Context: an optimization exercise on an open-source flow, tuned for small area. The choices shown serve that exercise and are no tape-out recipe.
Where RTL was checked, it was by simulation tests only, not by an equivalence proof against the original.
Some runs may be left out. An edit can pass the tests and still lose a function that they never use.
The RTL of runs 3, 4 and 7 to 9 was laid out without a check of its function.
In runs 7 to 10 the design's own scripts or RTL, not TritonCTS, make the clock network.
The clock input has no modelled driver; a real chip could not lean on it and would need a root buffer or a full tree.

[run.sh]
#!/bin/bash
# synth_recipe.tcl (not shown) runs the flow's synth.tcl, then flattens the netlist and writes it again
# the make line also repeats each setting of config.mk as NAME=value (left out here)
make -C /OpenROAD-flow-scripts/flow DESIGN_CONFIG=/design/flow/config.mk WORK_HOME=/design/flow/orfs CLKGATE_MAP_FILE= SYNTH_SCRIPT=/design/flow/synth_recipe.tcl finish
[config.mk]
export PLATFORM = sky130hd
export DESIGN_NAME = digital_takvim
export DESIGN_NICKNAME = digital_takvim
export VERILOG_FILES = /design/flow/design.v
export SDC_FILE = /design/flow/constraint.sdc
export NUM_CORES = 4
export LEC_CHECK = 0
export CAP_MARGIN = 20
export CORE_MARGIN = 2
export CORE_UTILIZATION = 40
export SLEW_MARGIN = 20
[constraint.sdc]
create_clock -name core_clock -period 16.0 [get_ports {clk}]
set_input_delay 3.2000 -clock core_clock [delete_from_list [all_inputs] [get_ports {clk}]]
set_output_delay 3.2000 -clock core_clock [all_outputs]
set_load 0.01 [all_outputs]
[design.v]
`timescale 1ns / 1ps
module seven_segment_display (
    input wire [3:0] num,
    output reg [6:0] segments
);
    always @(*) begin
        case (num)
            4'b0000: segments = 7'b1000000;  
            4'b0001: segments = 7'b1111001;  
            4'b0010: segments = 7'b0100100;  
            4'b0011: segments = 7'b0110000;  
            4'b0100: segments = 7'b0011001;  
            4'b0101: segments = 7'b0010010;  
            4'b0110: segments = 7'b0000010;  
            4'b0111: segments = 7'b1111000;  
            4'b1000: segments = 7'b0000000;  
            4'b1001: segments = 7'b0010000;  
            default: segments = 7'b1111111;
        endcase
    end
endmodule
`timescale 1ns / 1ps
module debouncer (
    input clk,           
    input reset,
    input btn_in,         
    output reg btn_out    
);
    localparam BEKLE = 16'd31;
    reg [15:0] counter;   
    reg btn_sync_0, btn_sync_1; 
    always @(posedge clk or posedge reset) begin
        if (reset) begin
            btn_sync_0 <= 0;
            btn_sync_1 <= 0;
        end else begin
            btn_sync_0 <= btn_in;
            btn_sync_1 <= btn_sync_0;
        end
    end
    always @(posedge clk or posedge reset) begin
        if (reset) begin
            counter <= 0;
            btn_out <= 0;
        end else if (btn_sync_1 == btn_out) begin
            counter <= 0; 
        end else begin
            counter <= counter + 1; 
            if (counter == BEKLE) begin
                btn_out <= ~btn_out; 
            end
        end
    end
endmodule
`timescale 1ns / 1ps
module saniye(
    input clk,
    input reset,
    input [5:0] ledSwitch,
    input stop,
    input speed,
    output reg dakika_arttir,
    output reg [5:0] saniye
    );
    localparam YAVAS_YARIM = 600;
    localparam HIZLI_YARIM = 10;
    reg [5:0] saniye_next;
    reg ledSwitch_before;
    reg [31:0] sayac;
    reg saniye_clk;
    reg saniye_tick;     
    always@* begin
        if(!speed) begin
            saniye_tick = (sayac >= YAVAS_YARIM) && !saniye_clk;
        end else begin
            saniye_tick = (sayac >= HIZLI_YARIM) && !saniye_clk;
        end
    end
    always@ (posedge clk or posedge reset) begin
        if(reset) begin
            sayac <= 0;
            saniye_clk <= 0;
        end else if(!speed) begin
            if(sayac >= YAVAS_YARIM) begin     
                sayac <= 1;
                saniye_clk <= ~saniye_clk;
            end else begin
                sayac <= sayac + 1;
            end
        end else begin
            if(sayac >= HIZLI_YARIM) begin     
                sayac <= 1;
                saniye_clk <= ~saniye_clk;
            end else begin
                sayac <= sayac + 1;
            end
        end
    end
    always@* begin
        saniye_next = saniye;
        dakika_arttir = 0;
        if(stop) begin
            if( ledSwitch!=0 ) begin
                saniye_next = ledSwitch;
            end
        end else begin
            if(saniye >= 59) begin
                saniye_next = 0;
                dakika_arttir = 1;
            end
            else begin
                saniye_next = saniye + 1;
            end
        end
    end
    always@ (posedge clk or posedge reset) begin
        if(reset) begin
            saniye <= 0;
        end else if(saniye_tick) begin
            saniye <= saniye_next;
        end
    end
endmodule
`timescale 1ns / 1ps
module dakika(
    input clk,
    input dakika_arttir,
    input reset,
    input stop,
    input arttir_buton,
    input azalt_buton,
    output reg saat_arttir,
    output reg saat_azalt,
    output reg [5:0] dakika
    );
    reg [5:0] dakika_next;
    reg kontrol, kontrol_next;
    always@* begin
        dakika_next = dakika;
        saat_arttir = 0;
        saat_azalt = 0;
        kontrol_next=kontrol;
        if(stop) begin
            if(arttir_buton && !azalt_buton && kontrol) begin
                if(dakika>=59)begin
                    dakika_next = 0;
                    saat_arttir = 1;
                end else begin
                    dakika_next = dakika + 1;
                end
                kontrol_next =0;
            end
            else if(azalt_buton && !arttir_buton && kontrol) begin
                if(dakika<=0)begin
                    dakika_next = 59;
                    saat_azalt = 1;
                end else begin
                    dakika_next = dakika - 1;
                end
                kontrol_next=0;
            end 
        end
         if(dakika_arttir && kontrol) begin
            if(dakika>=59)begin
                dakika_next = 0;
                saat_arttir = 1;
            end else begin
                dakika_next = dakika + 1;
            end
            kontrol_next=0;            
        end 
        if(!arttir_buton && !azalt_buton && !dakika_arttir) begin
            kontrol_next=1;
        end
    end
    always@(posedge clk or posedge reset) begin   
        if(reset) begin
            dakika <= 30;
            kontrol <= 1;
        end else begin
            dakika <= dakika_next;
            kontrol <= kontrol_next;
        end
    end
endmodule
`timescale 1ns / 1ps
module saat(
    input clk,
    input saat_arttir,
    input saat_azalt,
    input reset,
    input stop,
    input arttir_buton,
    input azalt_buton,
    output reg gun_arttir,
    output reg gun_azalt,
    output reg [5:0] saat
    );
    reg [5:0]saat_next;
    reg kontrol, kontrol_next;
    always@* begin
        saat_next = saat;
        gun_arttir = 0;
        gun_azalt = 0;
        kontrol_next = kontrol;
        if(stop) begin
            if(arttir_buton && !azalt_buton && kontrol) begin
                if(saat>=23)begin
                    saat_next = 0;
                    gun_arttir = 1;
                end else begin
                    saat_next = saat + 1;
                end
                kontrol_next=0;
            end
            if(((azalt_buton && !arttir_buton) || saat_azalt) && kontrol) begin
                if(saat<=0)begin
                    saat_next = 23;
                    gun_azalt = 1;
                end else begin
                    saat_next = saat - 1;
                end
                kontrol_next=0;
            end
        end
         if(saat_arttir && kontrol) begin
            if(saat>=23)begin
                saat_next = 0;
                gun_arttir = 1;
            end else begin
                saat_next = saat + 1;
            end
            kontrol_next=0;
        end
        if(!arttir_buton && !azalt_buton && !saat_arttir && !saat_azalt) begin
            kontrol_next=1;
        end
    end
    always@(posedge clk or posedge reset) begin     
        if(reset) begin
            saat <= 18;
            kontrol <= 1;
        end else begin
            saat <= saat_next;
            kontrol <= kontrol_next;
        end
    end
endmodule
`timescale 1ns / 1ps
module gun(
    input clk,
    input reset,
    input stop,
    input gun_azalt,
    input gun_arttir,
    output reg ay_arttir,
    output reg ay_azalt,
    output reg [5:0]gun
    );
    reg [5:0] gun_next;
    reg kontrol, kontrol_next;
    always @* begin
        kontrol_next = kontrol;
        gun_next = gun;
        ay_arttir = 0;
        ay_azalt = 0;
        if(gun_arttir && kontrol) begin
            if(gun>=30)begin
                gun_next = 1;
                ay_arttir = 1;
            end else begin
                gun_next = gun + 1;
            end
            kontrol_next=0;            
        end 
         if(gun_azalt && kontrol) begin
            if(gun<=1)begin
                gun_next = 30;
                ay_azalt = 1;
            end else begin
                gun_next = gun - 1;
            end
            kontrol_next=0;            
        end 
        if(!gun_arttir && !gun_azalt) begin
            kontrol_next=1;
        end
    end
    always @(posedge clk or posedge reset) begin
        if(reset) begin
            kontrol <= 1;
            gun <= 1;
        end
        else begin
            kontrol <= kontrol_next;
            gun <= gun_next;
        end
    end
endmodule
`timescale 1ns / 1ps
module ay( 
    input clk,
    input reset,
    input stop,
    input ay_azalt,
    input ay_arttir,
    output reg yil_arttir,
    output reg yil_azalt,
    output reg [5:0] ay
    );
    reg [5:0] ay_next;
    reg kontrol, kontrol_next;
    always @* begin
        kontrol_next = kontrol;
        ay_next = ay;
        yil_arttir = 0;
        yil_azalt = 0;
        if(ay_arttir && kontrol) begin
            if(ay>=12)begin
                ay_next = 1;
                yil_arttir = 1;
            end else begin
                ay_next = ay + 1;
            end
            kontrol_next=0;            
        end 
         if(ay_azalt && kontrol) begin
            if(ay<=1)begin
                ay_next = 12;
                yil_azalt = 1;
            end else begin
                ay_next = ay - 1;
            end
            kontrol_next=0;            
        end 
        if(!ay_arttir && !ay_azalt) begin
            kontrol_next=1;
        end
    end
    always @(posedge clk or posedge reset) begin
        if(reset) begin
            kontrol <= 1;
            ay <= 1;
        end
        else begin
            kontrol <= kontrol_next;
            ay <= ay_next;
        end
    end
endmodule
`timescale 1ns / 1ps
module yil(
    input clk,
    input reset,
    input stop,
    input yil_azalt,
    input yil_arttir,
    output reg [15:0] yil
    );
    reg [15:0] yil_next;
    reg kontrol, kontrol_next;
    always @* begin
        kontrol_next = kontrol;
        yil_next = yil;
        if(yil_arttir && kontrol) begin
                yil_next = yil + 1;
                kontrol_next=0;            
        end 
         if(yil_azalt && kontrol) begin
                yil_next = yil - 1;
                kontrol_next=0;            
        end 
        if(!yil_arttir && !yil_azalt) begin
            kontrol_next=1;
        end
    end
    always @(posedge clk or posedge reset) begin
        if(reset) begin
            kontrol <= 1;
            yil <= 1;
        end
        else begin
            kontrol <= kontrol_next;
            yil <= yil_next;
        end
    end
endmodule
`timescale 1ns / 1ps
module digital_takvim(
    input clk,
    input reset,
    input [5:0] LedSwitch,
    input speed,
    input Stop_buton,
    input Dakika_arttir_buton,
    input Dakika_azalt_buton,
    input Saat_arttir_buton,
    input Saat_azalt_buton,
    output reg [6:0] segment,
    output [3:0] sayac,
    output [5:0] saniye
    );
    wire [5:0] dakika, saat, gun, ay; 
    wire [15:0]yil;
    reg stop, stop_next, kontrol, kontrol_next;
    wire Dar, Sar, Saz, Gar, Gaz, Aar, Aaz, Yar, Yaz;
    reg [3:0] bcd_dakika [1:0];
    reg [3:0] bcd_saat [1:0];
    wire Saat_azalt_buton_c, Saat_arttir_buton_c, Dakika_azalt_buton_c, Dakika_arttir_buton_c, Stop_buton_c;
    saniye u_saniye(
        .clk(clk),
        .reset(reset),
        .ledSwitch(LedSwitch),
        .stop(stop),
        .speed(speed),
        .dakika_arttir(Dar),
        .saniye(saniye)
        );
    dakika u_dakika(
        .clk(clk),
        .dakika_arttir(Dar),
        .reset(reset),
        .stop(stop),
        .arttir_buton(Dakika_arttir_buton_c),
        .azalt_buton(Dakika_azalt_buton_c),
        .saat_arttir(Sar),
        .saat_azalt(Saz),
        .dakika(dakika)
        );
    saat u_saat(
        .clk(clk),
        .saat_arttir(Sar),
        .saat_azalt(Saz),
        .reset(reset),
        .stop(stop),
        .arttir_buton(Saat_arttir_buton_c),
        .azalt_buton(Saat_azalt_buton_c),
        .gun_arttir(Gar),
        .gun_azalt(Gaz),
        .saat(saat)
        );
    gun u_gun(
        .clk(clk),
        .reset(reset),
        .stop(stop),
        .gun_azalt(Gaz),
        .gun_arttir(Gar),
        .ay_arttir(Aar),
        .ay_azalt(Aaz),
        .gun(gun)
        );
    ay u_ay(
        .clk(clk),
        .reset(reset),
        .stop(stop),
        .ay_azalt(Aaz),
        .ay_arttir(Aar),
        .yil_arttir(Yar),
        .yil_azalt(Yaz),
        .ay(ay)
        );
    yil u_yil(
        .clk(clk),
        .reset(reset),
        .stop(stop),
        .yil_azalt(Yaz),
        .yil_arttir(Yar),
        .yil(yil)
        );
    wire [6:0] segD0, segD1, segS0, segS1;
    reg [3:0] sayac_next;
    reg [31:0] milisayac, milisayac_next;
    reg [3:0] sayac_r;
    assign sayac = ~sayac_r;
    seven_segment_display D0(
        .num( bcd_dakika[0] ),
        .segments(segD0)
    );
    seven_segment_display D1(
        .num( bcd_dakika[1] ),
        .segments(segD1)
    );
    seven_segment_display S0(
        .num( bcd_saat[0] ),
        .segments(segS0)
    );
    seven_segment_display S1(
        .num( bcd_saat[1] ),
        .segments(segS1)
    );
    debouncer d1(
        .clk(clk),           
        .reset(reset),
        .btn_in(Stop_buton),         
        . btn_out(Stop_buton_c)
    );
    debouncer d2(
        .clk(clk),           
        .reset(reset),
        .btn_in(Dakika_arttir_buton),         
        . btn_out(Dakika_arttir_buton_c)
    );
    debouncer d3(
        .clk(clk),           
        .reset(reset),
        .btn_in(Dakika_azalt_buton),         
        . btn_out(Dakika_azalt_buton_c)
    );
    debouncer d4(
        .clk(clk),           
        .reset(reset),
        .btn_in(Saat_arttir_buton),         
        . btn_out(Saat_arttir_buton_c)
    );
    debouncer d5(
        .clk(clk),           
        .reset(reset),
        .btn_in(Saat_azalt_buton),         
        . btn_out(Saat_azalt_buton_c)
    );
    localparam MILI = 50;
    always@* begin
        milisayac_next = milisayac;
        stop_next = stop;
        kontrol_next = kontrol;
        sayac_next = sayac_r;
        if(Stop_buton_c && kontrol) begin
            stop_next = ~stop;
            kontrol_next = 0;
        end
        else if(!Stop_buton_c) begin
            kontrol_next = 1;
        end
        bcd_dakika[0] = dakika%10;
        bcd_dakika[1] = (dakika - (dakika%10))/10;
        bcd_saat[0] = saat%10;
        bcd_saat[1] = (saat - (saat%10))/10;
        case(sayac_r)
            1:segment = segD0;
            2:segment = segD1;
            4:segment = segS0;
            8:segment = segS1;
            default:segment = 7'b1111111;
        endcase
        if(milisayac >= MILI)begin
            milisayac_next = 1;
        end else begin
            milisayac_next = milisayac + 1;
        end
        if(sayac_r==8 && milisayac == 1)begin
            sayac_next = 1;
        end else if(milisayac == 1) begin
            sayac_next = sayac_r*2;
        end
    end
    always@(posedge clk or posedge reset) begin
        if(reset) begin
            milisayac <= 1;
            stop <= 0;
            kontrol <= 1;
            sayac_r <= 1;
        end else begin
            milisayac <= milisayac_next;
            stop <= stop_next;
            kontrol <= kontrol_next;
            sayac_r <= sayac_next;
        end
    end
endmodule
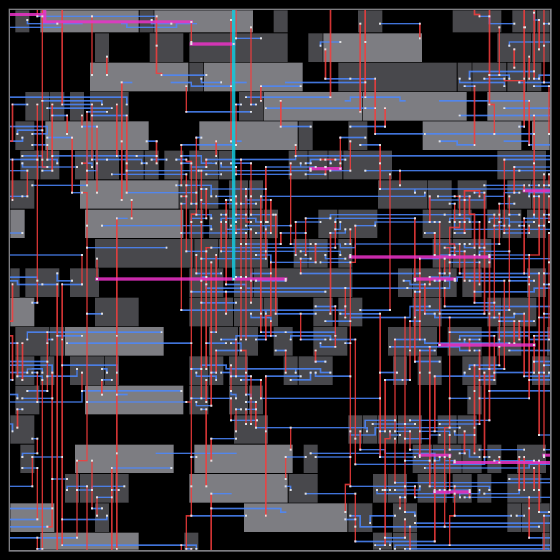
run_1/detail.png
Window x 69 to 119, y 31 to 81 um. Cells in grey, sequential cells in the stronger grey; small squares are vias.
layer	colour
metal 3	magenta
metal 4	cyan
metal 1	blue
metal 2	red
sequential cells in the window	20
cells with their middle in the window	171
most frequent	nor2_1 (18), dfrtp_1 (17), o21ai_0 (16)
netlist names of flops here include	milisayac (9), u_saat.saat (6), d5.counter (4)

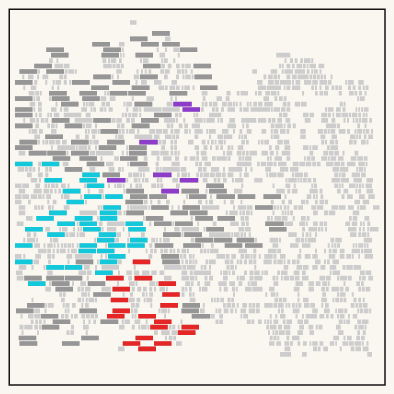
run_1/by_instance.png
(2 px per um)
scope	colour	flops
u_saniye	cyan	39
d5	red	19
u_dakika	purple	7
not coloured	121
full die area: 35,000 sq um
final std cells w/o fill: 2,091

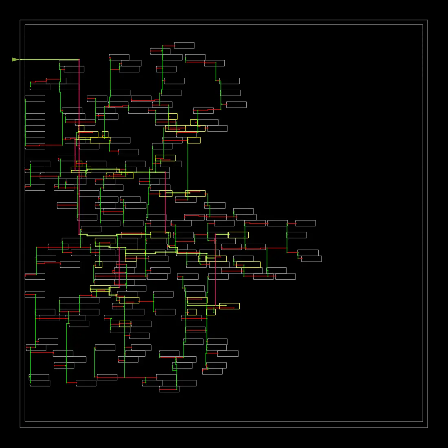
run_1/clocks.png
CLK BUF: 19
Clock Skews: 0.00832 ns
Num Clock Sinks: 186
sequential cells: 186
clock latency (worst-skew pair): 0.42 ns

==> summary.txt, run 1 <==
Status
  • Status: complete, no violations

Critical path
  • Reg-to-Reg Start: u_saniye.saniye[0]$_DFFE_PP0P_
  • Critical path's top delay family: compound AO/OA/AOI/OAI gates
  • Worst-case reg-to-reg path depth: 11
  • RR Endpoint: u_saat.saat[3]$_DFFE_PP0P_
  • CP Max Fanout: 24
  • CP Data Arrival Time: approximately 11 ns
  • Worst path depth: 33
  • Crit Path Class: flop to output port
  • CP Launch Point: u_dakika.dakika[3]$_DFFE_PP1P_
  • Critical Path End Type: output port
  • Required time worst endpoint: 12.80 ns
  • Slowest-stage cell, CP: dfstp_2
  • Worst setup endpoint: segment[4]
  • Crit-path most repeated cell: ha_1

Synth
  • Mapped Cells: 1,586
  • Sequential-to-total area share from yosys stat: 0.348
  • Yosys top cell by area: dfrtp_1
  • Largest cells by area after synthesis: dfrtp_1, ha_1, nor2_1, nand2_1, xor2_1
  • Synth top area share: 0.326
  • Synthesis-stage register bit count: 186
  • Mean post-synth cell area: 8.46 sq um
  • Ys flop type: dfrtp_1
  • Syn Std Cell Area: 13,400 sq um
  • Unique masters post-synth: around 100

Timing
  • Setup_tns: 0 ns
  • Unrepaired setup endpoints after global routing: false
  • Post-route clock period utilization: 0.904
  • Slew @ Worst Pin: between 1 and 1.5 ns
  • Final Max Slew Viols: 0
  • Final min period: ~14 ns

Clock tree
  • TritonCTS clock tree: built
  • Cts hold-fix bufs: 0
  • CTS resizes: 0
  • CTS buffer count: 17
  • Root buffer cell: clkbuf_16
  • Htree depth: 4
  • Post-CTS setup buffers: 0

Job
  • Max-cap violation count: 0

Die
  • Core ar.: ~33,000 sq um
  • IO Count: 31
  • Rows: 67
  • Chip Width: between 150 and 200 um
  • Die Y: ~190 um

GRT
  • GR Util All Layers: 0.170
  • Gr ovfl total: 0
  • Initial antenna violation count: 0
  • Vias in the first global route: around 11,000
  • Largest net degree at the start of global routing: about 140

Drt
  • Drt wl/cell: roughly 14 um
  • DRC: 0
  • Detail Route Antenna Nets: 0
  • Pre-antenna DRT Iters: 5
  • Vias/cell: between 5 and 6
  • Vias: 11,500

Placement
  • DPL Wire Length: slightly above 20 mm
  • GP Congestion: 0.853

Layout
  • Share of cells above drive strength 1: 0.0694
  • Design Area, Final: 14,900 sq um
  • Fill count: 3,259
  • Area Overhead vs Synth: 11.0%
==> run 1: cell usage after synthesis (11+ instances only) <==
| library cell | count |
|---|---|
| nor2_1 | 193 |
| dfrtp_1 | 175 |
| nand2_1 | 149 |
| a21oi_1 | 86 |
| nand3_1 | 78 |
| o21ai_0 | 75 |
| xor2_1 | 63 |
| ha_1 | 61 |
| xnor2_1 | 61 |
| inv_1 | 60 |
| clkbuf_1 | 45 |
| nor4_1 | 37 |
| nor3_1 | 34 |
| and3_1 | 31 |
| a211oi_1 | 24 |
| nand4_1 | 22 |
| a31oi_1 | 21 |
| nor2b_1 | 20 |
| nand2b_1 | 16 |
| o211ai_1 | 15 |
| buf_2 | 13 |
| o22ai_1 | 13 |
| o221ai_1 | 12 |
| a22oi_1 | 11 |
| dfstp_2 | 11 |
| o21ai_1 | 11 |
| o31ai_1 | 11 |
| or2_2 | 11 |
| or3_1 | 11 |
==> run 1: worst min-delay path by stage <==
stage | start | to | slack [ns] | cells past startpoint
floorplan | d1.btn_sync_0$_DFF_PP0_ | d1.btn_sync_1$_DFF_PP0_ | 0.33 | 0
detailed placement | d1.btn_sync_0$_DFF_PP0_ | d1.btn_sync_1$_DFF_PP0_ | 0.34 | 0
global placement | d1.btn_sync_0$_DFF_PP0_ | d1.btn_sync_1$_DFF_PP0_ | 0.33 | 0
finish | d1.btn_sync_0$_DFF_PP0_ | d1.btn_sync_1$_DFF_PP0_ | 0.35 | 0
CTS | d1.btn_sync_0$_DFF_PP0_ | d1.btn_sync_1$_DFF_PP0_ | 0.35 | 0
global route | d4.btn_sync_0$_DFF_PP0_ | d4.btn_sync_1$_DFF_PP0_ | 0.36 | 0
==> run 1: through the flow <==
stage,hold slack [ns],worst slack [ns],util,instances
CTS,0.353,1.60,0.447,2091
global route,0.359,0.674,0.448,2091
detailed placement,0.337,2.06,0.429,2059
global placement,0.333,2.38,0.429,2059
floorplan,0.331,4.28,-,1633
finish,0.349,1.53,0.448,2091
==> run 1: metal layers <==
metal  share of wire  vias to the layer above  wire length (um)  track usage
li1                -                     5826                 -            -
met3           0.035                       26              1010       0.0201
met2            0.45                      243             13100        0.274
met4           0.010                        0               296       0.0382
met1            0.50                     5410             14600        0.245
met5               0                        -                 0            0
==> run 1: placed cells by master, fill, tap and decap left out, types with 12 or more instances in the layout <==
cell             netlist  final
a211oi_1              24     24
a21oi_1               86     86
a31oi_1               21     21
and3_1                31     31
buf_4                  6     15
clkbuf_16              0     17
clkdlybuf4s50_1        0     30
conb_1                 1     48
dfrtp_1              175    175
ha_1                  61     61
inv_1                 60     59
nand2_1              149    149
nand2b_1              16     16
nand3_1               78     78
nand4_1               22     22
nor2_1               193    193
nor2b_1               20     20
nor3_1                34     34
nor4_1                37     37
o211ai_1              15     15
o21ai_0               75     75
o221ai_1              12     12
o22ai_1               13     13
xnor2_1               61     60
xor2_1                63     63
==> run 1: state kept, by name, indices dropped and copies added, names as in the netlist, 4 cells and up <==
| signal | count |
|---|---|
| milisayac | 32 |
| u_saniye.sayac | 32 |
| d1.counter | 16 |
| d2.counter | 16 |
| d3.counter | 16 |
| d4.counter | 16 |
| d5.counter | 16 |
| u_dakika.dakika | 6 |
| u_saat.saat | 6 |
| u_saniye.saniye | 6 |
| sayac_r | 4 |
==> run 1: final cells by class <==
type	count	area (sq um)	area share
tap	448	561	0.0376
clock inverter	13	154	0.0103
inverter	60	233	0.0156
timing repair buffer	45	413	0.0277
multi-input combinational	1320	8420	0.565
sequential	186	4670	0.313
clock buffer	19	453	0.0304
==> run 1: logic make-up after synthesis <==
| kind of cell | count (synthesis) | share of synthesized area |
|---|---|---|
| fa+ha+maj | 65 | 0.0601 |
| flops | 186 | 0.348 |
| compound gates | 429 | 0.232 |
| simple gates | 636 | 0.226 |
| buf+inv | 127 | 0.0390 |
| xor+xnor | 124 | 0.0810 |
| other cells | 1 | 0.000280 |
| mux | 18 | 0.0142 |
==> run 2: a larger rewrite; changed files in full <==
==> design.v <==
`timescale 1ns / 1ps
module debouncer (
    input clk,
    input reset,
    input btn_in,
    output reg btn_out
);
    reg btn_sync_0, btn_sync_1;
    reg [15:0] q;    
    wire clr = (btn_sync_1 == btn_out);
    wire [15:0] b = q ^ 16'hAAAA;
    wire fb = b[15] ^ b[13] ^ b[12] ^ b[10] ^ (b[14:0] == 15'd0);
    wire hit = (q == 16'hABEF);
    always @(posedge clk or posedge reset) begin
        if (reset) begin
            btn_sync_0 <= 0;
            btn_sync_1 <= 0;
            btn_out <= 0;
        end else begin
            btn_sync_0 <= btn_in;
            btn_sync_1 <= btn_sync_0;
            if (!clr && hit)
                btn_out <= ~btn_out;
        end
    end
    always @(posedge clk) begin
        q[0] <= ~clr & fb;
        q[15:1] <= ~({15{clr}} | q[14:0]);
    end
endmodule
`timescale 1ns / 1ps
module digital_takvim(
    input clk,
    input reset,
    input [5:0] LedSwitch,
    input speed,
    input Stop_buton,
    input Dakika_arttir_buton,
    input Dakika_azalt_buton,
    input Saat_arttir_buton,
    input Saat_azalt_buton,
    output reg [6:0] segment,
    output [3:0] sayac,
    output reg [5:0] saniye
    );
    wire stop_c, dA, dZ, hA, hZ;
    debouncer d1(.clk(clk), .reset(reset), .btn_in(Stop_buton),          .btn_out(stop_c));
    debouncer d2(.clk(clk), .reset(reset), .btn_in(Dakika_arttir_buton), .btn_out(dA));
    debouncer d3(.clk(clk), .reset(reset), .btn_in(Dakika_azalt_buton),  .btn_out(dZ));
    debouncer d4(.clk(clk), .reset(reset), .btn_in(Saat_arttir_buton),   .btn_out(hA));
    debouncer d5(.clk(clk), .reset(reset), .btn_in(Saat_azalt_buton),    .btn_out(hZ));
    reg stop, stop_prev;
    always @(posedge clk or posedge reset)
        if (reset) begin
            stop <= 0;
            stop_prev <= 0;
        end else begin
            stop <= stop ^ (stop_c & ~stop_prev);
            stop_prev <= stop_c;
        end
    reg [9:0] pre;
    reg half;
    wire ge600 = pre[9] & pre[6] & pre[4] & pre[3];    
    wire ge10 = (|pre[9:4]) | (pre[3] & (pre[2] | pre[1]));
    wire wrap = speed ? ge10 : ge600;
    wire tick = wrap & ~half;
    always @(posedge clk or posedge reset)
        if (reset) begin
            pre <= 0;
            half <= 0;
        end else begin
            pre <= wrap ? 10'd1 : pre + 10'd1;
            half <= half ^ wrap;
        end
    wire sec_hi = (saniye >= 6'd59);
    wire Dar = ~stop & sec_hi;
    always @(posedge clk or posedge reset)
        if (reset)
            saniye <= 0;
        else if (tick) begin
            if (stop) begin
                if (LedSwitch != 0) saniye <= LedSwitch;
            end else
                saniye <= sec_hi ? 6'd0 : saniye + 6'd1;
        end
    reg [2:0] mt;
    reg [3:0] mu;
    reg kd;
    wire d_inc = kd & (stop ? (dA & ~dZ) : Dar);
    wire d_dec = kd & stop & dZ & ~dA;
    wire mu9 = mu[3] & mu[0];
    wire mu0 = ~|mu;
    wire d_max = mu9 & mt[2] & mt[0];
    wire d_zero = mu0 & ~|mt;
    wire Sar = d_inc & d_max;
    wire Saz = d_dec & d_zero;
    always @(posedge clk or posedge reset)
        if (reset) begin
            mt <= 3'd3;
            mu <= 4'd0;
            kd <= 1;
        end else begin
            if (d_inc) begin
                mu <= mu9 ? 4'd0 : mu + 4'd1;
                if (mu9) mt <= d_max ? 3'd0 : mt + 3'd1;
            end else if (d_dec) begin
                mu <= mu0 ? 4'd9 : mu - 4'd1;
                if (mu0) mt <= d_zero ? 3'd5 : mt - 3'd1;
            end
            kd <= ~(dA | dZ | Dar) | (kd & ~(d_inc | d_dec));
        end
    reg [1:0] ht;
    reg [3:0] hu;
    reg kh;
    wire h_inc = kh & (Sar | (stop & hA & ~hZ & ~Saz));
    wire h_dec = kh & ~Sar & stop & ((hZ & ~hA) | Saz);
    wire hu9 = hu[3] & hu[0];
    wire hu0 = ~|hu;
    wire h_max = ht[1] & hu[1] & hu[0];
    wire h_zero = hu0 & ~|ht;
    always @(posedge clk or posedge reset)
        if (reset) begin
            ht <= 2'd1;
            hu <= 4'd8;
            kh <= 1;
        end else begin
            if (h_inc) begin
                if (h_max) begin
                    ht <= 2'd0; hu <= 4'd0;
                end else begin
                    hu <= hu9 ? 4'd0 : hu + 4'd1;
                    if (hu9) ht <= ht + 2'd1;
                end
            end else if (h_dec) begin
                if (h_zero) begin
                    ht <= 2'd2; hu <= 4'd3;
                end else begin
                    hu <= hu0 ? 4'd9 : hu - 4'd1;
                    if (hu0) ht <= ht - 2'd1;
                end
            end
            kh <= ~(hA | hZ | Sar | Saz) | (kh & ~(h_inc | h_dec));
        end
    reg [5:0] m;
    reg [1:0] sel;
    wire m_wrap = (m == 6'd49);
    always @(posedge clk or posedge reset)
        if (reset) begin
            m <= 6'd49;
            sel <= 0;
        end else begin
            m <= m_wrap ? 6'd0 : m + 6'd1;
            if (m_wrap) sel <= sel + 2'd1;
        end
    assign sayac = ~(4'b0001 << sel);
    reg [3:0] digit;
    always @* begin
        case (sel)
            2'd0: digit = mu;
            2'd1: digit = {1'b0, mt};
            2'd2: digit = hu;
            default: digit = {2'b0, ht};
        endcase
        case (digit)
            4'd0: segment = 7'b1000000;
            4'd1: segment = 7'b1111001;
            4'd2: segment = 7'b0100100;
            4'd3: segment = 7'b0110000;
            4'd4: segment = 7'b0011001;
            4'd5: segment = 7'b0010010;
            4'd6: segment = 7'b0000010;
            4'd7: segment = 7'b1111000;
            4'd8: segment = 7'b0000000;
            default: segment = 7'b0010000;
        endcase
    end
endmodule
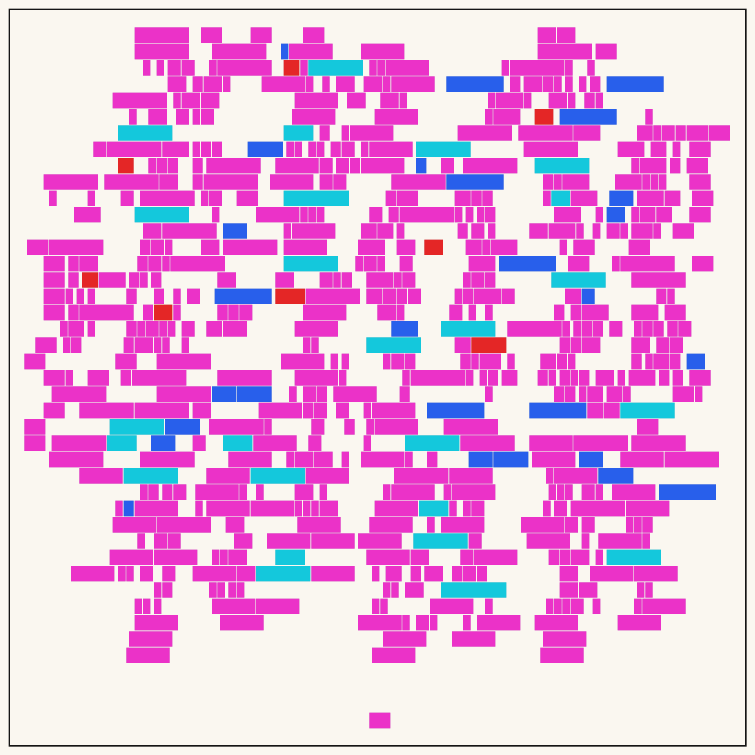
run_2/sizes.png
(6 px per um)
size	colour	cells	most used
_6 and larger	cyan	25	clkbuf_16
_0 and _1 cells	magenta	568	nor2_1
_3 and _4 cells	red	8	clkinv_4
_2 cells	blue	27	dfstp_2
Design Area, Final: 6730 sq um
setup ws final: 9.86 ns
Area Overhead vs Synth: 19.8%
bufs w/o clock: 32

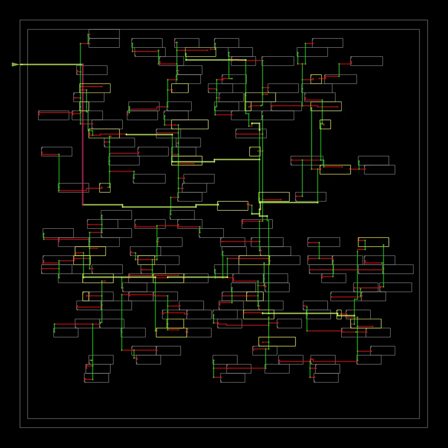
run_2/clocks.png
CLK BUF: 23
Clock Skews: 0.00618 ns
clock latency (worst-skew pair): 0.41 ns

==> summary.txt, run 2 <==
GRT
  • GR Util All Layers: 0.152
  • Vias in the first global route: 4,054
  • Gr ovfl total: 0
  • Largest net degree at the start of global routing: slightly below 60
  • Initial antenna violation count: 0

Layout
  • Most frequent cells in the layout: nor2_1, dfxtp_1, dfrtp_1, nand2_1, clkdlybuf4s50_1
  • Share of cells above drive strength 1: 0.0955
  • Core Util, Final: 0.489
  • Commonest non-fill, non-tap cell in the layout: nor2_1

Clock tree
  • Num Clock Sinks: approximately 140
  • Root buffer cell: clkbuf_16
  • Clock transition at the registers of the reported paths: approximately 0.050 ns
  • Htree depth: 4
  • CTS resizes: 0
  • Cts hold-fix bufs: 0
  • CTS buffer count: 17
  • TritonCTS clock tree: built
  • Post-CTS setup buffers: 0

Die
  • Core ar.: between 10,000 and 15,000 sq um
  • Rows: 43
  • Die Y: around 120 um
  • Chip Width: between 100 and 150 um
  • IO Count: 31
  • Full die area: about 15,000 sq um
  • Initial core utilization: 0.408

Drt
  • Pre-antenna DRT Iters: 5
  • Drt wl/cell: around 13 um
  • Vias/cell: approximately 5
  • Iter 0 DRT Violations: about 220
  • Detail Route Antenna Nets: 0
  • Vias: 4,131
  • DRC: 0

Critical path
  • Startpoint types: flop
  • Crit Path Class: flop to output port
  • Worst-case reg-to-reg path depth: 5
  • CP Data Arrival Time: ~2.9 ns
  • Critical Path End Type: output port
  • Slowest-stage cell, CP: clkdlybuf4s50_1
  • Worst setup endpoint: segment[1]
  • CP Launch Point: sel[0]$_DFFE_PP0N_
  • Required time worst endpoint: 12.80 ns
  • RR Endpoint: hu[2]$_DFFE_PP0P_
  • Reg-to-Reg Start: stop$_DFF_PP0_
  • CP Max Fanout: 5

Job
  • Max-cap violation count: 0

Timing
  • Fmax: around 0.16 GHz
  • Final min period: slightly above 6 ns
  • Setup violators final: 0
  • Post-route clock period utilization: 0.384
  • Unrepaired setup endpoints after global routing: false
  • Hold Vio Cnt, Final: 0
  • Slew @ Worst Pin: 0.902 ns
  • Final Max Slew Viols: 0
  • Setup_tns: 0 ns

Synth
  • Syn Std Cell Area: 5620 sq um
  • Largest cells by area after synthesis: dfxtp_1, dfrtp_1, nor2_1, ha_1, dfstp_2
  • Mean post-synth cell area: about 9.7 sq um
  • Unique masters post-synth: between 50 and 60
  • Count leader, synth: nor2_1
  • Synthesis-stage register bit count: approximately 140
  • Ys flop type: dfxtp_1
  • Synth top cells by count: nor2_1, dfxtp_1, dfrtp_1, nand2_1, inv_1
  • Post-synth EDFFs: 0
  • Yosys top cell by area: dfxtp_1
  • Mapped Cells: about 580
  • Synth top area share: 0.285
  • Sequential-to-total area share from yosys stat: 0.541

Hold path
  • Worst Hold Path Cells: 0
  • Worst hold start: d2.btn_sync_0$_DFF_PP0_

Placement
  • DPL Wire Length: 7.12 mm
  • GP Congestion: a little under 0.8

Status
  • Status: complete, no violations
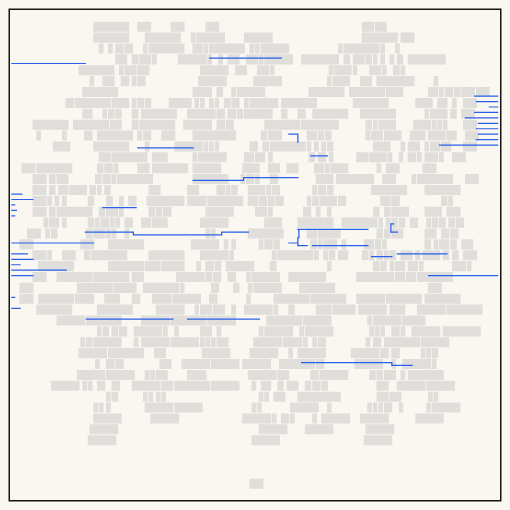
run_2/layer_met3.png
(4 px per um) Cells faint in the background.
nets with wire on the layer	32
main direction	horizontal

-- run 2: final cells by class --
cell class	count	area [sq um]
Timing Repair Buffer	32	315
Fill cell	1308	7040
Clock inverter	9	113
Clock buffer	23	498
Sequential cell	137	3040
Multi-Input combinational cell	398	2430
Tap cell	180	225
Inverter	29	109
-- run 2: how the worst min path moves through the flow --
stage	to	slack (ns)
floorplan	d1.btn_sync_1$_DFF_PP0_	0.33
global placement	d1.btn_sync_1$_DFF_PP0_	0.33
detailed placement	d2.btn_sync_1$_DFF_PP0_	0.33
CTS	d2.btn_sync_1$_DFF_PP0_	0.35
global route	d5.btn_sync_1$_DFF_PP0_	0.36
finish	d2.btn_sync_1$_DFF_PP0_	0.35
-- run 2: stage by stage --
stage	hold slack [ns]	setup slack [ns]	std cells
after floorplan	0.331	10.91	581
after global placement	0.332	10.38	776
after detailed placement	0.335	10.31	776
after CTS	0.347	9.83	808
after global routing	0.357	9.62	808
final	0.346	9.86	808
-- run 2: logic make-up after synthesis --
logic type      count (synthesis)  synth area share
simple gates                  241             0.202
flops                         137             0.541
compound gates                 93             0.106
buf+inv                        46            0.0325
xor+xnor                       32            0.0499
fa+ha+maj                      22            0.0490
mux                            10            0.0192
-- run 2: critical path, delay by kind of cell, from the launching register on --
family | cells | cell delay, ns
and+or+nand+nor | 1 | 0.20
DFF | 1 | 0.40
muxes | 1 | 0.25
AOI/OAI and AO/OA | 1 | 0.38
buffers and inverters | 3 | 0.74
adders and majority gates | 2 | 0.56
-- run 2: layer usage --
metal,share of wire,wire length [um],vias up,track usage
met5,0,0,-,0
met4,0.0041,42,0,0.0611
met3,0.039,408,2,0.0511
met2,0.48,5010,57,0.246
met1,0.47,4900,1992,0.185
li1,-,-,2080,-
run_2/logic_types.png
(4 px per um)
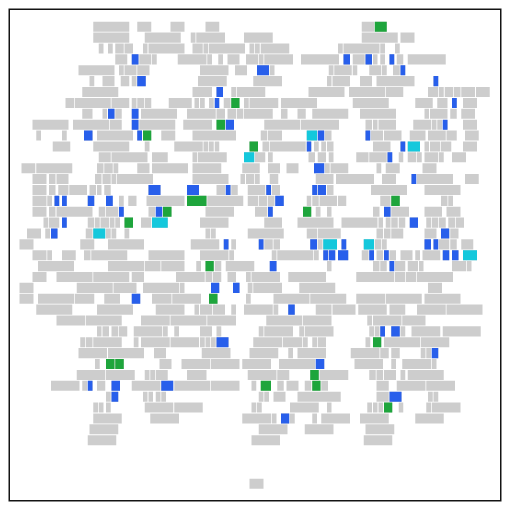

--- run 3 (changed files replaced; the others as in run 2) ---
==> design.v <==
`timescale 1ns / 1ps
module debouncer (
    input clk,
    input reset,
    input btn_in,
    output reg btn_out
);
    localparam [15:0] P = 16'hAA4A;
    reg btn_sync_0, btn_sync_1;
    reg [15:0] q;    
    wire clr = (btn_sync_1 == btn_out);
    wire [15:0] b = q ^ P;
    wire z = (b[14:0] == 15'd0);
    wire f = b[15] ^ b[13] ^ b[8] ^ b[0] ^ z;
    wire hit = z & ~b[15];
    always @(posedge clk or posedge reset) begin
        if (reset) begin
            btn_sync_0 <= 0;
            btn_sync_1 <= 0;
            btn_out <= 0;
        end else begin
            btn_sync_0 <= btn_in;
            btn_sync_1 <= btn_sync_0;
            if (!clr && hit)
                btn_out <= ~btn_out;
        end
    end
    always @(posedge clk)
        q <= clr ? 16'd0 : ({b[14:0], f} ^ P);
endmodule
`timescale 1ns / 1ps
module digital_takvim(
    input clk,
    input reset,
    input [5:0] LedSwitch,
    input speed,
    input Stop_buton,
    input Dakika_arttir_buton,
    input Dakika_azalt_buton,
    input Saat_arttir_buton,
    input Saat_azalt_buton,
    output reg [6:0] segment,
    output [3:0] sayac,
    output reg [5:0] saniye
    );
    wire stop_c, dA, dZ, hA, hZ;
    debouncer d1(.clk(clk), .reset(reset), .btn_in(Stop_buton),          .btn_out(stop_c));
    debouncer d2(.clk(clk), .reset(reset), .btn_in(Dakika_arttir_buton), .btn_out(dA));
    debouncer d3(.clk(clk), .reset(reset), .btn_in(Dakika_azalt_buton),  .btn_out(dZ));
    debouncer d4(.clk(clk), .reset(reset), .btn_in(Saat_arttir_buton),   .btn_out(hA));
    debouncer d5(.clk(clk), .reset(reset), .btn_in(Saat_azalt_buton),    .btn_out(hZ));
    reg stop, stop_prev;
    always @(posedge clk or posedge reset)
        if (reset) begin
            stop <= 0;
            stop_prev <= 0;
        end else begin
            stop <= stop ^ (stop_c & ~stop_prev);
            stop_prev <= stop_c;
        end
    reg [9:0] pre;
    reg half;
    wire ge600 = pre[9] & pre[6] & pre[4] & pre[3];    
    wire ge10 = (|pre[9:4]) | (pre[3] & (pre[2] | pre[1]));
    wire wrap = speed ? ge10 : ge600;
    wire tick = wrap & ~half;
    always @(posedge clk or posedge reset)
        if (reset) begin
            pre <= 0;
            half <= 0;
        end else begin
            pre <= wrap ? 10'd1 : pre + 10'd1;
            half <= half ^ wrap;
        end
    wire sec_hi = (saniye >= 6'd59);
    wire Dar = ~stop & sec_hi;
    always @(posedge clk or posedge reset)
        if (reset)
            saniye <= 0;
        else if (tick) begin
            if (stop) begin
                if (LedSwitch != 0) saniye <= LedSwitch;
            end else
                saniye <= sec_hi ? 6'd0 : saniye + 6'd1;
        end
    reg [3:0] mu;
    reg [2:0] mt;
    reg [3:0] hu;
    reg [1:0] ht;
    reg kd, kh;
    wire d_inc = kd & (stop ? (dA & ~dZ) : Dar);
    wire d_dec = kd & stop & dZ & ~dA;
    wire d_any = d_inc | d_dec;
    wire mu_up1 = mu[0] & ~mu[3];
    wire mu_up2 = mu[0] & mu[1];
    wire mu_up3 = mu[0] & ((mu[1] & mu[2]) | mu[3]);
    wire mu_dn1 = ~mu[0] & (mu[1] | mu[2] | mu[3]);
    wire mu_dn2 = ~mu[0] & ~mu[1] & (mu[2] | mu[3]);
    wire mu_dn3 = ~mu[0] & ~mu[1] & ~mu[2];
    wire mu9 = mu[3] & mu[0];
    wire mu0 = mu_dn3 & ~mu[3];
    wire mc = d_inc & mu9;           
    wire mb = d_dec & mu0;           
    wire mt_up1 = mt[0] & ~mt[2];
    wire mt_up2 = (mt[0] & mt[1]) | (mt[0] & mt[2]);
    wire mt_dn1 = ~mt[0] & (mt[1] | mt[2]);
    wire mt_dn2 = ~mt[0] & ~mt[1];
    wire Sar = mc & mt[2] & mt[0];
    wire Saz = mb & ~mt[2] & ~mt[1] & ~mt[0];
    wire h_inc = kh & (Sar | (stop & hA & ~hZ & ~Saz));
    wire h_dec = kh & ~Sar & stop & ((hZ & ~hA) | Saz);
    wire h_any = h_inc | h_dec;
    wire h23 = ht[1] & hu[1] & hu[0];
    wire h00 = ~ht[1] & ~ht[0] & ~hu[0] & ~hu[1] & ~hu[2] & ~hu[3];
    wire hu_up1 = hu[0] & ~hu[3];
    wire hu_up2 = hu[0] & hu[1];
    wire hu_up3 = hu[0] & ((hu[1] & hu[2]) | hu[3]);
    wire hu_dn1 = ~hu[0] & (hu[1] | hu[2] | hu[3]);
    wire hu_dn2 = ~hu[0] & ~hu[1] & (hu[2] | hu[3]);
    wire hu_dn3 = ~hu[0] & ~hu[1] & ~hu[2];
    wire hu9 = hu[3] & hu[0];
    wire hu0 = hu_dn3 & ~hu[3];
    always @(posedge clk or posedge reset)
        if (reset) begin
            mt <= 3'd3; mu <= 4'd0; kd <= 1;
            ht <= 2'd1; hu <= 4'd8; kh <= 1;
        end else begin
            mu[0] <= mu[0] ^ d_any;
            mu[1] <= mu[1] ^ ((d_inc & mu_up1) | (d_dec & mu_dn1));
            mu[2] <= mu[2] ^ ((d_inc & mu_up2) | (d_dec & mu_dn2));
            mu[3] <= mu[3] ^ ((d_inc & mu_up3) | (d_dec & mu_dn3));
            mt[0] <= mt[0] ^ (mc | mb);
            mt[1] <= mt[1] ^ ((mc & mt_up1) | (mb & mt_dn1));
            mt[2] <= mt[2] ^ ((mc & mt_up2) | (mb & mt_dn2));
            kd <= ~(dA | dZ | Dar) | (kd & ~d_any);
            if (h_inc & h23) begin
                ht <= 2'd0; hu <= 4'd0;
            end else if (h_dec & h00) begin
                ht <= 2'd2; hu <= 4'd3;
            end else begin
                hu[0] <= hu[0] ^ h_any;
                hu[1] <= hu[1] ^ ((h_inc & hu_up1) | (h_dec & hu_dn1));
                hu[2] <= hu[2] ^ ((h_inc & hu_up2) | (h_dec & hu_dn2));
                hu[3] <= hu[3] ^ ((h_inc & hu_up3) | (h_dec & hu_dn3));
                ht <= ht + {1'b0, h_inc & hu9} - {1'b0, h_dec & hu0};
            end
            kh <= ~(hA | hZ | Sar | Saz) | (kh & ~h_any);
        end
    reg [5:0] m;
    reg [1:0] sel;
    wire m_wrap = (m == 6'd49);
    always @(posedge clk or posedge reset)
        if (reset) begin
            m <= 6'd49;
            sel <= 0;
        end else begin
            m <= m_wrap ? 6'd0 : m + 6'd1;
            if (m_wrap) sel <= sel + 2'd1;
        end
    assign sayac = ~(4'b0001 << sel);
    reg [3:0] digit;
    always @* begin
        case (sel)
            2'd0: digit = mu;
            2'd1: digit = {1'b0, mt};
            2'd2: digit = hu;
            default: digit = {2'b0, ht};
        endcase
        case (digit)
            4'd0: segment = 7'b1000000;
            4'd1: segment = 7'b1111001;
            4'd2: segment = 7'b0100100;
            4'd3: segment = 7'b0110000;
            4'd4: segment = 7'b0011001;
            4'd5: segment = 7'b0010010;
            4'd6: segment = 7'b0000010;
            4'd7: segment = 7'b1111000;
            4'd8: segment = 7'b0000000;
            default: segment = 7'b0010000;
        endcase
    end
endmodule
==> config.mk <==
export PLATFORM = sky130hd
export DESIGN_NAME = digital_takvim
export DESIGN_NICKNAME = digital_takvim
export VERILOG_FILES = /design/flow/design.v
export SDC_FILE = /design/flow/constraint.sdc
export NUM_CORES = 4
export LEC_CHECK = 0
export CAP_MARGIN = 20
export CORE_MARGIN = 2
export CORE_UTILIZATION = 60
export CTS_BUF_LIST = sky130_fd_sc_hd__clkbuf_2 sky130_fd_sc_hd__clkbuf_4 sky130_fd_sc_hd__clkbuf_8
export SLEW_MARGIN = 20
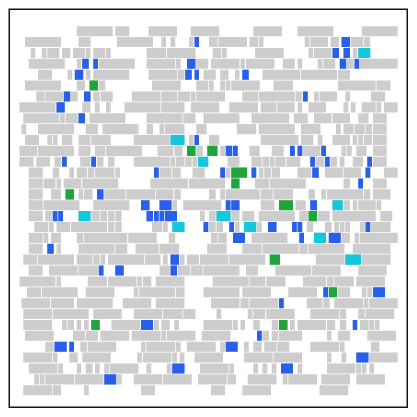
run_3/logic_types.png
(4 px per um)
family	colour	cells
AND-OR and OR-AND gates	cyan	10
AND and OR gates	green	12
NAND gates	blue	74

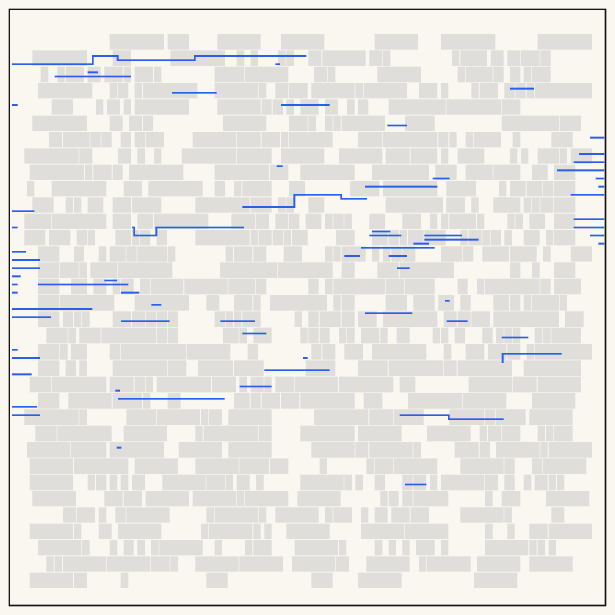
run_3/layer_met3.png
(6 px per um) Cells faint in the background.
share of all routed wire	4.1%
main direction	horizontal
GR Util met3: 0.0639
Vias: 3,882

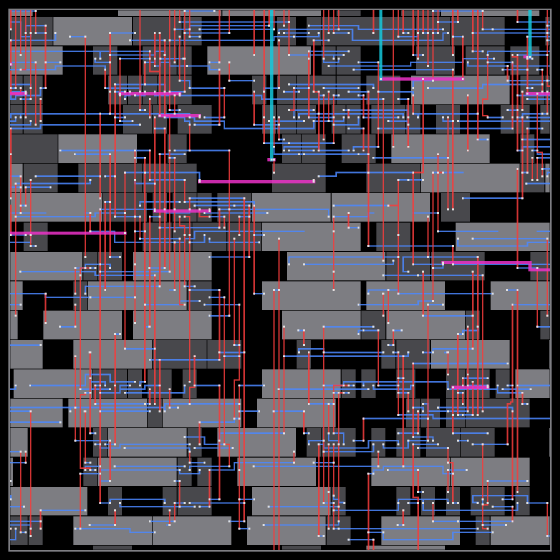
run_3/detail.png
Window x 25 to 75, y 5 to 55 um. Cells in grey, sequential cells in the stronger grey; small squares are vias.
layer	colour
metal 1	blue
metal 2	red
metal 3	magenta
metal 4	cyan
most frequent	nor2_1 (33), dfxtp_1 (32), dfrtp_1 (11)
netlist names of flops here include	d3.q (16), d2.q (14), d1.q (2)
sequential cells in the window	44
cells with their middle in the window	163

==> summary.txt, run 3 <==
Status
  • Status: complete, no violations

Placement
  • Place WS: 10.27 ns
  • GP Congestion: between 0.8 and 0.9

Synth
  • Largest cells by area after synthesis: dfxtp_1, dfrtp_1, nor2_1, dfstp_2, ha_1
  • Count leader, synth: nor2_1
  • Mapped Cells: approximately 540
  • Ys flop type: dfxtp_1
  • Sequential-to-total area share from yosys stat: 0.560
  • Synth top cells by count: nor2_1, dfxtp_1, dfrtp_1, nand2_1

Drt
  • Vias/cell: ~5.6
  • DRC: 0
  • Pre-antenna DRT Iters: 5
  • Drt wl/cell: roughly 14 um

Clock tree
  • Root buffer cell: clkbuf_8
  • TritonCTS clock tree: built
  • CTS buffer count: 17
  • Cts hold-fix bufs: 0
  • Clock latency (worst-skew pair): between 0.4 and 0.5 ns
  • CTS resizes: 0
  • Clock transition at the registers of the reported paths: around 0.090 ns

Layout
  • Core Util, Final: 0.712
  • Share of cells above drive strength 1: 0.108
  • Fill count: about 670
  • Commonest non-fill, non-tap cell in the layout: nor2_1

Timing
  • Hold Vio Cnt, Final: 0
  • Fmax: about 0.16 GHz
  • Setup ws final: slightly below 10 ns
  • Setup_tns: 0 ns
  • Post-route clock period utilization: 0.388
  • Final min period: ~6.2 ns
  • Unrepaired setup endpoints after global routing: false
  • Setup violators final: 0

GRT
  • Gr ovfl total: 0
  • Met1 Use GR: 0.291
  • Initial antenna violation count: 0
  • Largest net degree at the start of global routing: 58

Critical path
  • Required time worst endpoint: roughly 13 ns
  • Critical Path End Type: output port

Die
  • Die Y: between 90 and 100 um
  • Initial core utilization: 0.620
  • Chip Width: 99.1 um
-- run 3: cell types whose count changed in the layout (fill, tap and decap cells not counted), moves of 6 or more --
cell,previous run,this run
a21oi_1,28,16
nor2b_1,5,18
ha_1,22,16
inv_1,28,19
nand2_1,30,37
clkbuf_8,5,17
nor2_1,118,105
and3_1,11,2
clkbuf_16,17,0
nand3_1,23,16
nand4b_1,6,12
-- run 3: cell type report --
class	count	area share
clock inverters	14	0.0259
well taps	108	0.0216
flip-flops and latches	137	0.487
multi-input cells	370	0.366
clock buffers	17	0.0375
repair buffers	32	0.0505
inverters	20	0.0120
-- run 3: kinds of logic after synthesis --
logic type      Yosys count  share of synthesized area
simple gates            234                      0.210
flops                   137                      0.560
compound gates           78                     0.0954
buf+inv                  36                     0.0270
xor+xnor                 33                     0.0532
fa+ha+maj                16                     0.0369
mux                       9                     0.0180
-- run 3: worst max-delay path, cell delays in order, from the launching register on --
cell and delay (ns):
dfrtp_1 0.41, inv_1 0.11, ha_1 0.27, a222oi_1 0.33, nand2_1 0.09, o21ai_0 0.14, inv_1 0.14, ha_1 0.32
nand2_1 0.06, a21oi_1 0.16, clkdlybuf4s50_1 0.55
-- run 3: final timing paths --
check                                             start                       to  cells past startpoint
max in group asynchronous                         reset  d4.btn_sync_1$_DFF_PP0_                      3
worst max register to register           stop$_DFF_PP0_          ht[1]$_DFF_PP0_                     11
worst min-delay path            d1.btn_sync_0$_DFF_PP0_  d1.btn_sync_1$_DFF_PP0_                      0
worst max-delay path                 sel[0]$_DFFE_PP0N_               segment[3]                     10
worst min register to register  d1.btn_sync_0$_DFF_PP0_  d1.btn_sync_1$_DFF_PP0_                      0
min in group asynchronous                         reset           half$_DFF_PP0_                      3
-- run 3: per-layer routing --
metal | share of wire | up-vias
met2 | 0.47 | 101
met4 | 0.015 | 0
met3 | 0.041 | 15
li1 | - | 1930
met5 | 0 | -
met1 | 0.47 | 1836
-- run 3: metrics by stage --
stage          cell area [sq um]  hold WS (ns)
2_1_floorplan               5430         0.331
3_3_place_gp                5810         0.334
3_5_place_dp                5810         0.337
4_1_cts                     6200         0.358
5_1_grt                     6240         0.360
6_report                    6240         0.356
--- run 4 (diff from run 3) ---
--- a/config.mk
+++ b/config.mk
@@ -10,3 +10,4 @@
 export CORE_UTILIZATION = 60
-export CTS_BUF_LIST = sky130_fd_sc_hd__clkbuf_2 sky130_fd_sc_hd__clkbuf_4 sky130_fd_sc_hd__clkbuf_8
+export CTS_BUF_LIST = sky130_fd_sc_hd__clkbuf_8
+export CTS_CLUSTER_SIZE = 30
 export SLEW_MARGIN = 20
==> summary.txt, run 4 <==
Status
  • Status: complete, no violations

GRT
  • Vias in the first global route: ~3,800

Clock tree
  • Post-CTS setup buffers: 0
  • Clock transition at the registers of the reported paths: 0.09 ns
  • Num Clock Sinks: 137

Synth
  • Synthesis-stage register bit count: about 140
  • Post-synth EDFFs: 0
  • Largest cells by area after synthesis: dfxtp_1, dfrtp_1, nor2_1, dfstp_2, ha_1
  • Mean post-synth cell area: between 10 and 15 sq um
  • Syn Std Cell Area: 5430 sq um
  • Synth top area share: 0.295
  • Sequential-to-total area share from yosys stat: 0.560
  • Count leader, synth: nor2_1
  • Unique masters post-synth: 58
  • Ys flop type: dfxtp_1

Placement
  • DPL Wire Length: around 6.5 mm
  • Cell count after placement: 667
  • DP Area: ~5800 sq um
  • GP Congestion: roughly 0.85

Timing
  • Unrepaired setup endpoints after global routing: false
  • Fmax: 0.161 GHz
  • Setup violators final: 0

Die
  • IO Count: 31
  • Chip Width: 99.1 um
  • Full die area: slightly below 10,000 sq um

Layout
  • Design Area, Final: about 6200 sq um
  • Final std cells w/o fill: roughly 700
  • Share of cells above drive strength 1: 0.108

Critical path
  • CP Max Fanout: 5
  • Reg-to-Reg Start: stop$_DFF_PP0_
  • Slowest-stage cell, CP: clkdlybuf4s50_1
  • Startpoint types: flop
  • CP Data Arrival Time: around 3 ns
  • Required time worst endpoint: around 13 ns
  • CP Launch Point: sel[0]$_DFFE_PP0N_
  • Critical path's top delay family: buffers and inverters
  • Cell Chain, Critical Path: inv_1, ha_1, a222oi_1, nand2_1, o21ai_0, inv_1, ha_1, nand2_1, a21oi_1, clkdlybuf4s50_1

Drt
  • Iter 0 DRT Violations: ~190
  • Detail Route Antenna Nets: 0
  • Drt wl/cell: 14.1 um
## run 4: cell counts in the layout (fill, tap and decap cells not counted)
No cell type changed its count.
## run 4: cell type report
| type | instances | area [sq um] |
|---|---|---|
| clock buffers | 17 | 234 |
| clock inverters | 14 | 161 |
| fillers | 671 | 2520 |
| inverters | 20 | 75.1 |
| multi-input cells | 370 | 2280 |
| flip-flops and latches | 137 | 3040 |
| well taps | 108 | 135 |
| repair buffers | 32 | 315 |
## run 4: per-stage QoR
| stage | hold WS [ns] |
|---|---|
| floorplan | 0.331 |
| global placement | 0.334 |
| detailed placement | 0.337 |
| CTS | 0.358 |
| global route | 0.360 |
| finish | 0.356 |
## run 4: routing by layer
metal  vias to the layer above  global-route usage  part of all wire
li1                       1930                   -                 -
met1                      1836               0.291              0.47
met2                       101               0.348              0.47
met3                        15              0.0639             0.041
met4                         0              0.0769             0.015
met5                         -                   0                 0
## run 4: cell families (layout without fill, tap and decap cells)
logic type | count (synthesis) | count (layout) | share of synthesized area
xor gates and xnor gates | 33 | 33 | 0.0532
adders and majority gates | 16 | 16 | 0.0369
DFF | 137 | 137 | 0.560
muxes | 9 | 9 | 0.0180
buffers and inverters | 36 | 83 | 0.0270
AOI/OAI and AO/OA | 78 | 78 | 0.0954
and+or+nand+nor | 234 | 234 | 0.210
## run 4: worst paths after layout
kind / to / slack, ns / cells after the start
max: segment[3] / 9.80 / 10
min: d1.btn_sync_1$_DFF_PP0_ / 0.36 / 0
max reg2reg: ht[1]$_DFF_PP0_ / 12.78 / 11
min reg2reg: d1.btn_sync_1$_DFF_PP0_ / 0.36 / 0
max in group asynchronous: d4.btn_sync_1$_DFF_PP0_ / 12.24 / 3
min in group asynchronous: half$_DFF_PP0_ / 3.28 / 3
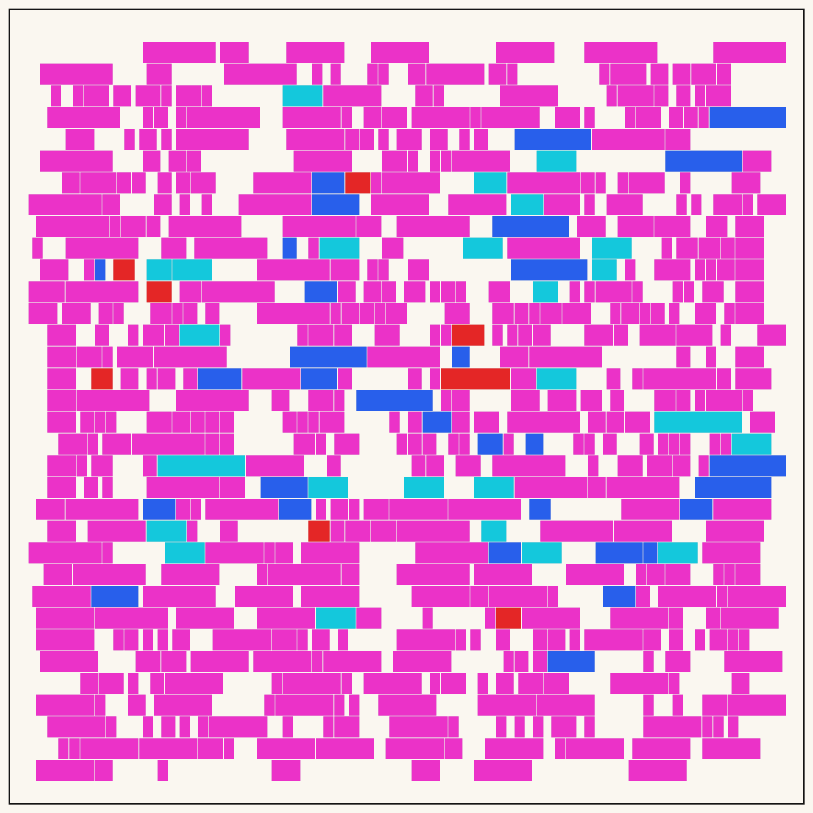
run_4/sizes.png
(8 px per um)
size	colour	cells	most used
_0 and _1 cells	magenta	526	nor2_1
_2 cells	blue	31	dfstp_2
_3 and _4 cells	red	8	clkinv_4
_6 and larger	cyan	25	clkbuf_8
setup ws final: 9.80 ns
Area Overhead vs Synth: 15.0%

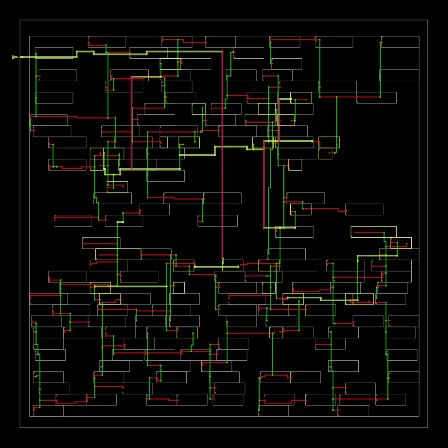
run_4/clocks.png
clock latency (worst-skew pair): 0.43 ns
CTS buffer count: 17
Clock Skews: 0.0123 ns
CLK BUF: 17

--- run 5 (diff from run 4) ---
--- a/design.v
+++ b/design.v
@@ -148,11 +148,13 @@
         end
+    localparam [5:0] MP = 6'b101010;
     reg [5:0] m;
     reg [1:0] sel;
-    wire m_wrap = (m == 6'd49);
+    wire [5:0] ml = m ^ MP;
+    wire m_wrap = (m == 6'b000111);
     always @(posedge clk or posedge reset)
         if (reset) begin
-            m <= 6'd49;
+            m <= 6'b000111;
             sel <= 0;
         end else begin
-            m <= m_wrap ? 6'd0 : m + 6'd1;
+            m <= m_wrap ? 6'd0 : ({ml[4:0], ml[5] ^ ml[4]} ^ MP);
             if (m_wrap) sel <= sel + 2'd1;
--- a/config.mk
+++ b/config.mk
@@ -11,3 +11,2 @@
 export CTS_BUF_LIST = sky130_fd_sc_hd__clkbuf_8
-export CTS_CLUSTER_SIZE = 30
 export SLEW_MARGIN = 20
==> summary.txt, run 5 <==
Synth
  • Yosys Warn Count: 2
  • Post-synthesis mux area share: 0.0200
  • Adder-Cell Fraction of Synth Area: 0.0326
  • Post-synthesis xor/xnor area fraction: 0.0522
  • Sequential-to-total area share from yosys stat: 0.566
  • Synth top cells by count: nor2_1, dfxtp_1, dfrtp_1, nand2_1, xnor2_1
  • Unique masters post-synth: between 60 and 70
  • Mean post-synth cell area: ~10 sq um
  • Main combinational cell family by area after synthesis: simple AND/OR/NAND/NOR gates
  • Synth Area in Compound Gates: 0.0845
  • Synthesis-stage register bit count: 137
  • Mapped Cells: between 500 and 600
  • Share of flip-flops with an asynchronous set or reset: 0.416
  • Largest cells by area after synthesis: dfxtp_1, dfrtp_1, nor2_1, dfstp_2, xnor2_1
  • Simple logic cell fraction of the synthesized area: 0.216
  • Syn Std Cell Area: between 5000 and 6000 sq um
  • Ys flop type: dfxtp_1
  • Post-synth EDFFs: 0
  • Count leader, synth: nor2_1
  • Synth top area share: 0.298
  • Yosys top cell by area: dfxtp_1

Clock tree
  • Clock latency (worst-skew pair): between 0.4 and 0.5 ns
  • CTS buffer count: 17
  • TritonCTS clock tree: built
  • Root buffer cell: clkbuf_8
  • Post-CTS setup buffers: 0
  • Htree depth: 4
  • CTS resizes: 0
  • Clock transition at the registers of the reported paths: approximately 0.080 ns
  • Cts hold-fix bufs: 0

Critical path
  • Required time worst endpoint: roughly 13 ns
  • Max incr delay on CP: about 0.56 ns
  • Critical Path End Type: output port
  • Slowest-stage cell, CP: clkdlybuf4s50_1
  • Crit Path Class: flop to output port
  • CP Max Fanout: 5
  • Critical path's top delay family: buffers and inverters
  • Cell Chain, Critical Path: inv_1, ha_1, a222oi_1, nand2_1, o21ai_0, inv_1, ha_1, nor3b_1, clkdlybuf4s50_1
  • Startpoint types: flop
  • CP bufs+invs: 3
  • CP Data Arrival Time: about 3.0 ns

Timing
  • Slew @ Worst Pin: between 0.7 and 0.8 ns
  • Final Max Slew Viols: 0
  • Unrepaired setup endpoints after global routing: false
  • Hold Vio Cnt, Final: 0
  • Fmax: 0.162 GHz
  • Setup violators final: 0
  • Post-route clock period utilization: 0.386
  • Setup_tns: 0 ns
  • Final min period: 6.18 ns
  • Fin Hold WS: 0.357 ns

Layout
  • Design Area, Final: 6190 sq um
  • Final std cells w/o fill: roughly 700
  • Area Overhead vs Synth: 15.2%
  • Most frequent cells in the layout: nor2_1, dfxtp_1, dfrtp_1, nand2_1, clkdlybuf4s50_1
  • Fill count: approximately 680
  • Commonest non-fill, non-tap cell in the layout: nor2_1
  • Share of cells above drive strength 1: 0.111
  • Diodes inserted: 0
  • Fin nets: around 600

Drt
  • Detail Route Antenna Nets: 0
  • DRC: 0
  • Vias: 3,781
  • Iter 0 DRT Violations: ~200
  • Pre-antenna DRT Iters: 5
  • Drt wl/cell: about 13 um
  • Vias/cell: ~5.4

Die
  • Full die area: between 9000 and 10,000 sq um
  • Core ar.: about 8700 sq um
  • Initial core utilization: 0.616
  • IO Count: 31
  • Rows: 34
  • Chip Width: 98.6 um
  • Die Y: ~100 um

Status
  • Status: complete, no violations

Placement
  • DP Area: between 5000 and 6000 sq um
  • Cell count after placement: 662
  • GP Congestion: about 0.85
  • DPL Wire Length: around 6.4 mm

Job
  • Max-cap violation count: 0

Hold path
  • Tightest Hold Check Type: flop to flop

GRT
  • Global-route wire length before repair: roughly 16 mm
  • Vias in the first global route: between 3,000 and 4,000
  • Largest net degree at the start of global routing: between 50 and 60
  • GR Util All Layers: 0.206
  • Initial antenna violation count: 0
  • Gr ovfl total: 0
==> run 5: cell types whose count changed after synthesis, sizes merged, moves of 3 or more <==
cell,before,now
and3,2,5
nand3,16,12
nor2,105,112
or3,5,1
==> run 5: logic make-up after synthesis <==
logic type      after synthesis
mux                          10
compound gates               70
xor+xnor                     32
simple gates                236
fa+ha+maj                    14
buf+inv                      37
flops                       137
==> run 5: final timing paths <==
path | end | slack, ns | from | cells after the start
worst min-delay path | d3.btn_sync_1$_DFF_PP0_ | 0.36 | d3.btn_sync_0$_DFF_PP0_ | 0
max in group asynchronous | d4.btn_sync_1$_DFF_PP0_ | 12.22 | reset | 3
worst min register to register | d3.btn_sync_1$_DFF_PP0_ | 0.36 | d3.btn_sync_0$_DFF_PP0_ | 0
worst max-delay path | segment[1] | 9.82 | sel[0]$_DFFE_PP0P_ | 9
min in group asynchronous | mu[2]$_DFF_PP0_ | 3.30 | reset | 3
worst max register to register | ht[1]$_DFF_PP0_ | 12.53 | stop$_DFF_PP0_ | 11
==> run 5: layout make-up <==
type / instances / area, sq um / area share
Clock buffer: 17 / 234 / 0.0378
Clock inverter: 15 / 161 / 0.0261
Inverter: 22 / 82.6 / 0.0133
Multi-Input combinational cell: 362 / 2220 / 0.358
Sequential cell: 137 / 3040 / 0.491
Tap cell: 108 / 135 / 0.0218
Timing Repair Buffer: 33 / 323 / 0.0521
==> run 5: metrics by stage <==
stage | worst slack [ns] | util
floorplan | 10.88 | -
global placement | 10.36 | 0.660
detailed placement | 10.27 | 0.660
CTS | 9.80 | 0.706
global route | 9.57 | 0.710
finish | 9.82 | 0.710
==> run 5: per-layer routing <==
| metal | vias up | routed length (um) | share of wire | GRT usage |
|---|---|---|---|---|
| li1 | 1903 | - | - | - |
| met2 | 55 | 4350 | 0.47 | 0.330 |
| met1 | 1816 | 4580 | 0.49 | 0.276 |
| met4 | 0 | 86 | 0.0092 | 0.0495 |
| met5 | - | 0 | 0 | 0 |
| met3 | 7 | 299 | 0.032 | 0.0645 |
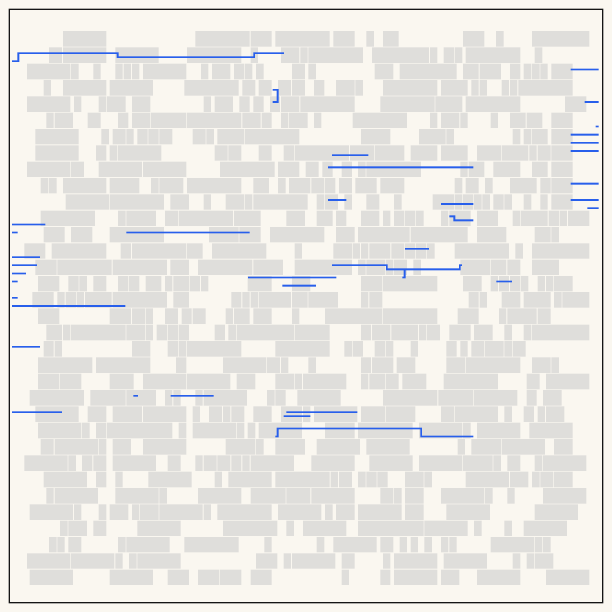
run_5/layer_met3.png
(6 px per um) Cells faint in the background.
share of all routed wire	3.2%
nets with wire on the layer	30
wire length on this layer	300 um
main direction	horizontal

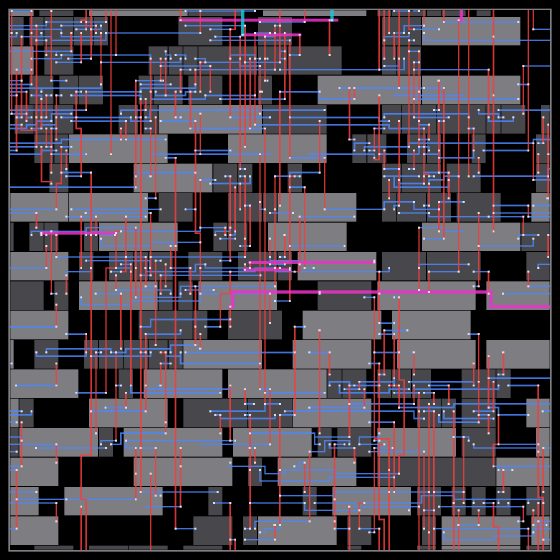
run_5/detail.png
Window x 24 to 74, y 5 to 55 um. Cells in grey, sequential cells in the stronger grey; small squares are vias.

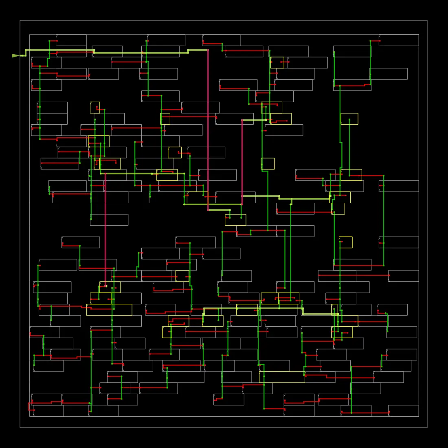
run_5/clocks.png
Clock Skews: 0.0135 ns
Num Clock Sinks: 137
sequential cells: 137

--- run 6 (diff from run 5) ---
==> flow/run.sh (new file) <==
#!/bin/bash
# The standard layout with three changes:
#  - synthesis is ORFS's own (flow/synth_area.tcl wraps it like synth_recipe.tcl)
#    but ABC maps with the area-oriented script flow/area.abc;
#  - the port buffers are buf_1 cells;
#  - CTS inserts no dummy loads.
set -euo pipefail
F=$(pwd)/flow
export MY_ABC_SCRIPT=$F/area.abc
export BUFFER_PORTS_ARGS="-buffer_cell sky130_fd_sc_hd__buf_1"
export CTS_ARGS="-sink_clustering_enable -repair_clock_nets -buf_list sky130_fd_sc_hd__clkbuf_8 -dont_use_dummy_load"
bash standard.sh SYNTH_SCRIPT=$F/synth_area.tcl finish > standard.log 2>&1
==> flow/area.abc (new file) <==
strash
&get -n
&fraig -x
&put
scorr
dc2
strash
&get -n
&dch -f
&nf -a -R 1000
&put
topo
==> flow/synth_area.tcl (new file) <==
proc synth {args} { yosys synth -nofsm -noshare {*}$args }
# ABC with an area-oriented script in place of ORFS's speed script
proc abc {args} {
  set out {}
  set skip 0
  foreach a $args {
    if {$skip} { set skip 0; continue }
    if {$a eq "-script" || $a eq "-D" || $a eq "-constr"} { set skip 1; continue }
    lappend out $a
  }
  if {[info exists ::env(MY_ABC_SCRIPT)] && $::env(MY_ABC_SCRIPT) ne ""} {
    yosys abc -script $::env(MY_ABC_SCRIPT) {*}$out
  } else {
    yosys abc {*}$out
  }
}
source $::env(SCRIPTS_DIR)/synth.tcl
# left out here: clear keep_hierarchy, flatten, clean up, hide names made inside functions, write 1_2_yosys.v
==> standard.sh (new file) <==
#!/bin/bash
# synth_recipe.tcl (not shown) runs the flow's synth.tcl, then flattens the netlist and writes it again
# the make line also repeats each setting of config.mk as NAME=value (left out here)
make -C /OpenROAD-flow-scripts/flow DESIGN_CONFIG=/design/flow/config.mk WORK_HOME=/design/flow/orfs CLKGATE_MAP_FILE= SYNTH_SCRIPT=/design/flow/synth_recipe.tcl "${@:-finish}"
removed: run.sh
==> summary.txt, run 6 <==
Clock tree
  • Clock transition at the registers of the reported paths: about 0.05 ns
  • CTS buffer count: 17
  • Root buffer cell: clkbuf_8
  • TritonCTS clock tree: built
  • CTS resizes: 0
  • Cts hold-fix bufs: 0
  • Post-CTS setup buffers: 0

Timing
  • Setup_tns: 0 ns
  • Setup violators final: 0
  • Unrepaired setup endpoints after global routing: false
  • Final min period: a little over 6 ns
  • Post-route clock period utilization: 0.378
  • Setup ws final: 9.95 ns
  • Fmax: between 0.15 and 0.2 GHz
  • Final Max Slew Viols: 0
  • Slew @ Worst Pin: around 0.75 ns
  • Hold Vio Cnt, Final: 0

Synth
  • Largest cells by area after synthesis: dfxtp_1, dfrtp_1, nor2_1, dfstp_2, ha_1
  • Main combinational cell family by area after synthesis: simple AND/OR/NAND/NOR gates
  • Adder-Cell Fraction of Synth Area: 0.0347
  • Simple logic cell fraction of the synthesized area: 0.198
  • Synth top area share: 0.317
  • Yosys Warn Count: 2
  • Post-synthesis mux area share: 0.0131
  • Share of flip-flops with an asynchronous set or reset: 0.416
  • Mean post-synth cell area: a little over 10 sq um
  • Mapped Cells: between 400 and 500
  • Synth Area in Compound Gates: 0.0884
  • Count leader, synth: nor2_1
  • Synth top cells by count: nor2_1, dfxtp_1, dfrtp_1, nand2_1, a21oi_1
  • Yosys top cell by area: dfxtp_1
  • Sequential-to-total area share from yosys stat: 0.601
  • Post-synthesis xor/xnor area fraction: 0.0468
  • Synthesis-stage register bit count: around 140
  • Syn Std Cell Area: roughly 5100 sq um
  • Unique masters post-synth: between 40 and 50
  • Ys flop type: dfxtp_1

Layout
  • Commonest non-fill, non-tap cell in the layout: nor2_1
  • Share of cells above drive strength 1: 0.0626
  • Fin nets: between 500 and 600
  • Final std cells w/o fill: around 650
  • Fill count: between 600 and 700
  • Area Overhead vs Synth: 10.5%
  • Storage cell area: ~3000 sq um
  • Diodes inserted: 0

Critical path
  • CP Launch Point: sel[0]$_DFFE_PP0P_
  • Slowest-stage cell, CP: dfrtp_1
  • CP Max Fanout: 5
  • CP Data Arrival Time: between 2 and 3 ns
  • Worst-case reg-to-reg path depth: 17
  • Critical Path End Type: output port
  • Cell Chain, Critical Path: clkinv_1, ha_1, a222oi_1, nor2_1, a21oi_1, clkinv_1, ha_1, nor2_1, and2_0, buf_1
  • Startpoint types: flop
  • Required time worst endpoint: 12.80 ns
  • Reg-to-Reg Start: saniye[0]$_DFFE_PP0P_
  • Max incr delay on CP: roughly 0.41 ns
  • Crit Path Class: flop to output port

Drt
  • Vias/cell: approximately 5.3
  • Drt wl/cell: 12.9 um
  • DRC: 0
  • Detail Route Antenna Nets: 0
  • Iter 0 DRT Violations: 130
  • Pre-antenna DRT Iters: 4
  • Vias: 3,457

Hold path
  • Tightest Hold Check Type: flop to flop
  • Worst Hold Path Cells: 0
  • Worst hold start: d5.btn_sync_0$_DFF_PP0_

Die
  • Die Y: between 90 and 100 um
  • Rows: 33
  • IO Count: 31
  • Full die area: 9170 sq um
  • Initial core utilization: 0.618
  • Chip Width: 95.8 um

GRT
  • Initial antenna violation count: 0
  • Gr ovfl total: 0
  • Largest net degree at the start of global routing: 58
  • Vias in the first global route: 3,306
  • Global-route wire length before repair: about 14 mm
  • GR Util All Layers: 0.199

Placement
  • GP Congestion: between 0.7 and 0.8
  • Place WS: 10.36 ns
  • Cell count after placement: 631
  • DPL Wire Length: ~5.8 mm

Job
  • Max-cap violation count: 0

Status
  • Status: complete, no violations
[run 6: cell count changes after synthesis, moves of 9 or more]
cell / delta
clkbuf_1: -10
clkinv_1: +24
nand4b_1: -9
a21oi_1: +10
inv_1: -22
nor2_1: -14
[run 6: metrics by stage]
stage | util | hold slack (ns) | cell area [sq um]
global placement | 0.650 | 0.333 | 5310
detailed placement | 0.650 | 0.335 | 5310
floorplan | - | 0.331 | 5050
CTS | 0.678 | 0.352 | 5550
finish | 0.683 | 0.348 | 5580
global route | 0.683 | 0.360 | 5580
[run 6: kinds of logic (layout without fill, tap and decap cells)]
family          Yosys count  count (layout)
compound gates           73              73
xor+xnor                 27              27
fa+ha+maj                14              14
buf+inv                  24              73
flops                   137             137
mux                       6               6
simple gates            213             213
[run 6: final timing paths]
path,end,slack [ns]
worst max-delay path,segment[1],9.95
worst min-delay path,d5.btn_sync_1$_DFF_PP0_,0.35
worst max register to register,ht[1]$_DFF_PP0_,11.93
worst min register to register,d5.btn_sync_1$_DFF_PP0_,0.35
max in group asynchronous,hu[2]$_DFF_PP0_,12.56
min in group asynchronous,pre[0]$_DFF_PP0_,2.94
[run 6: routing by layer]
layer	wire [um]	up-vias	GRT usage
met3	303	10	0.0532
met2	3880	56	0.323
li1	-	1775	-
met5	0	-	0
met1	4090	1616	0.251
met4	111	0	0.0905
[run 6: worst max-delay path, delay by kind of cell (launching register included)]
| family | cells | cell delay [ns] |
|---|---|---|
| AO/OA/AOI/OAI | 2 | 0.63 |
| adder cells (fa/ha/maj) | 2 | 0.58 |
| buffers and inverters | 3 | 0.46 |
| flip-flops | 1 | 0.41 |
| AND/OR/NAND/NOR | 3 | 0.38 |
[run 6: cell type report]
class	instances	area share
inverters	24	0.0161
repair buffers	32	0.0229
clock buffers	17	0.0419
well taps	105	0.0235
multi-input cells	333	0.351
flip-flops and latches	137	0.544
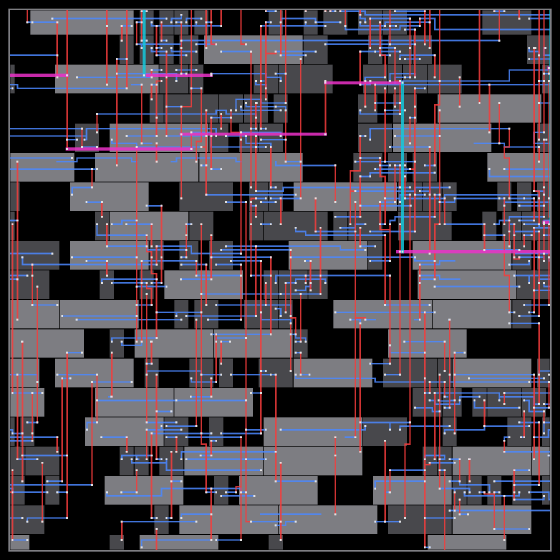
run_6/detail.png
Window x 23 to 73, y 4 to 54 um. Cells in grey, sequential cells in the stronger grey; small squares are vias.

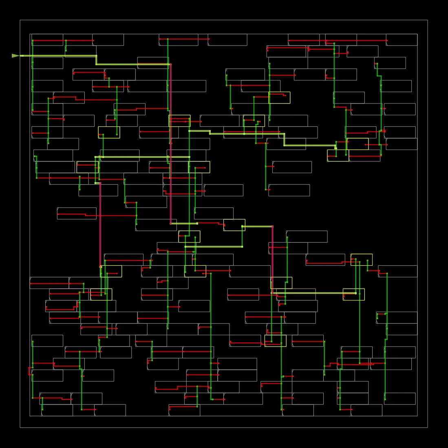
run_6/clocks.png
Clock Skews: 0.0331 ns
clock latency (worst-skew pair): 0.42 ns

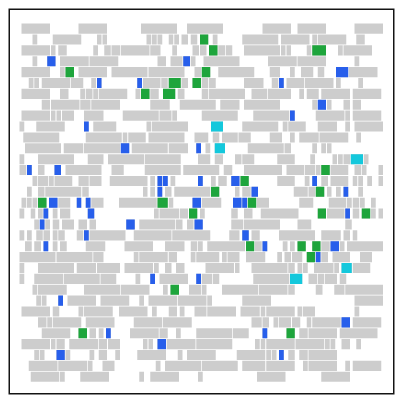
run_6/logic_types.png
(4 px per um)
family	colour	cells	most used
AND and OR gates	green	26	and3_1
NAND gates	blue	48	nand2_1
AND-OR and OR-AND gates	cyan	5	o31a_1

--- run 7 (diff from run 6) ---
--- a/design.v
+++ b/design.v
@@ -53,9 +53,8 @@
     always @(posedge clk or posedge reset)
-        if (reset) begin
+        if (reset)
             stop <= 0;
-            stop_prev <= 0;
-        end else begin
+        else
             stop <= stop ^ (stop_c & ~stop_prev);
-            stop_prev <= stop_c;
-        end
+    always @(posedge clk)
+        stop_prev <= stop_c;
     reg [9:0] pre;
@@ -124,4 +123,4 @@
         if (reset) begin
-            mt <= 3'd3; mu <= 4'd0; kd <= 1;
-            ht <= 2'd1; hu <= 4'd8; kh <= 1;
+            mt <= 3'd3; mu <= 4'd0;
+            ht <= 2'd1; hu <= 4'd8;
         end else begin
@@ -134,3 +133,2 @@
             mt[2] <= mt[2] ^ ((mc & mt_up2) | (mb & mt_dn2));
-            kd <= ~(dA | dZ | Dar) | (kd & ~d_any);
             if (h_inc & h23) begin
@@ -146,4 +144,7 @@
             end
-            kh <= ~(hA | hZ | Sar | Saz) | (kh & ~h_any);
         end
+    always @(posedge clk) begin
+        kd <= ~(dA | dZ | Dar) | (kd & ~d_any);
+        kh <= ~(hA | hZ | Sar | Saz) | (kh & ~h_any);
+    end
     localparam [5:0] MP = 6'b101010;
==> flow/run.sh (replaced) <==
#!/bin/bash
# The standard layout with these changes:
#  - synthesis is ORFS's own (flow/synth_area.tcl wraps it like synth_recipe.tcl)
#    but ABC maps with the area-oriented script flow/area.abc;
#  - the port buffers are buf_1 cells;
#  - CTS is a two-level tree built by flow/cts_tree.tcl (one root buffer,
#    CTS_NLEAF leaf buffers over k-means clusters of the flip-flops).
# Output of the ORFS run goes to standard.log; ORFS keeps per-step logs
# under orfs/logs.
set -euo pipefail
F=$(pwd)/flow
export MY_ABC_SCRIPT=$F/area.abc
export BUFFER_PORTS_ARGS="-buffer_cell sky130_fd_sc_hd__buf_1"
export PRE_CTS_TCL=$F/cts_tree.tcl
export CTS_NLEAF=8
export CTS_LEAF_BUF=sky130_fd_sc_hd__clkbuf_8
export CTS_ROOT_BUF=sky130_fd_sc_hd__clkbuf_8
bash standard.sh SYNTH_SCRIPT=$F/synth_area.tcl finish > standard.log 2>&1
==> flow/cts_tree.tcl (new file) <==
# Sourced by ORFS's cts.tcl as its PRE CTS hook. It replaces the
# clock_tree_synthesis command with a small two-level tree: the clock port
# drives one root buffer, which drives CTS_NLEAF leaf buffers, each driving
# one cluster of clock sinks found by balanced k-means on their positions.
# Everything else in cts.tcl (legalisation, timing repair, writing the
# results) runs unchanged.

proc clock_tree_synthesis {args} {
  set block [ord::get_db_block]
  set db [ord::get_db]
  set clknet [$block findNet clk]
  set nleaf $::env(CTS_NLEAF)
  set leaf_master [$db findMaster $::env(CTS_LEAF_BUF)]
  set root_master [$db findMaster $::env(CTS_ROOT_BUF)]

  set sinks {}
  foreach it [$clknet getITerms] {
    set loc [[$it getInst] getLocation]
    lappend sinks [list $it [lindex $loc 0] [lindex $loc 1]]
  }
  set n [llength $sinks]
  puts "manual CTS: $n sinks, $nleaf leaves"

  # initial centres: sinks spread along x
  set sorted [lsort -integer -index 1 $sinks]
  set cx {}; set cy {}
  for {set k 0} {$k < $nleaf} {incr k} {
    set s [lindex $sorted [expr {int(($k + 0.5) * $n / $nleaf)}]]
    lappend cx [lindex $s 1]; lappend cy [lindex $s 2]
  }
  set cap [expr {int(ceil(double($n) / $nleaf)) + 1}]
  for {set iter 0} {$iter < 40} {incr iter} {
    # balanced assignment: nearest centre first, with a size cap
    set pairs {}
    set i 0
    foreach s $sinks {
      for {set k 0} {$k < $nleaf} {incr k} {
        set d [expr {abs([lindex $s 1] - [lindex $cx $k]) + abs([lindex $s 2] - [lindex $cy $k])}]
        lappend pairs [list $d $i $k]
      }
      incr i
    }
    set pairs [lsort -integer -index 0 $pairs]
    set assign [lrepeat $n -1]
    set cnt [lrepeat $nleaf 0]
    foreach p $pairs {
      lassign $p d i k
      if {[lindex $assign $i] >= 0 || [lindex $cnt $k] >= $cap} continue
      lset assign $i $k
      lset cnt $k [expr {[lindex $cnt $k] + 1}]
    }
    set sx [lrepeat $nleaf 0]; set sy [lrepeat $nleaf 0]
    for {set i 0} {$i < $n} {incr i} {
      set k [lindex $assign $i]
      lset sx $k [expr {[lindex $sx $k] + [lindex $sinks $i 1]}]
      lset sy $k [expr {[lindex $sy $k] + [lindex $sinks $i 2]}]
    }
    for {set k 0} {$k < $nleaf} {incr k} {
      set c [lindex $cnt $k]
      if {$c > 0} {
        lset cx $k [expr {[lindex $sx $k] / $c}]
        lset cy $k [expr {[lindex $sy $k] / $c}]
      }
    }
  }
  puts "manual CTS: cluster sizes $cnt"

  set root [odb::dbInst_create $block $root_master "clkbuf_root"]
  set rootnet [odb::dbNet_create $block "clknet_root"]
  $rootnet setSigType CLOCK
  [$root findITerm A] connect $clknet
  [$root findITerm X] connect $rootnet
  set rx 0; set ry 0
  for {set k 0} {$k < $nleaf} {incr k} {
    set inst [odb::dbInst_create $block $leaf_master "clkbuf_leaf_$k"]
    $inst setLocation [lindex $cx $k] [lindex $cy $k]
    $inst setPlacementStatus PLACED
    set net [odb::dbNet_create $block "clknet_leaf_$k"]
    $net setSigType CLOCK
    [$inst findITerm A] connect $rootnet
    [$inst findITerm X] connect $net
    set leafnet($k) $net
    set rx [expr {$rx + [lindex $cx $k]}]; set ry [expr {$ry + [lindex $cy $k]}]
  }
  $root setLocation [expr {$rx / $nleaf}] [expr {$ry / $nleaf}]
  $root setPlacementStatus PLACED
  for {set i 0} {$i < $n} {incr i} {
    set it [lindex $sinks $i 0]
    $it disconnect
    $it connect $leafnet([lindex $assign $i])
  }
  $clknet setSigType CLOCK
  set_propagated_clock [all_clocks]
}
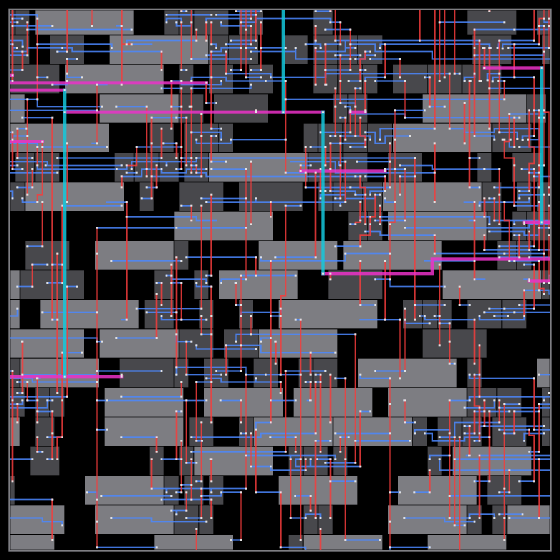
run_7/detail.png
Window x 23 to 73, y 4 to 54 um. Cells in grey, sequential cells in the stronger grey; small squares are vias.
layer	colour
metal 3	magenta
metal 4	cyan
metal 1	blue
metal 2	red
netlist names of flops here include	d4.q (16), d2.q (6), d3.q (4)
cells with their middle in the window	167
most frequent	nor2_1 (30), dfxtp_1 (28), dfrtp_1 (15)
sequential cells in the window	44

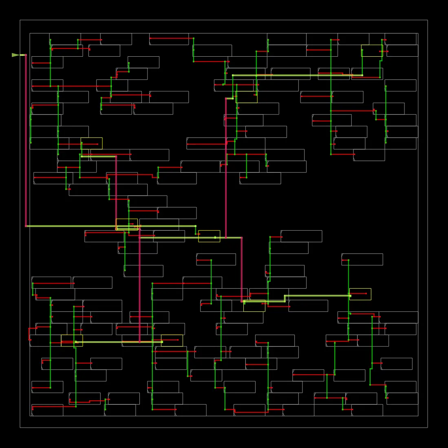
run_7/clocks.png
Clock Skews: 0.0120 ns
clock latency (worst-skew pair): 0.38 ns

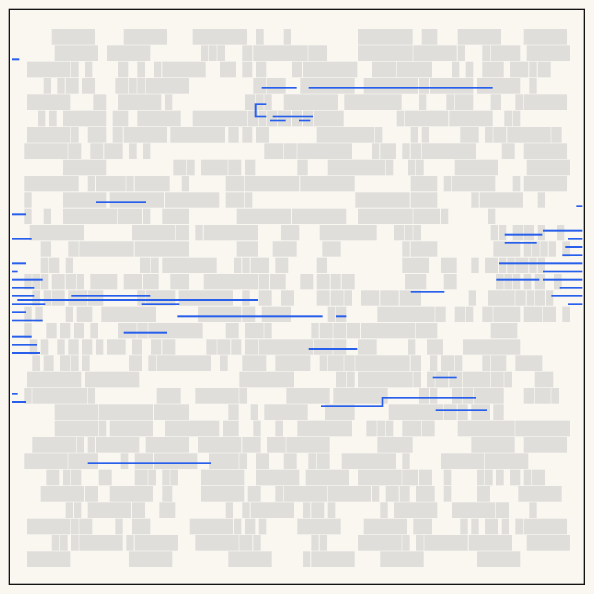
run_7/layer_met3.png
(6 px per um) Cells faint in the background.
main direction	horizontal
share of all routed wire	4.3%
longest straight run	39.8 um
wire length on this layer	338 um
total wire length: 7.87 mm
Vias: 3,441

==> summary.txt, run 7 <==
Status
  • Status: complete, no violations

Synth
  • Ys flop type: dfxtp_1
  • Sequential-to-total area share from yosys stat: 0.600
  • Synthesis-stage register bit count: 137
  • Yosys top cell by area: dfxtp_1
  • Syn Std Cell Area: 5030 sq um
  • Unique masters post-synth: 44
  • Synth top cells by count: nor2_1, dfxtp_1, dfrtp_1, nand2_1, a21oi_1
  • Post-synth EDFFs: 0
  • Mapped Cells: just under 500
  • Largest cells by area after synthesis: dfxtp_1, dfrtp_1, nor2_1, dfstp_2, ha_1
  • Count leader, synth: nor2_1
  • Share of flip-flops with an asynchronous set or reset: 0.394
  • Yosys Warn Count: 2
  • Mean post-synth cell area: between 10 and 15 sq um

GRT
  • Gr ovfl total: 0
  • GR Util All Layers: 0.181
  • Global-route wire length before repair: around 14 mm
  • Vias in the first global route: ~3,200

Critical path
  • Worst R2R Setup Slack: approximately 12 ns
  • Crit Path Class: flop to output port
  • Required time worst endpoint: around 13 ns
  • Slowest-stage cell, CP: dfrtp_1
  • CP bufs+invs: 3
  • Reg-to-Reg Start: saniye[0]$_DFFE_PP0P_
  • Critical Path End Type: output port
  • Cell Chain, Critical Path: clkinv_1, ha_1, a222oi_1, nor2_1, a21oi_1, clkinv_1, ha_1, nor2_1, and2_0, buf_1
  • CP Data Arrival Time: about 2.8 ns
  • Startpoint types: flop

Timing
  • Setup_tns: 0 ns
  • Slew @ Worst Pin: just over 0.7 ns
  • Hold Vio Cnt, Final: 0
  • Final min period: 6.02 ns
  • Setup violators final: 0
  • Unrepaired setup endpoints after global routing: false
  • Post-route clock period utilization: 0.377

Layout
  • Commonest non-fill, non-tap cell in the layout: nor2_1
  • Share of cells above drive strength 1: 0.0449
  • Diodes inserted: 0
  • Area Overhead vs Synth: 8.35%
  • Most frequent cells in the layout: nor2_1, dfxtp_1, dfrtp_1, buf_1, nand2_1
  • Fill count: 685

Clock tree
  • Clock transition at the registers of the reported paths: 0.10 ns
  • CTS resizes: 0

Placement
  • Place WS: approximately 10 ns
  • DPL Wire Length: 5.67 mm
  • GP Congestion: around 0.8

Die
  • Initial core utilization: 0.616
  • Chip Width: 95.6 um
  • IO Count: 31
  • Core ar.: roughly 8000 sq um
  • Die Y: about 96 um
  • Rows: 33
  • Full die area: 9140 sq um

Drt
  • Drt wl/cell: 12.3 um
  • Pre-antenna DRT Iters: 4
  • Detail Route Antenna Nets: 0
  • Iter 0 DRT Violations: 146
  • DRC: 0
  • Vias/cell: between 5 and 6

Hold path
  • Worst hold start: d3.btn_sync_0$_DFF_PP0_
  • Worst Hold Path Cells: 0
  • Tightest Hold Check Type: flop to flop
[run 7: cell count changes after synthesis]
cell / previous run / this run
a311oi_1: 0 / 1
and3_1: 13 / 12
dfrtp_1: 48 / 47
dfstp_2: 9 / 7
dfxtp_1: 80 / 83
nor3_1: 18 / 17
[run 7: worst register-to-register path: cells and delay by family, from the launching register on]
kind	cells	cell delay [ns]
xor gates and xnor gates	1	0.17
buffers and inverters	1	0.05
and+or+nand+nor	8	1.83
AOI/OAI and AO/OA	4	0.69
DFF	1	0.44
adders and majority gates	3	0.68
[run 7: kinds of logic after synthesis]
kind of cell	synth area share
compound gates	0.0905
xor+xnor	0.0470
fa+ha+maj	0.0348
buf+inv	0.0179
flops	0.600
mux	0.0132
simple gates	0.196
[run 7: worst max-delay path by stage]
stage                  startpoint          to  slack [ns]  depth (start not counted)
3_5_place_dp   sel[0]$_DFFE_PP0P_  segment[1]       10.42                         10
6_report       sel[0]$_DFFE_PP0P_  segment[1]        9.98                         10
3_3_place_gp   sel[0]$_DFFE_PP0P_  segment[1]       10.54                         10
5_1_grt        sel[0]$_DFFE_PP0P_  segment[1]        9.69                         10
2_1_floorplan  sel[0]$_DFFE_PP0P_  segment[1]       10.72                          9
4_1_cts        sel[0]$_DFFE_PP0P_  segment[1]        9.95                         10
[run 7: area by class of cell]
class,instances,area [sq um],area share
tap,105,131,0.0241
multi-input combinational,332,1960,0.359
inverter,24,90.1,0.0165
buffer,9,124,0.0227
sequential,137,3020,0.554
timing repair buffer,32,128,0.0234
[run 7: per-stage QoR]
stage / std cells / hold WS [ns] / util / area [sq um]
floorplan: 493 / 0.331 / - / 5030
detailed placement: 630 / 0.342 / 0.647 / 5290
global route: 639 / 0.370 / 0.667 / 5450
finish: 639 / 0.360 / 0.667 / 5450
global placement: 630 / 0.332 / 0.647 / 5290
CTS: 639 / 0.365 / 0.663 / 5420
[run 7: layer usage]
metal / up-vias / GRT usage / share of wire
met5: - / 0 / 0
met4: 0 / 0.0298 / 0.018
met3: 13 / 0.0190 / 0.043
met2: 66 / 0.283 / 0.43
met1: 1603 / 0.277 / 0.51
li1: 1759 / - / -
run_7/logic_types.png
(4 px per um)
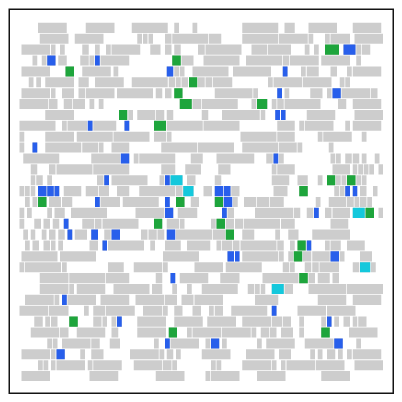

--- run 8 (diff from run 7) ---
--- a/design.v
+++ b/design.v
@@ -41,3 +41,3 @@
     input Saat_azalt_buton,
-    output reg [6:0] segment,
+    output [6:0] segment,
     output [3:0] sayac,
@@ -133,13 +133,8 @@
             mt[2] <= mt[2] ^ ((mc & mt_up2) | (mb & mt_dn2));
-            if (h_inc & h23) begin
-                ht <= 2'd0; hu <= 4'd0;
-            end else if (h_dec & h00) begin
-                ht <= 2'd2; hu <= 4'd3;
-            end else begin
-                hu[0] <= hu[0] ^ h_any;
-                hu[1] <= hu[1] ^ ((h_inc & hu_up1) | (h_dec & hu_dn1));
-                hu[2] <= hu[2] ^ ((h_inc & hu_up2) | (h_dec & hu_dn2));
-                hu[3] <= hu[3] ^ ((h_inc & hu_up3) | (h_dec & hu_dn3));
-                ht <= ht + {1'b0, h_inc & hu9} - {1'b0, h_dec & hu0};
-            end
+            hu[0] <= hu[0] ^ h_any;
+            hu[1] <= hu[1] ^ ((h_inc & hu_up1) | (h_dec & (hu_dn1 | h00)));
+            hu[2] <= hu[2] ^ ((h_inc & hu_up2 & ~ht[1]) | (h_dec & hu_dn2));
+            hu[3] <= hu[3] ^ ((h_inc & hu_up3) | (h_dec & hu_dn3 & ~h00));
+            ht[0] <= ht[0] ^ ((h_inc & hu9) | (h_dec & hu0 & ~h00));
+            ht[1] <= ht[1] ^ ((h_inc & ((hu9 & ht[0]) | h23)) | (h_dec & ((hu0 & ht[1]) | h00)));
         end
@@ -162,24 +157,19 @@
         end
-    assign sayac = ~(4'b0001 << sel);
-    reg [3:0] digit;
-    always @* begin
-        case (sel)
-            2'd0: digit = mu;
-            2'd1: digit = {1'b0, mt};
-            2'd2: digit = hu;
-            default: digit = {2'b0, ht};
-        endcase
-        case (digit)
-            4'd0: segment = 7'b1000000;
-            4'd1: segment = 7'b1111001;
-            4'd2: segment = 7'b0100100;
-            4'd3: segment = 7'b0110000;
-            4'd4: segment = 7'b0011001;
-            4'd5: segment = 7'b0010010;
-            4'd6: segment = 7'b0000010;
-            4'd7: segment = 7'b1111000;
-            4'd8: segment = 7'b0000000;
-            default: segment = 7'b0010000;
-        endcase
-    end
+    assign sayac[0] = sel[1] | sel[0];
+    assign sayac[1] = sel[1] | ~sel[0];
+    assign sayac[2] = ~sel[1] | sel[0];
+    assign sayac[3] = ~sel[1] | ~sel[0];
+    wire [3:0] dg;
+    assign dg[0] = sel[0] ? (sel[1] ? ht[0] : mt[0]) : (sel[1] ? hu[0] : mu[0]);
+    assign dg[1] = sel[0] ? (sel[1] ? ht[1] : mt[1]) : (sel[1] ? hu[1] : mu[1]);
+    assign dg[2] = sel[0] ? (~sel[1] & mt[2]) : (sel[1] ? hu[2] : mu[2]);
+    assign dg[3] = ~sel[0] & (sel[1] ? hu[3] : mu[3]);
+    wire D = dg[3], C = dg[2], B = dg[1], A = dg[0];
+    assign segment[0] = ~(D | B | (C & A) | (~C & ~A));
+    assign segment[1] = ~(~C | (B & A) | (~B & ~A));
+    assign segment[2] = ~(C | ~B | A);
+    assign segment[3] = ~(D | (~C & ~A) | (B & ~A) | (~C & B) | (C & ~B & A));
+    assign segment[4] = ~((~C & ~A) | (B & ~A));
+    assign segment[5] = ~(D | (~B & ~A) | (C & ~B) | (C & ~A));
+    assign segment[6] = ~(D | (C & ~B) | (~C & B) | (B & ~A));
 endmodule
--- a/config.mk
+++ b/config.mk
@@ -7,6 +7,5 @@
 export LEC_CHECK = 0
-export CAP_MARGIN = 20
+export CAP_MARGIN = 5
 export CORE_MARGIN = 2
 export CORE_UTILIZATION = 60
-export CTS_BUF_LIST = sky130_fd_sc_hd__clkbuf_8
-export SLEW_MARGIN = 20
+export SLEW_MARGIN = 5
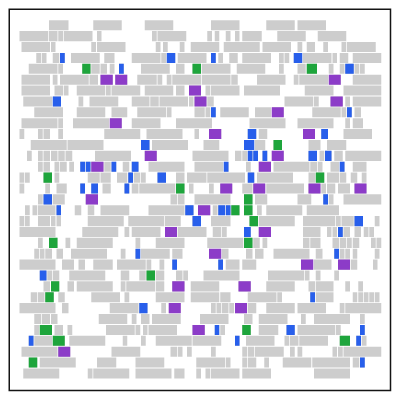
run_8/logic_types.png
(4 px per um)
family	colour	cells	most used
XOR/XNOR gates	purple	31	xnor2_1
NAND gates	blue	54	nand2_1
AND and OR gates	green	21	and3_1

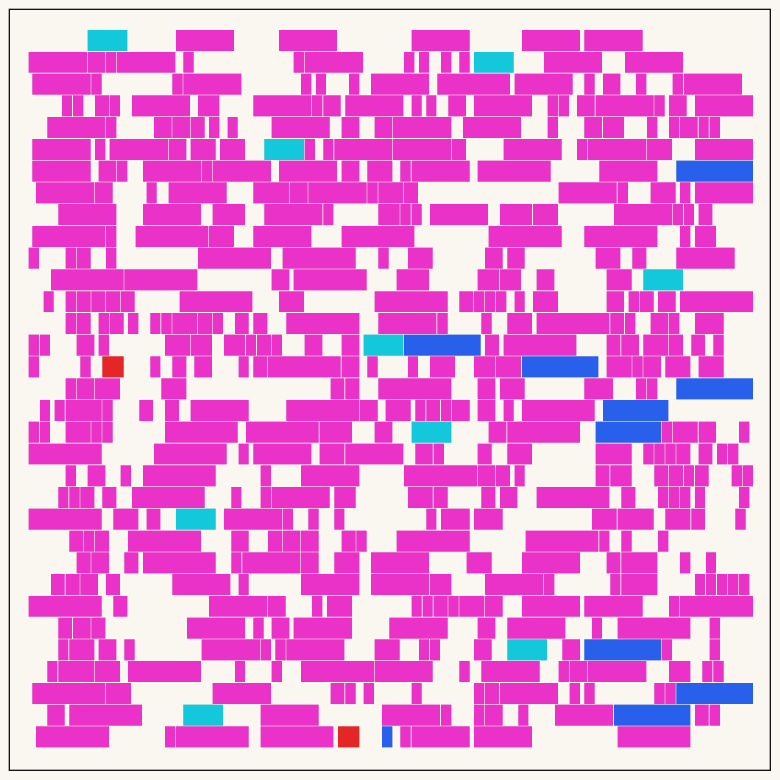
run_8/sizes.png
(8 px per um)
Area Overhead vs Synth: 7.72%
setup ws final: 10.46 ns
Design Area, Final: 5350 sq um

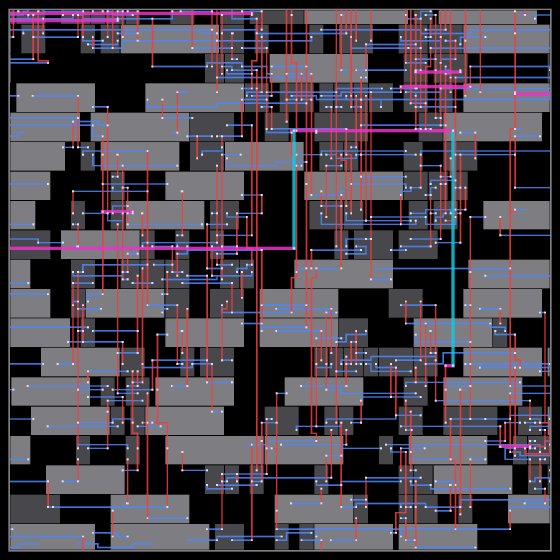
run_8/detail.png
Window x 22 to 72, y 3 to 53 um. Cells in grey, sequential cells in the stronger grey; small squares are vias.
layer	colour
metal 3	magenta
metal 1	blue
metal 2	red
metal 4	cyan
sequential cells in the window	46
netlist names of flops here include	d3.q (16), d2.q (14), mu (4)
cells with their middle in the window	148
most frequent	dfxtp_1 (30), nor2_1 (29), dfrtp_1 (15)

==> summary.txt, run 8 <==
GRT
  • Vias in the first global route: 3,154
  • Largest net degree at the start of global routing: 34
  • Initial antenna violation count: 0
  • Global-route wire length before repair: 13.9 mm

Drt
  • Pre-antenna DRT Iters: 6
  • DRC: 0
  • Vias/cell: about 5.4
  • Total wire length: roughly 8.2 mm
  • Detail Route Antenna Nets: 0
  • Iter 0 DRT Violations: 104
  • Drt wl/cell: roughly 13 um

Synth
  • Synthesis-stage register bit count: between 100 and 150
  • Synth top area share: 0.335
  • Mean post-synth cell area: roughly 10 sq um
  • Yosys Warn Count: 2
  • Post-synth EDFFs: 0
  • Count leader, synth: nor2_1
  • Unique masters post-synth: 39
  • Mapped Cells: ~480
  • Syn Std Cell Area: approximately 5000 sq um
  • Share of flip-flops with an asynchronous set or reset: 0.394

Critical path
  • RR Endpoint: ht[0]$_DFF_PP1_
  • CP Max Fanout: 8
  • Slowest-stage cell, CP: dfrtp_1
  • Worst R2R Setup Slack: 12.67 ns
  • Critical Path End Type: output port
  • Crit Path Class: flop to output port
  • Critical path's top delay family: compound AO/OA/AOI/OAI gates
  • Crit-path most repeated cell: clkinv_1
  • Max incr delay on CP: ~0.5 ns
  • Startpoint types: flop
  • CP Data Arrival Time: 2.34 ns
  • Worst-case reg-to-reg path depth: 11
  • Cell Chain, Critical Path: clkinv_1, a21oi_1, a211oi_1, clkinv_1, nor2_1, clkinv_1, a21oi_1, buf_1

Layout
  • Final std cells w/o fill: 629
  • Share of cells above drive strength 1: 0.0401
  • Diodes inserted: 0
  • Commonest non-fill, non-tap cell in the layout: nor2_1

Timing
  • Final Max Slew Viols: 0
  • Setup_tns: 0 ns
  • Unrepaired setup endpoints after global routing: false
  • Slew @ Worst Pin: between 1 and 1.5 ns
  • Setup violators final: 0
  • Fin Hold WS: roughly 0.35 ns
  • Hold Vio Cnt, Final: 0

Hold path
  • Worst Hold Path Cells: 0
  • Worst hold start: d4.btn_sync_0$_DFF_PP0_
  • Tightest Hold Check Type: flop to flop

Clock tree
  • CTS resizes: 0
  • Clock transition at the registers of the reported paths: about 0.11 ns
  • Post-CTS setup buffers: 0

Placement
  • Cell count after placement: just over 600
  • GP Congestion: 0.807

Status
  • Status: complete, no violations

Die
  • Core ar.: roughly 8100 sq um
  • IO Count: 31
  • Initial core utilization: 0.610
  • Full die area: 9010 sq um
  • Chip Width: between 90 and 100 um
## run 8: changes by cell type after synthesis, sizes merged, moves of 3 or more
cell    change
o21ai       -3
a222oi      -3
ha          -7
and2        -4
mux2i       +3
nor2        -4
nand4       +3
xnor2       +5
a21oi       -3
nand3       +3
## run 8: per-layer routing
metal | part of all wire | vias up | GRT usage
met2 | 0.46 | 62 | 0.320
met3 | 0.042 | 11 | 0.0271
li1 | - | 1731 | -
met1 | 0.48 | 1605 | 0.260
met4 | 0.014 | 0 | 0.0266
met5 | 0 | - | 0
## run 8: worst max-delay path by stage
stage	from	end
finish	sel[1]$_DFFE_PP0P_	segment[1]
global route	sel[1]$_DFFE_PP0P_	segment[1]
CTS	sel[1]$_DFFE_PP0P_	segment[1]
detailed placement	sel[1]$_DFFE_PP0P_	segment[1]
global placement	sel[1]$_DFFE_PP0P_	segment[1]
floorplan	LedSwitch[1]	saniye[5]$_DFFE_PP0P_
## run 8: cell type report
cell class	count	area [sq um]
multi-input cells	320	1840
fillers	693	2790
well taps	105	131
flip-flops and latches	137	3020
repair buffers	32	128
plain buffers	9	124
inverters	26	97.6
## run 8: kinds of logic after synthesis
group | Yosys count | share of synthesized area
flops | 137 | 0.609
compound gates | 62 | 0.0754
buf+inv | 26 | 0.0197
simple gates | 210 | 0.197
mux | 10 | 0.0262
fa+ha+maj | 7 | 0.0176
xor+xnor | 31 | 0.0547
## run 8: stage by stage
step	setup WS [ns]	util	cell area, sq um
final	10.46	0.657	5350
after global routing	10.16	0.657	5350
after floorplan	11.05	-	4960
after CTS	10.49	0.657	5350
after global placement	11.08	0.642	5220
after detailed placement	10.96	0.642	5220
## run 8: worst reg2reg max path, cell delays in order, from the launching register on
cell	delay [ns]
dfrtp_1	0.45
ha_1	0.27
o2111ai_1	0.38
nand2b_1	0.18
and3_1	0.26
and3_1	0.22
and3_1	0.21
nand3b_1	0.15
a211oi_1	0.47
o2111ai_1	0.26
o21ai_0	0.26
xnor2_1	0.15
--- run 9 (diff from run 8) ---
--- a/config.mk
+++ b/config.mk
@@ -7,5 +7,6 @@
 export LEC_CHECK = 0
-export CAP_MARGIN = 5
+export CAP_MARGIN = 20
 export CORE_MARGIN = 2
-export CORE_UTILIZATION = 60
-export SLEW_MARGIN = 5
+export CORE_UTILIZATION = 75
+export PLACE_DENSITY = 0.8
+export SLEW_MARGIN = 20
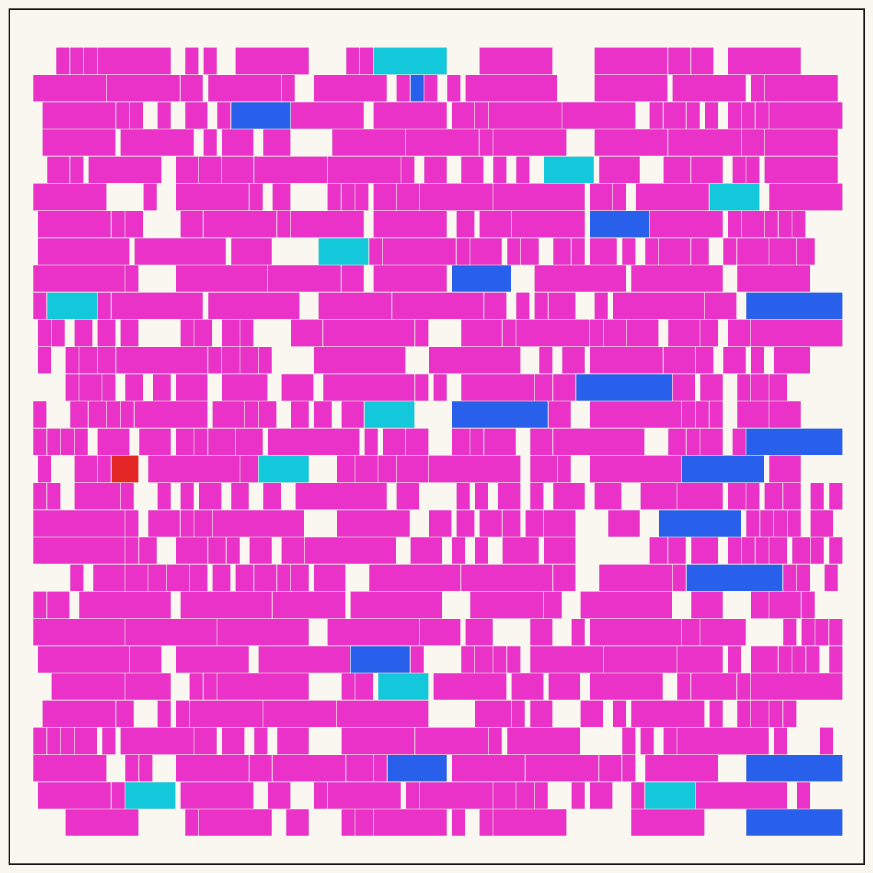
run_9/sizes.png
(10 px per um)
Design Area, Final: 5360 sq um
setup ws final: 10.59 ns

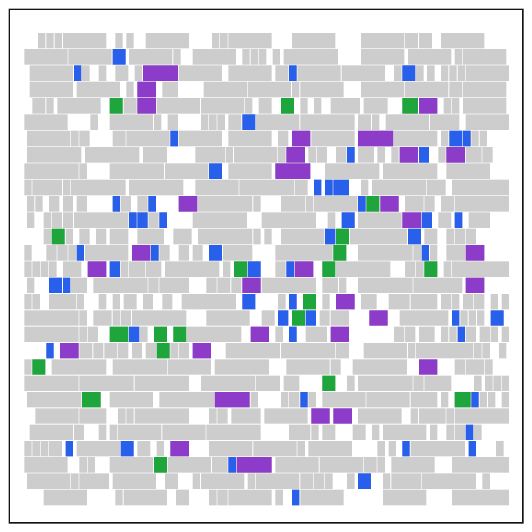
run_9/logic_types.png
(6 px per um)
family	colour	cells	most used
XOR/XNOR gates	purple	31	xnor2_1
AND and OR gates	green	21	and3_1
NAND gates	blue	54	nand2_1

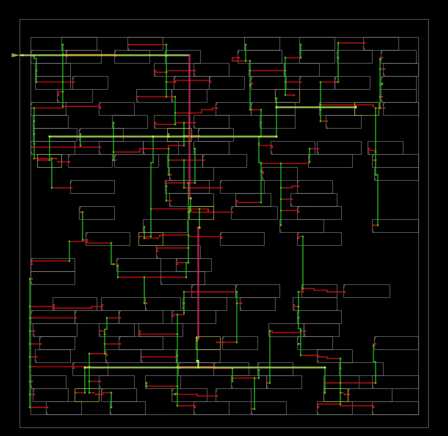
run_9/clocks.png
Clock Skews: 0.0200 ns

==> summary.txt, run 9 <==
Synth
  • Share of flip-flops with an asynchronous set or reset: 0.394
  • Synth top cells by count: nor2_1, dfxtp_1, dfrtp_1, nand2_1, clkinv_1
  • Synthesis-stage register bit count: approximately 140
  • Simple logic cell fraction of the synthesized area: 0.197
  • Count leader, synth: nor2_1
  • Main combinational cell family by area after synthesis: simple AND/OR/NAND/NOR gates
  • Sequential-to-total area share from yosys stat: 0.609
  • Synth Area in Compound Gates: 0.0754
  • Mean post-synth cell area: slightly above 10 sq um
  • Post-synth EDFFs: 0
  • Synth top area share: 0.335
  • Largest cells by area after synthesis: dfxtp_1, dfrtp_1, nor2_1, dfstp_2, xnor2_1
  • Ys flop type: dfxtp_1

Clock tree
  • Clock latency (worst-skew pair): 0.38 ns
  • Clock transition at the registers of the reported paths: 0.10 ns
  • Cts hold-fix bufs: 0
  • CTS resizes: 0

Critical path
  • Critical path's top delay family: compound AO/OA/AOI/OAI gates
  • Slowest-stage cell, CP: dfrtp_1
  • Cell Chain, Critical Path: clkinv_1, a21oi_1, a211oi_1, nand2_1, xnor2_1, nor3_1, buf_1
  • Max incr delay on CP: 0.49 ns
  • Required time worst endpoint: 12.80 ns
  • Crit Path Class: flop to output port
  • CP Max Fanout: 8
  • Reg-to-Reg Start: saniye[0]$_DFFE_PP0P_
  • CP bufs+invs: 2
  • CP Data Arrival Time: 2.21 ns

Die
  • Die Y: 85.3 um
  • Core ar.: 6390 sq um
  • Rows: 29
  • Initial core utilization: 0.777
  • Full die area: 7280 sq um

Drt
  • Total wire length: 8.60 mm
  • Pre-antenna DRT Iters: 4
  • Iter 0 DRT Violations: roughly 130
  • DRC: 0
  • Drt wl/cell: roughly 14 um
  • Vias/cell: 5.80
  • Detail Route Antenna Nets: 0

Timing
  • Fmax: 0.185 GHz
  • Final min period: 5.41 ns
  • Final Max Slew Viols: 0
  • Setup_tns: 0 ns
  • Slew @ Worst Pin: roughly 0.7 ns
  • Hold Vio Cnt, Final: 0
  • Setup violators final: 0

GRT
  • GR Util All Layers: 0.242
  • Initial antenna violation count: 0
  • Gr ovfl total: 0

Job
  • Max-cap violation count: 0

Layout
  • Share of cells above drive strength 1: 0.0496
  • Commonest non-fill, non-tap cell in the layout: nor2_1
  • Area Overhead vs Synth: 8.02%
  • Diodes inserted: 0
  • Core Util, Final: 0.839

Hold path
  • Worst hold start: d4.btn_sync_0$_DFF_PP0_
  • Tightest Hold Check Type: flop to flop

Placement
  • DPL Wire Length: between 6 and 7 mm

Status
  • Status: complete, no violations
run 9: cell counts after synthesis:
Identical to the previous run, type by type.
run 9: worst paths after layout:
path	cells past startpoint	end	slack, ns
worst max-delay path	7	segment[3]	10.59
worst min-delay path	0	d4.btn_sync_1$_DFF_PP0_	0.35
worst max register to register	11	ht[0]$_DFF_PP1_	12.57
worst min register to register	0	d4.btn_sync_1$_DFF_PP0_	0.35
max in group asynchronous	3	mt[0]$_DFF_PP1_	12.60
min in group asynchronous	2	d5.btn_sync_0$_DFF_PP0_	2.80
run 9: routing by layer:
layer  routed length, um  track usage
met1                3840        0.338
met2                4250        0.423
met3                 422       0.0282
met4                  93       0.0332
met5                   0            0
run 9: kinds of logic after synthesis:
kind of cell             after synthesis
XOR/XNOR                              31
AND/OR/NAND/NOR                      210
flip-flops                           137
buffers and inverters                 26
multiplexers                          10
AO/OA/AOI/OAI                         62
adder cells (fa/ha/maj)                7
run 9: layout make-up:
class | instances | area [sq um]
multi-input cells | 320 | 1880
fillers | 371 | 1030
plain buffers | 9 | 124
repair buffers | 32 | 140
well taps | 77 | 96.3
inverters | 26 | 97.6
flip-flops and latches | 137 | 3020
run 9: metrics by stage:
stage / hold WS [ns] / instances / cell area, sq um / setup WS, ns
global route: 0.366 / 601 / 5360 / 10.30
finish: 0.350 / 601 / 5360 / 10.59
CTS: 0.348 / 601 / 5320 / 10.58
detailed placement: 0.336 / 592 / 5200 / 11.02
floorplan: 0.331 / 483 / 4960 / 11.05
global placement: 0.334 / 591 / 5180 / 11.10
run 9: worst reg2reg max path, cell delays in order, from the launching register on:
cell       delay [ns]
dfrtp_1          0.45
ha_1             0.26
o2111ai_1        0.36
nand2b_1         0.17
and3_1           0.24
and3_1           0.22
and3_1           0.21
nand3b_1         0.18
a211oi_1         0.55
o2111ai_1        0.30
o21ai_0          0.26
xnor2_1          0.15
run_9/layer_met3.png
(6 px per um) Cells faint in the background.
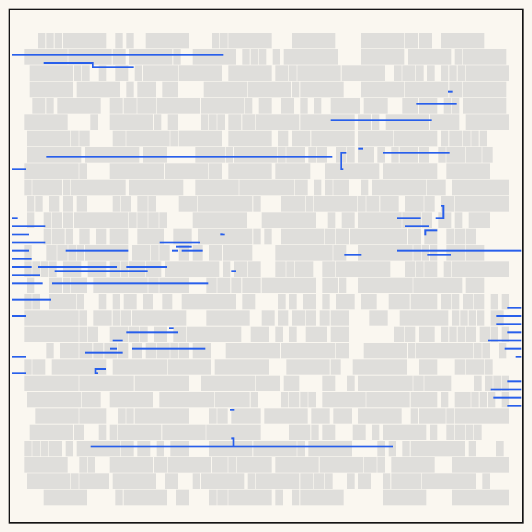

--- run 10 (diff from run 9) ---
--- a/design.v
+++ b/design.v
@@ -73,4 +73,8 @@
         end
-    wire sec_hi = (saniye >= 6'd59);
+    wire sec_hi = saniye[5] & saniye[4] & saniye[3] & (saniye[2] | (saniye[1] & saniye[0]));
     wire Dar = ~stop & sec_hi;
+    wire s_load = tick & stop & (|LedSwitch);
+    wire s_cnt = tick & ~stop;
+    wire [5:0] s_carry = {&saniye[4:0], &saniye[3:0], &saniye[2:0], &saniye[1:0], saniye[0], 1'b1};
+    wire [5:0] s_tog = sec_hi ? saniye : s_carry;
     always @(posedge clk or posedge reset)
@@ -78,8 +82,4 @@
             saniye <= 0;
-        else if (tick) begin
-            if (stop) begin
-                if (LedSwitch != 0) saniye <= LedSwitch;
-            end else
-                saniye <= sec_hi ? 6'd0 : saniye + 6'd1;
-        end
+        else
+            saniye <= s_load ? LedSwitch : (saniye ^ ({6{s_cnt}} & s_tog));
     reg [3:0] mu;
--- a/config.mk
+++ b/config.mk
@@ -7,6 +7,5 @@
 export LEC_CHECK = 0
-export CAP_MARGIN = 20
+export CAP_MARGIN = 5
 export CORE_MARGIN = 2
-export CORE_UTILIZATION = 75
-export PLACE_DENSITY = 0.8
-export SLEW_MARGIN = 20
+export CORE_UTILIZATION = 60
+export SLEW_MARGIN = 5
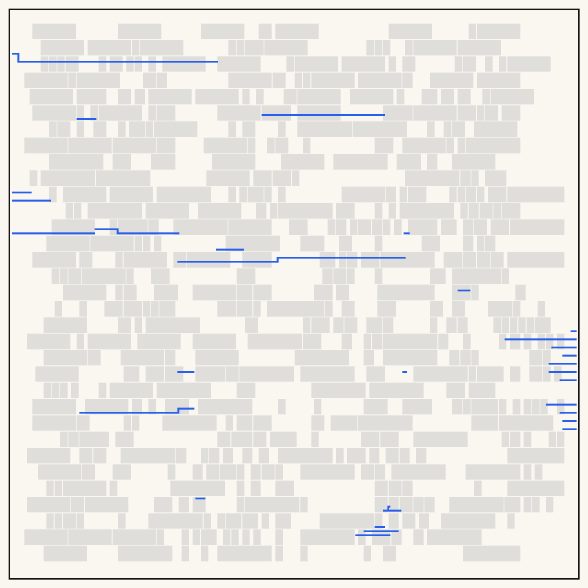
run_10/layer_met3.png
(6 px per um) Cells faint in the background.
Vias: 3,319
GR Util met3: 0.0176
total wire length: 7.60 mm

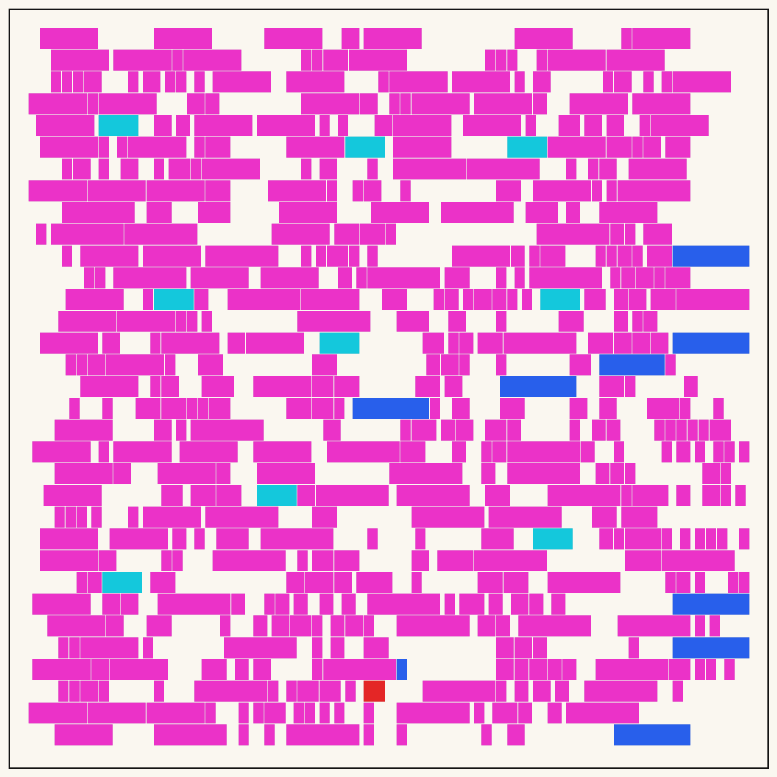
run_10/sizes.png
(8 px per um)
size	colour	cells	most used
_3 and _4 cells	red	1	buf_4
_0 and _1 cells	magenta	497	nor2_1
_2 cells	blue	9	dfstp_2
_6 and larger	cyan	9	clkbuf_8
Design Area, Final: 5310 sq um
Area Overhead vs Synth: 7.61%

==> summary.txt, run 10 <==
Critical path
  • Crit-path most repeated cell: a21oi_1
  • Crit Path Class: flop to output port
  • Critical Path End Type: output port

Timing
  • Fmax: between 0.15 and 0.2 GHz
  • Final Max Slew Viols: 0
  • Setup_tns: 0 ns

Status
  • Status: complete, no violations

Synth
  • Syn Std Cell Area: about 4900 sq um
  • Ys flop type: dfxtp_1
  • Synth top cells by count: nor2_1, dfxtp_1, dfrtp_1, nand2_1
  • Simple logic cell fraction of the synthesized area: 0.201

GRT
  • Gr ovfl total: 0
  • Met1 Use GR: 0.247

Drt
  • Drt wl/cell: approximately 12 um
  • Detail Route Antenna Nets: 0
  • Met3 WL post-DR: around 220 um
  • Top layer in use: met4
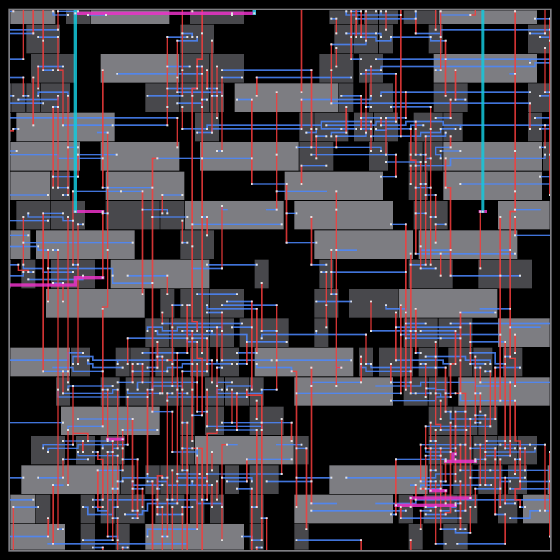
run_10/detail.png
Window x 22 to 72, y 3 to 53 um. Cells in grey, sequential cells in the stronger grey; small squares are vias.
layer	colour
metal 2	red
metal 3	magenta
metal 4	cyan
metal 1	blue
netlist names of flops here include	pre (8), saniye (6), mu (4)
cells with their middle in the window	160
most frequent	dfrtp_1 (26), buf_1 (15), nand2_1 (14)
sequential cells in the window	33

## run 10: worst max-delay path: cells and delay by family, from the launching register on
family                 cells  cell delay [ns]
AOI/OAI and AO/OA          3             0.38
buffers and inverters      2             0.28
DFF                        1             0.50
and+or+nand+nor            2             0.60
## run 10: cell type report
cell class | count | area (sq um) | share of cell area
buffer | 9 | 124 | 0.0233
sequential | 137 | 3020 | 0.569
inverter | 18 | 67.6 | 0.0127
timing repair buffer | 31 | 120 | 0.0226
tap | 105 | 131 | 0.0247
multi-input combinational | 321 | 1840 | 0.347
## run 10: through the flow
stage               utilization  setup slack (ns)  std cells  cell area [sq um]
CTS                       0.656             10.64        621               5310
global placement          0.641             10.76        612               5180
finish                    0.656             10.66        621               5310
floorplan                     -             11.11        476               4930
global route              0.656             10.37        621               5310
detailed placement        0.641             10.68        612               5180

==> screenshots <==
Cells by drive strength.
(a)
(8 px per um)
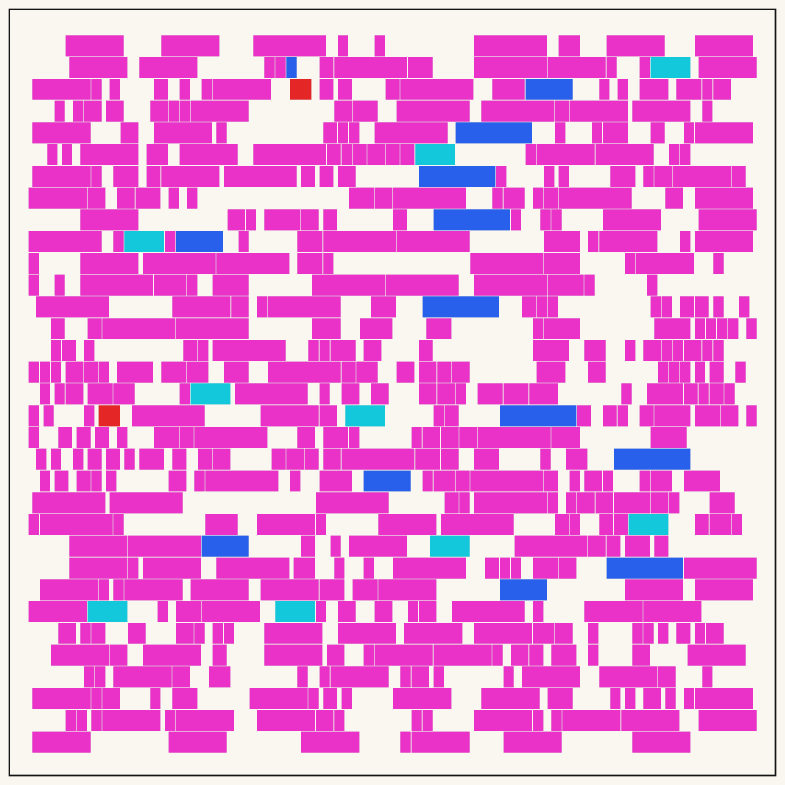
(b)
(8 px per um)
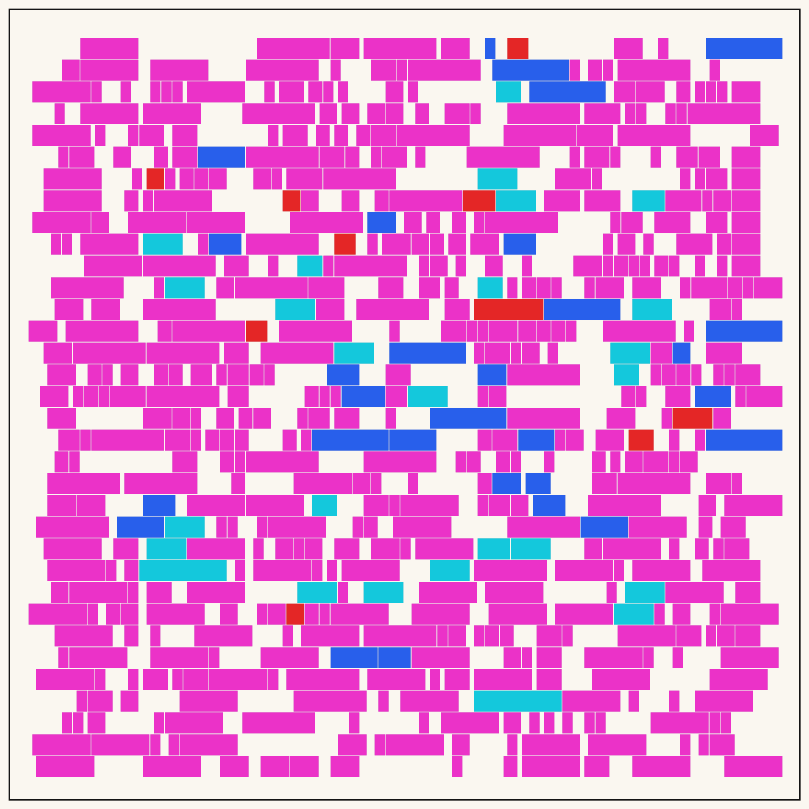
(c)
(4 px per um)
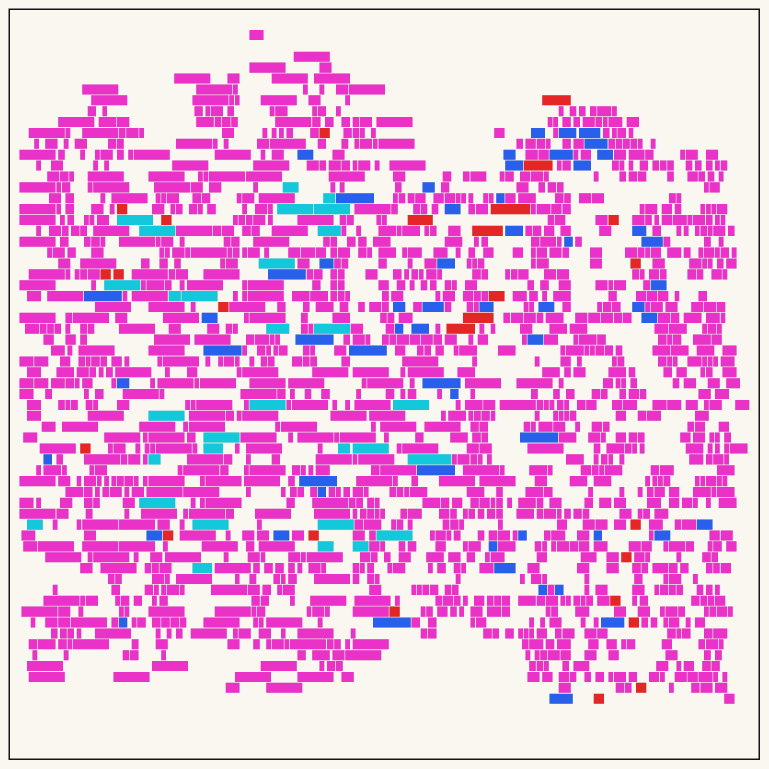
(d)
(8 px per um)
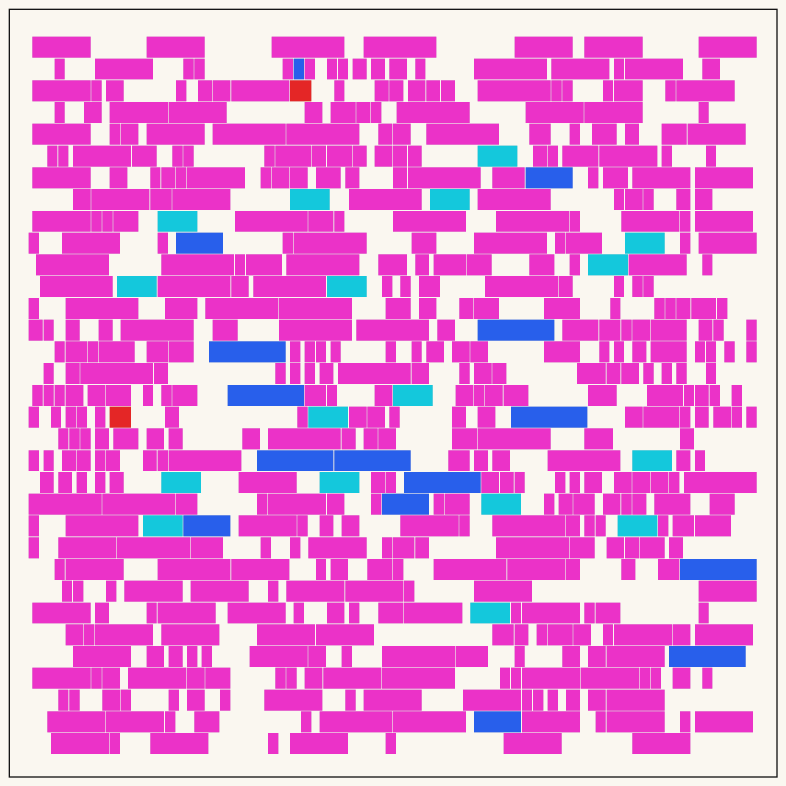
run 7 -> (a)
run 1 -> (c)
run 5 -> (b)
run 6 -> (d)


==> screenshots <==
Selected gate families.
shot_01.png
(2 px per um)
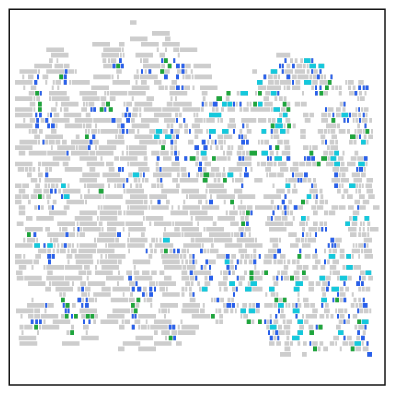
shot_02.png
(4 px per um)
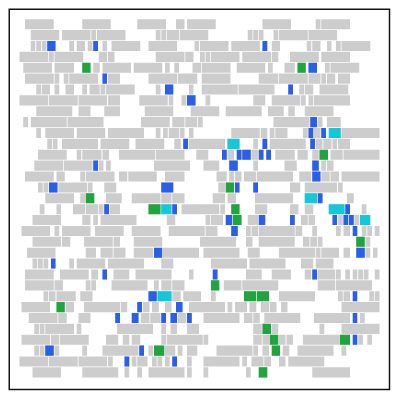
shot_02.png is run 10.
shot_01.png is run 1.
- most cells: shot_01.png
- largest die: shot_01.png

## static timing again, ports no longer ideal
How much do the figures lean on ideal ports? The routed layouts below were timed once more, with nothing changed but the port constraints.
Step 1: set_driving_cell puts a clkbuf_16 on clk and a buf_2 on each other input, an assumption about the parent block.
Step 2 times the ports against the registers' clock, not the clock port: input delays grow and output delays shrink by t, the midpoint of the rising clock arrivals with the driver on.
a / b / c = ideal ports / drivers / drivers and shift; a / b = the first two.
run | shift t [ns] | slack for setup (ns) | slew at the worst register clock pin (ns) | worst slew at a driven data input, ns | pins driven straight from the clock port
run 1 | 0.465 | 1.535 / 1.489 / 1.953 | 0.07 / 0.07 | 0.03 | 1
run 2 | 0.451 | 9.861 / 9.822 / 10.273 | 0.06 / 0.06 | 0.04 | 1
run 3 | 0.461 | 9.795 / 9.760 / 10.221 | 0.09 / 0.09 | 0.03 | 1
run 4 | 0.461 | 9.795 / 9.760 / 10.221 | 0.09 / 0.09 | 0.03 | 1
run 5 | 0.450 | 9.823 / 9.789 / 10.239 | 0.09 / 0.09 | 0.05 | 1
run 6 | 0.439 | 9.947 / 9.913 / 10.352 | 0.08 / 0.08 | 0.03 | 1
run 7 | 0.407 | 9.975 / 9.943 / 10.351 | 0.10 / 0.10 | 0.03 | 1
run 8 | 0.412 | 10.462 / 10.431 / 10.843 | 0.11 / 0.11 | 0.03 | 1
run 9 | 0.397 | 10.587 / 10.558 / 10.955 | 0.10 / 0.10 | 0.03 | 1
run 10 | 0.394 | 10.657 / 10.628 / 10.671 | 0.11 / 0.11 | 0.03 | 1
After both steps every run listed still meets setup and hold.
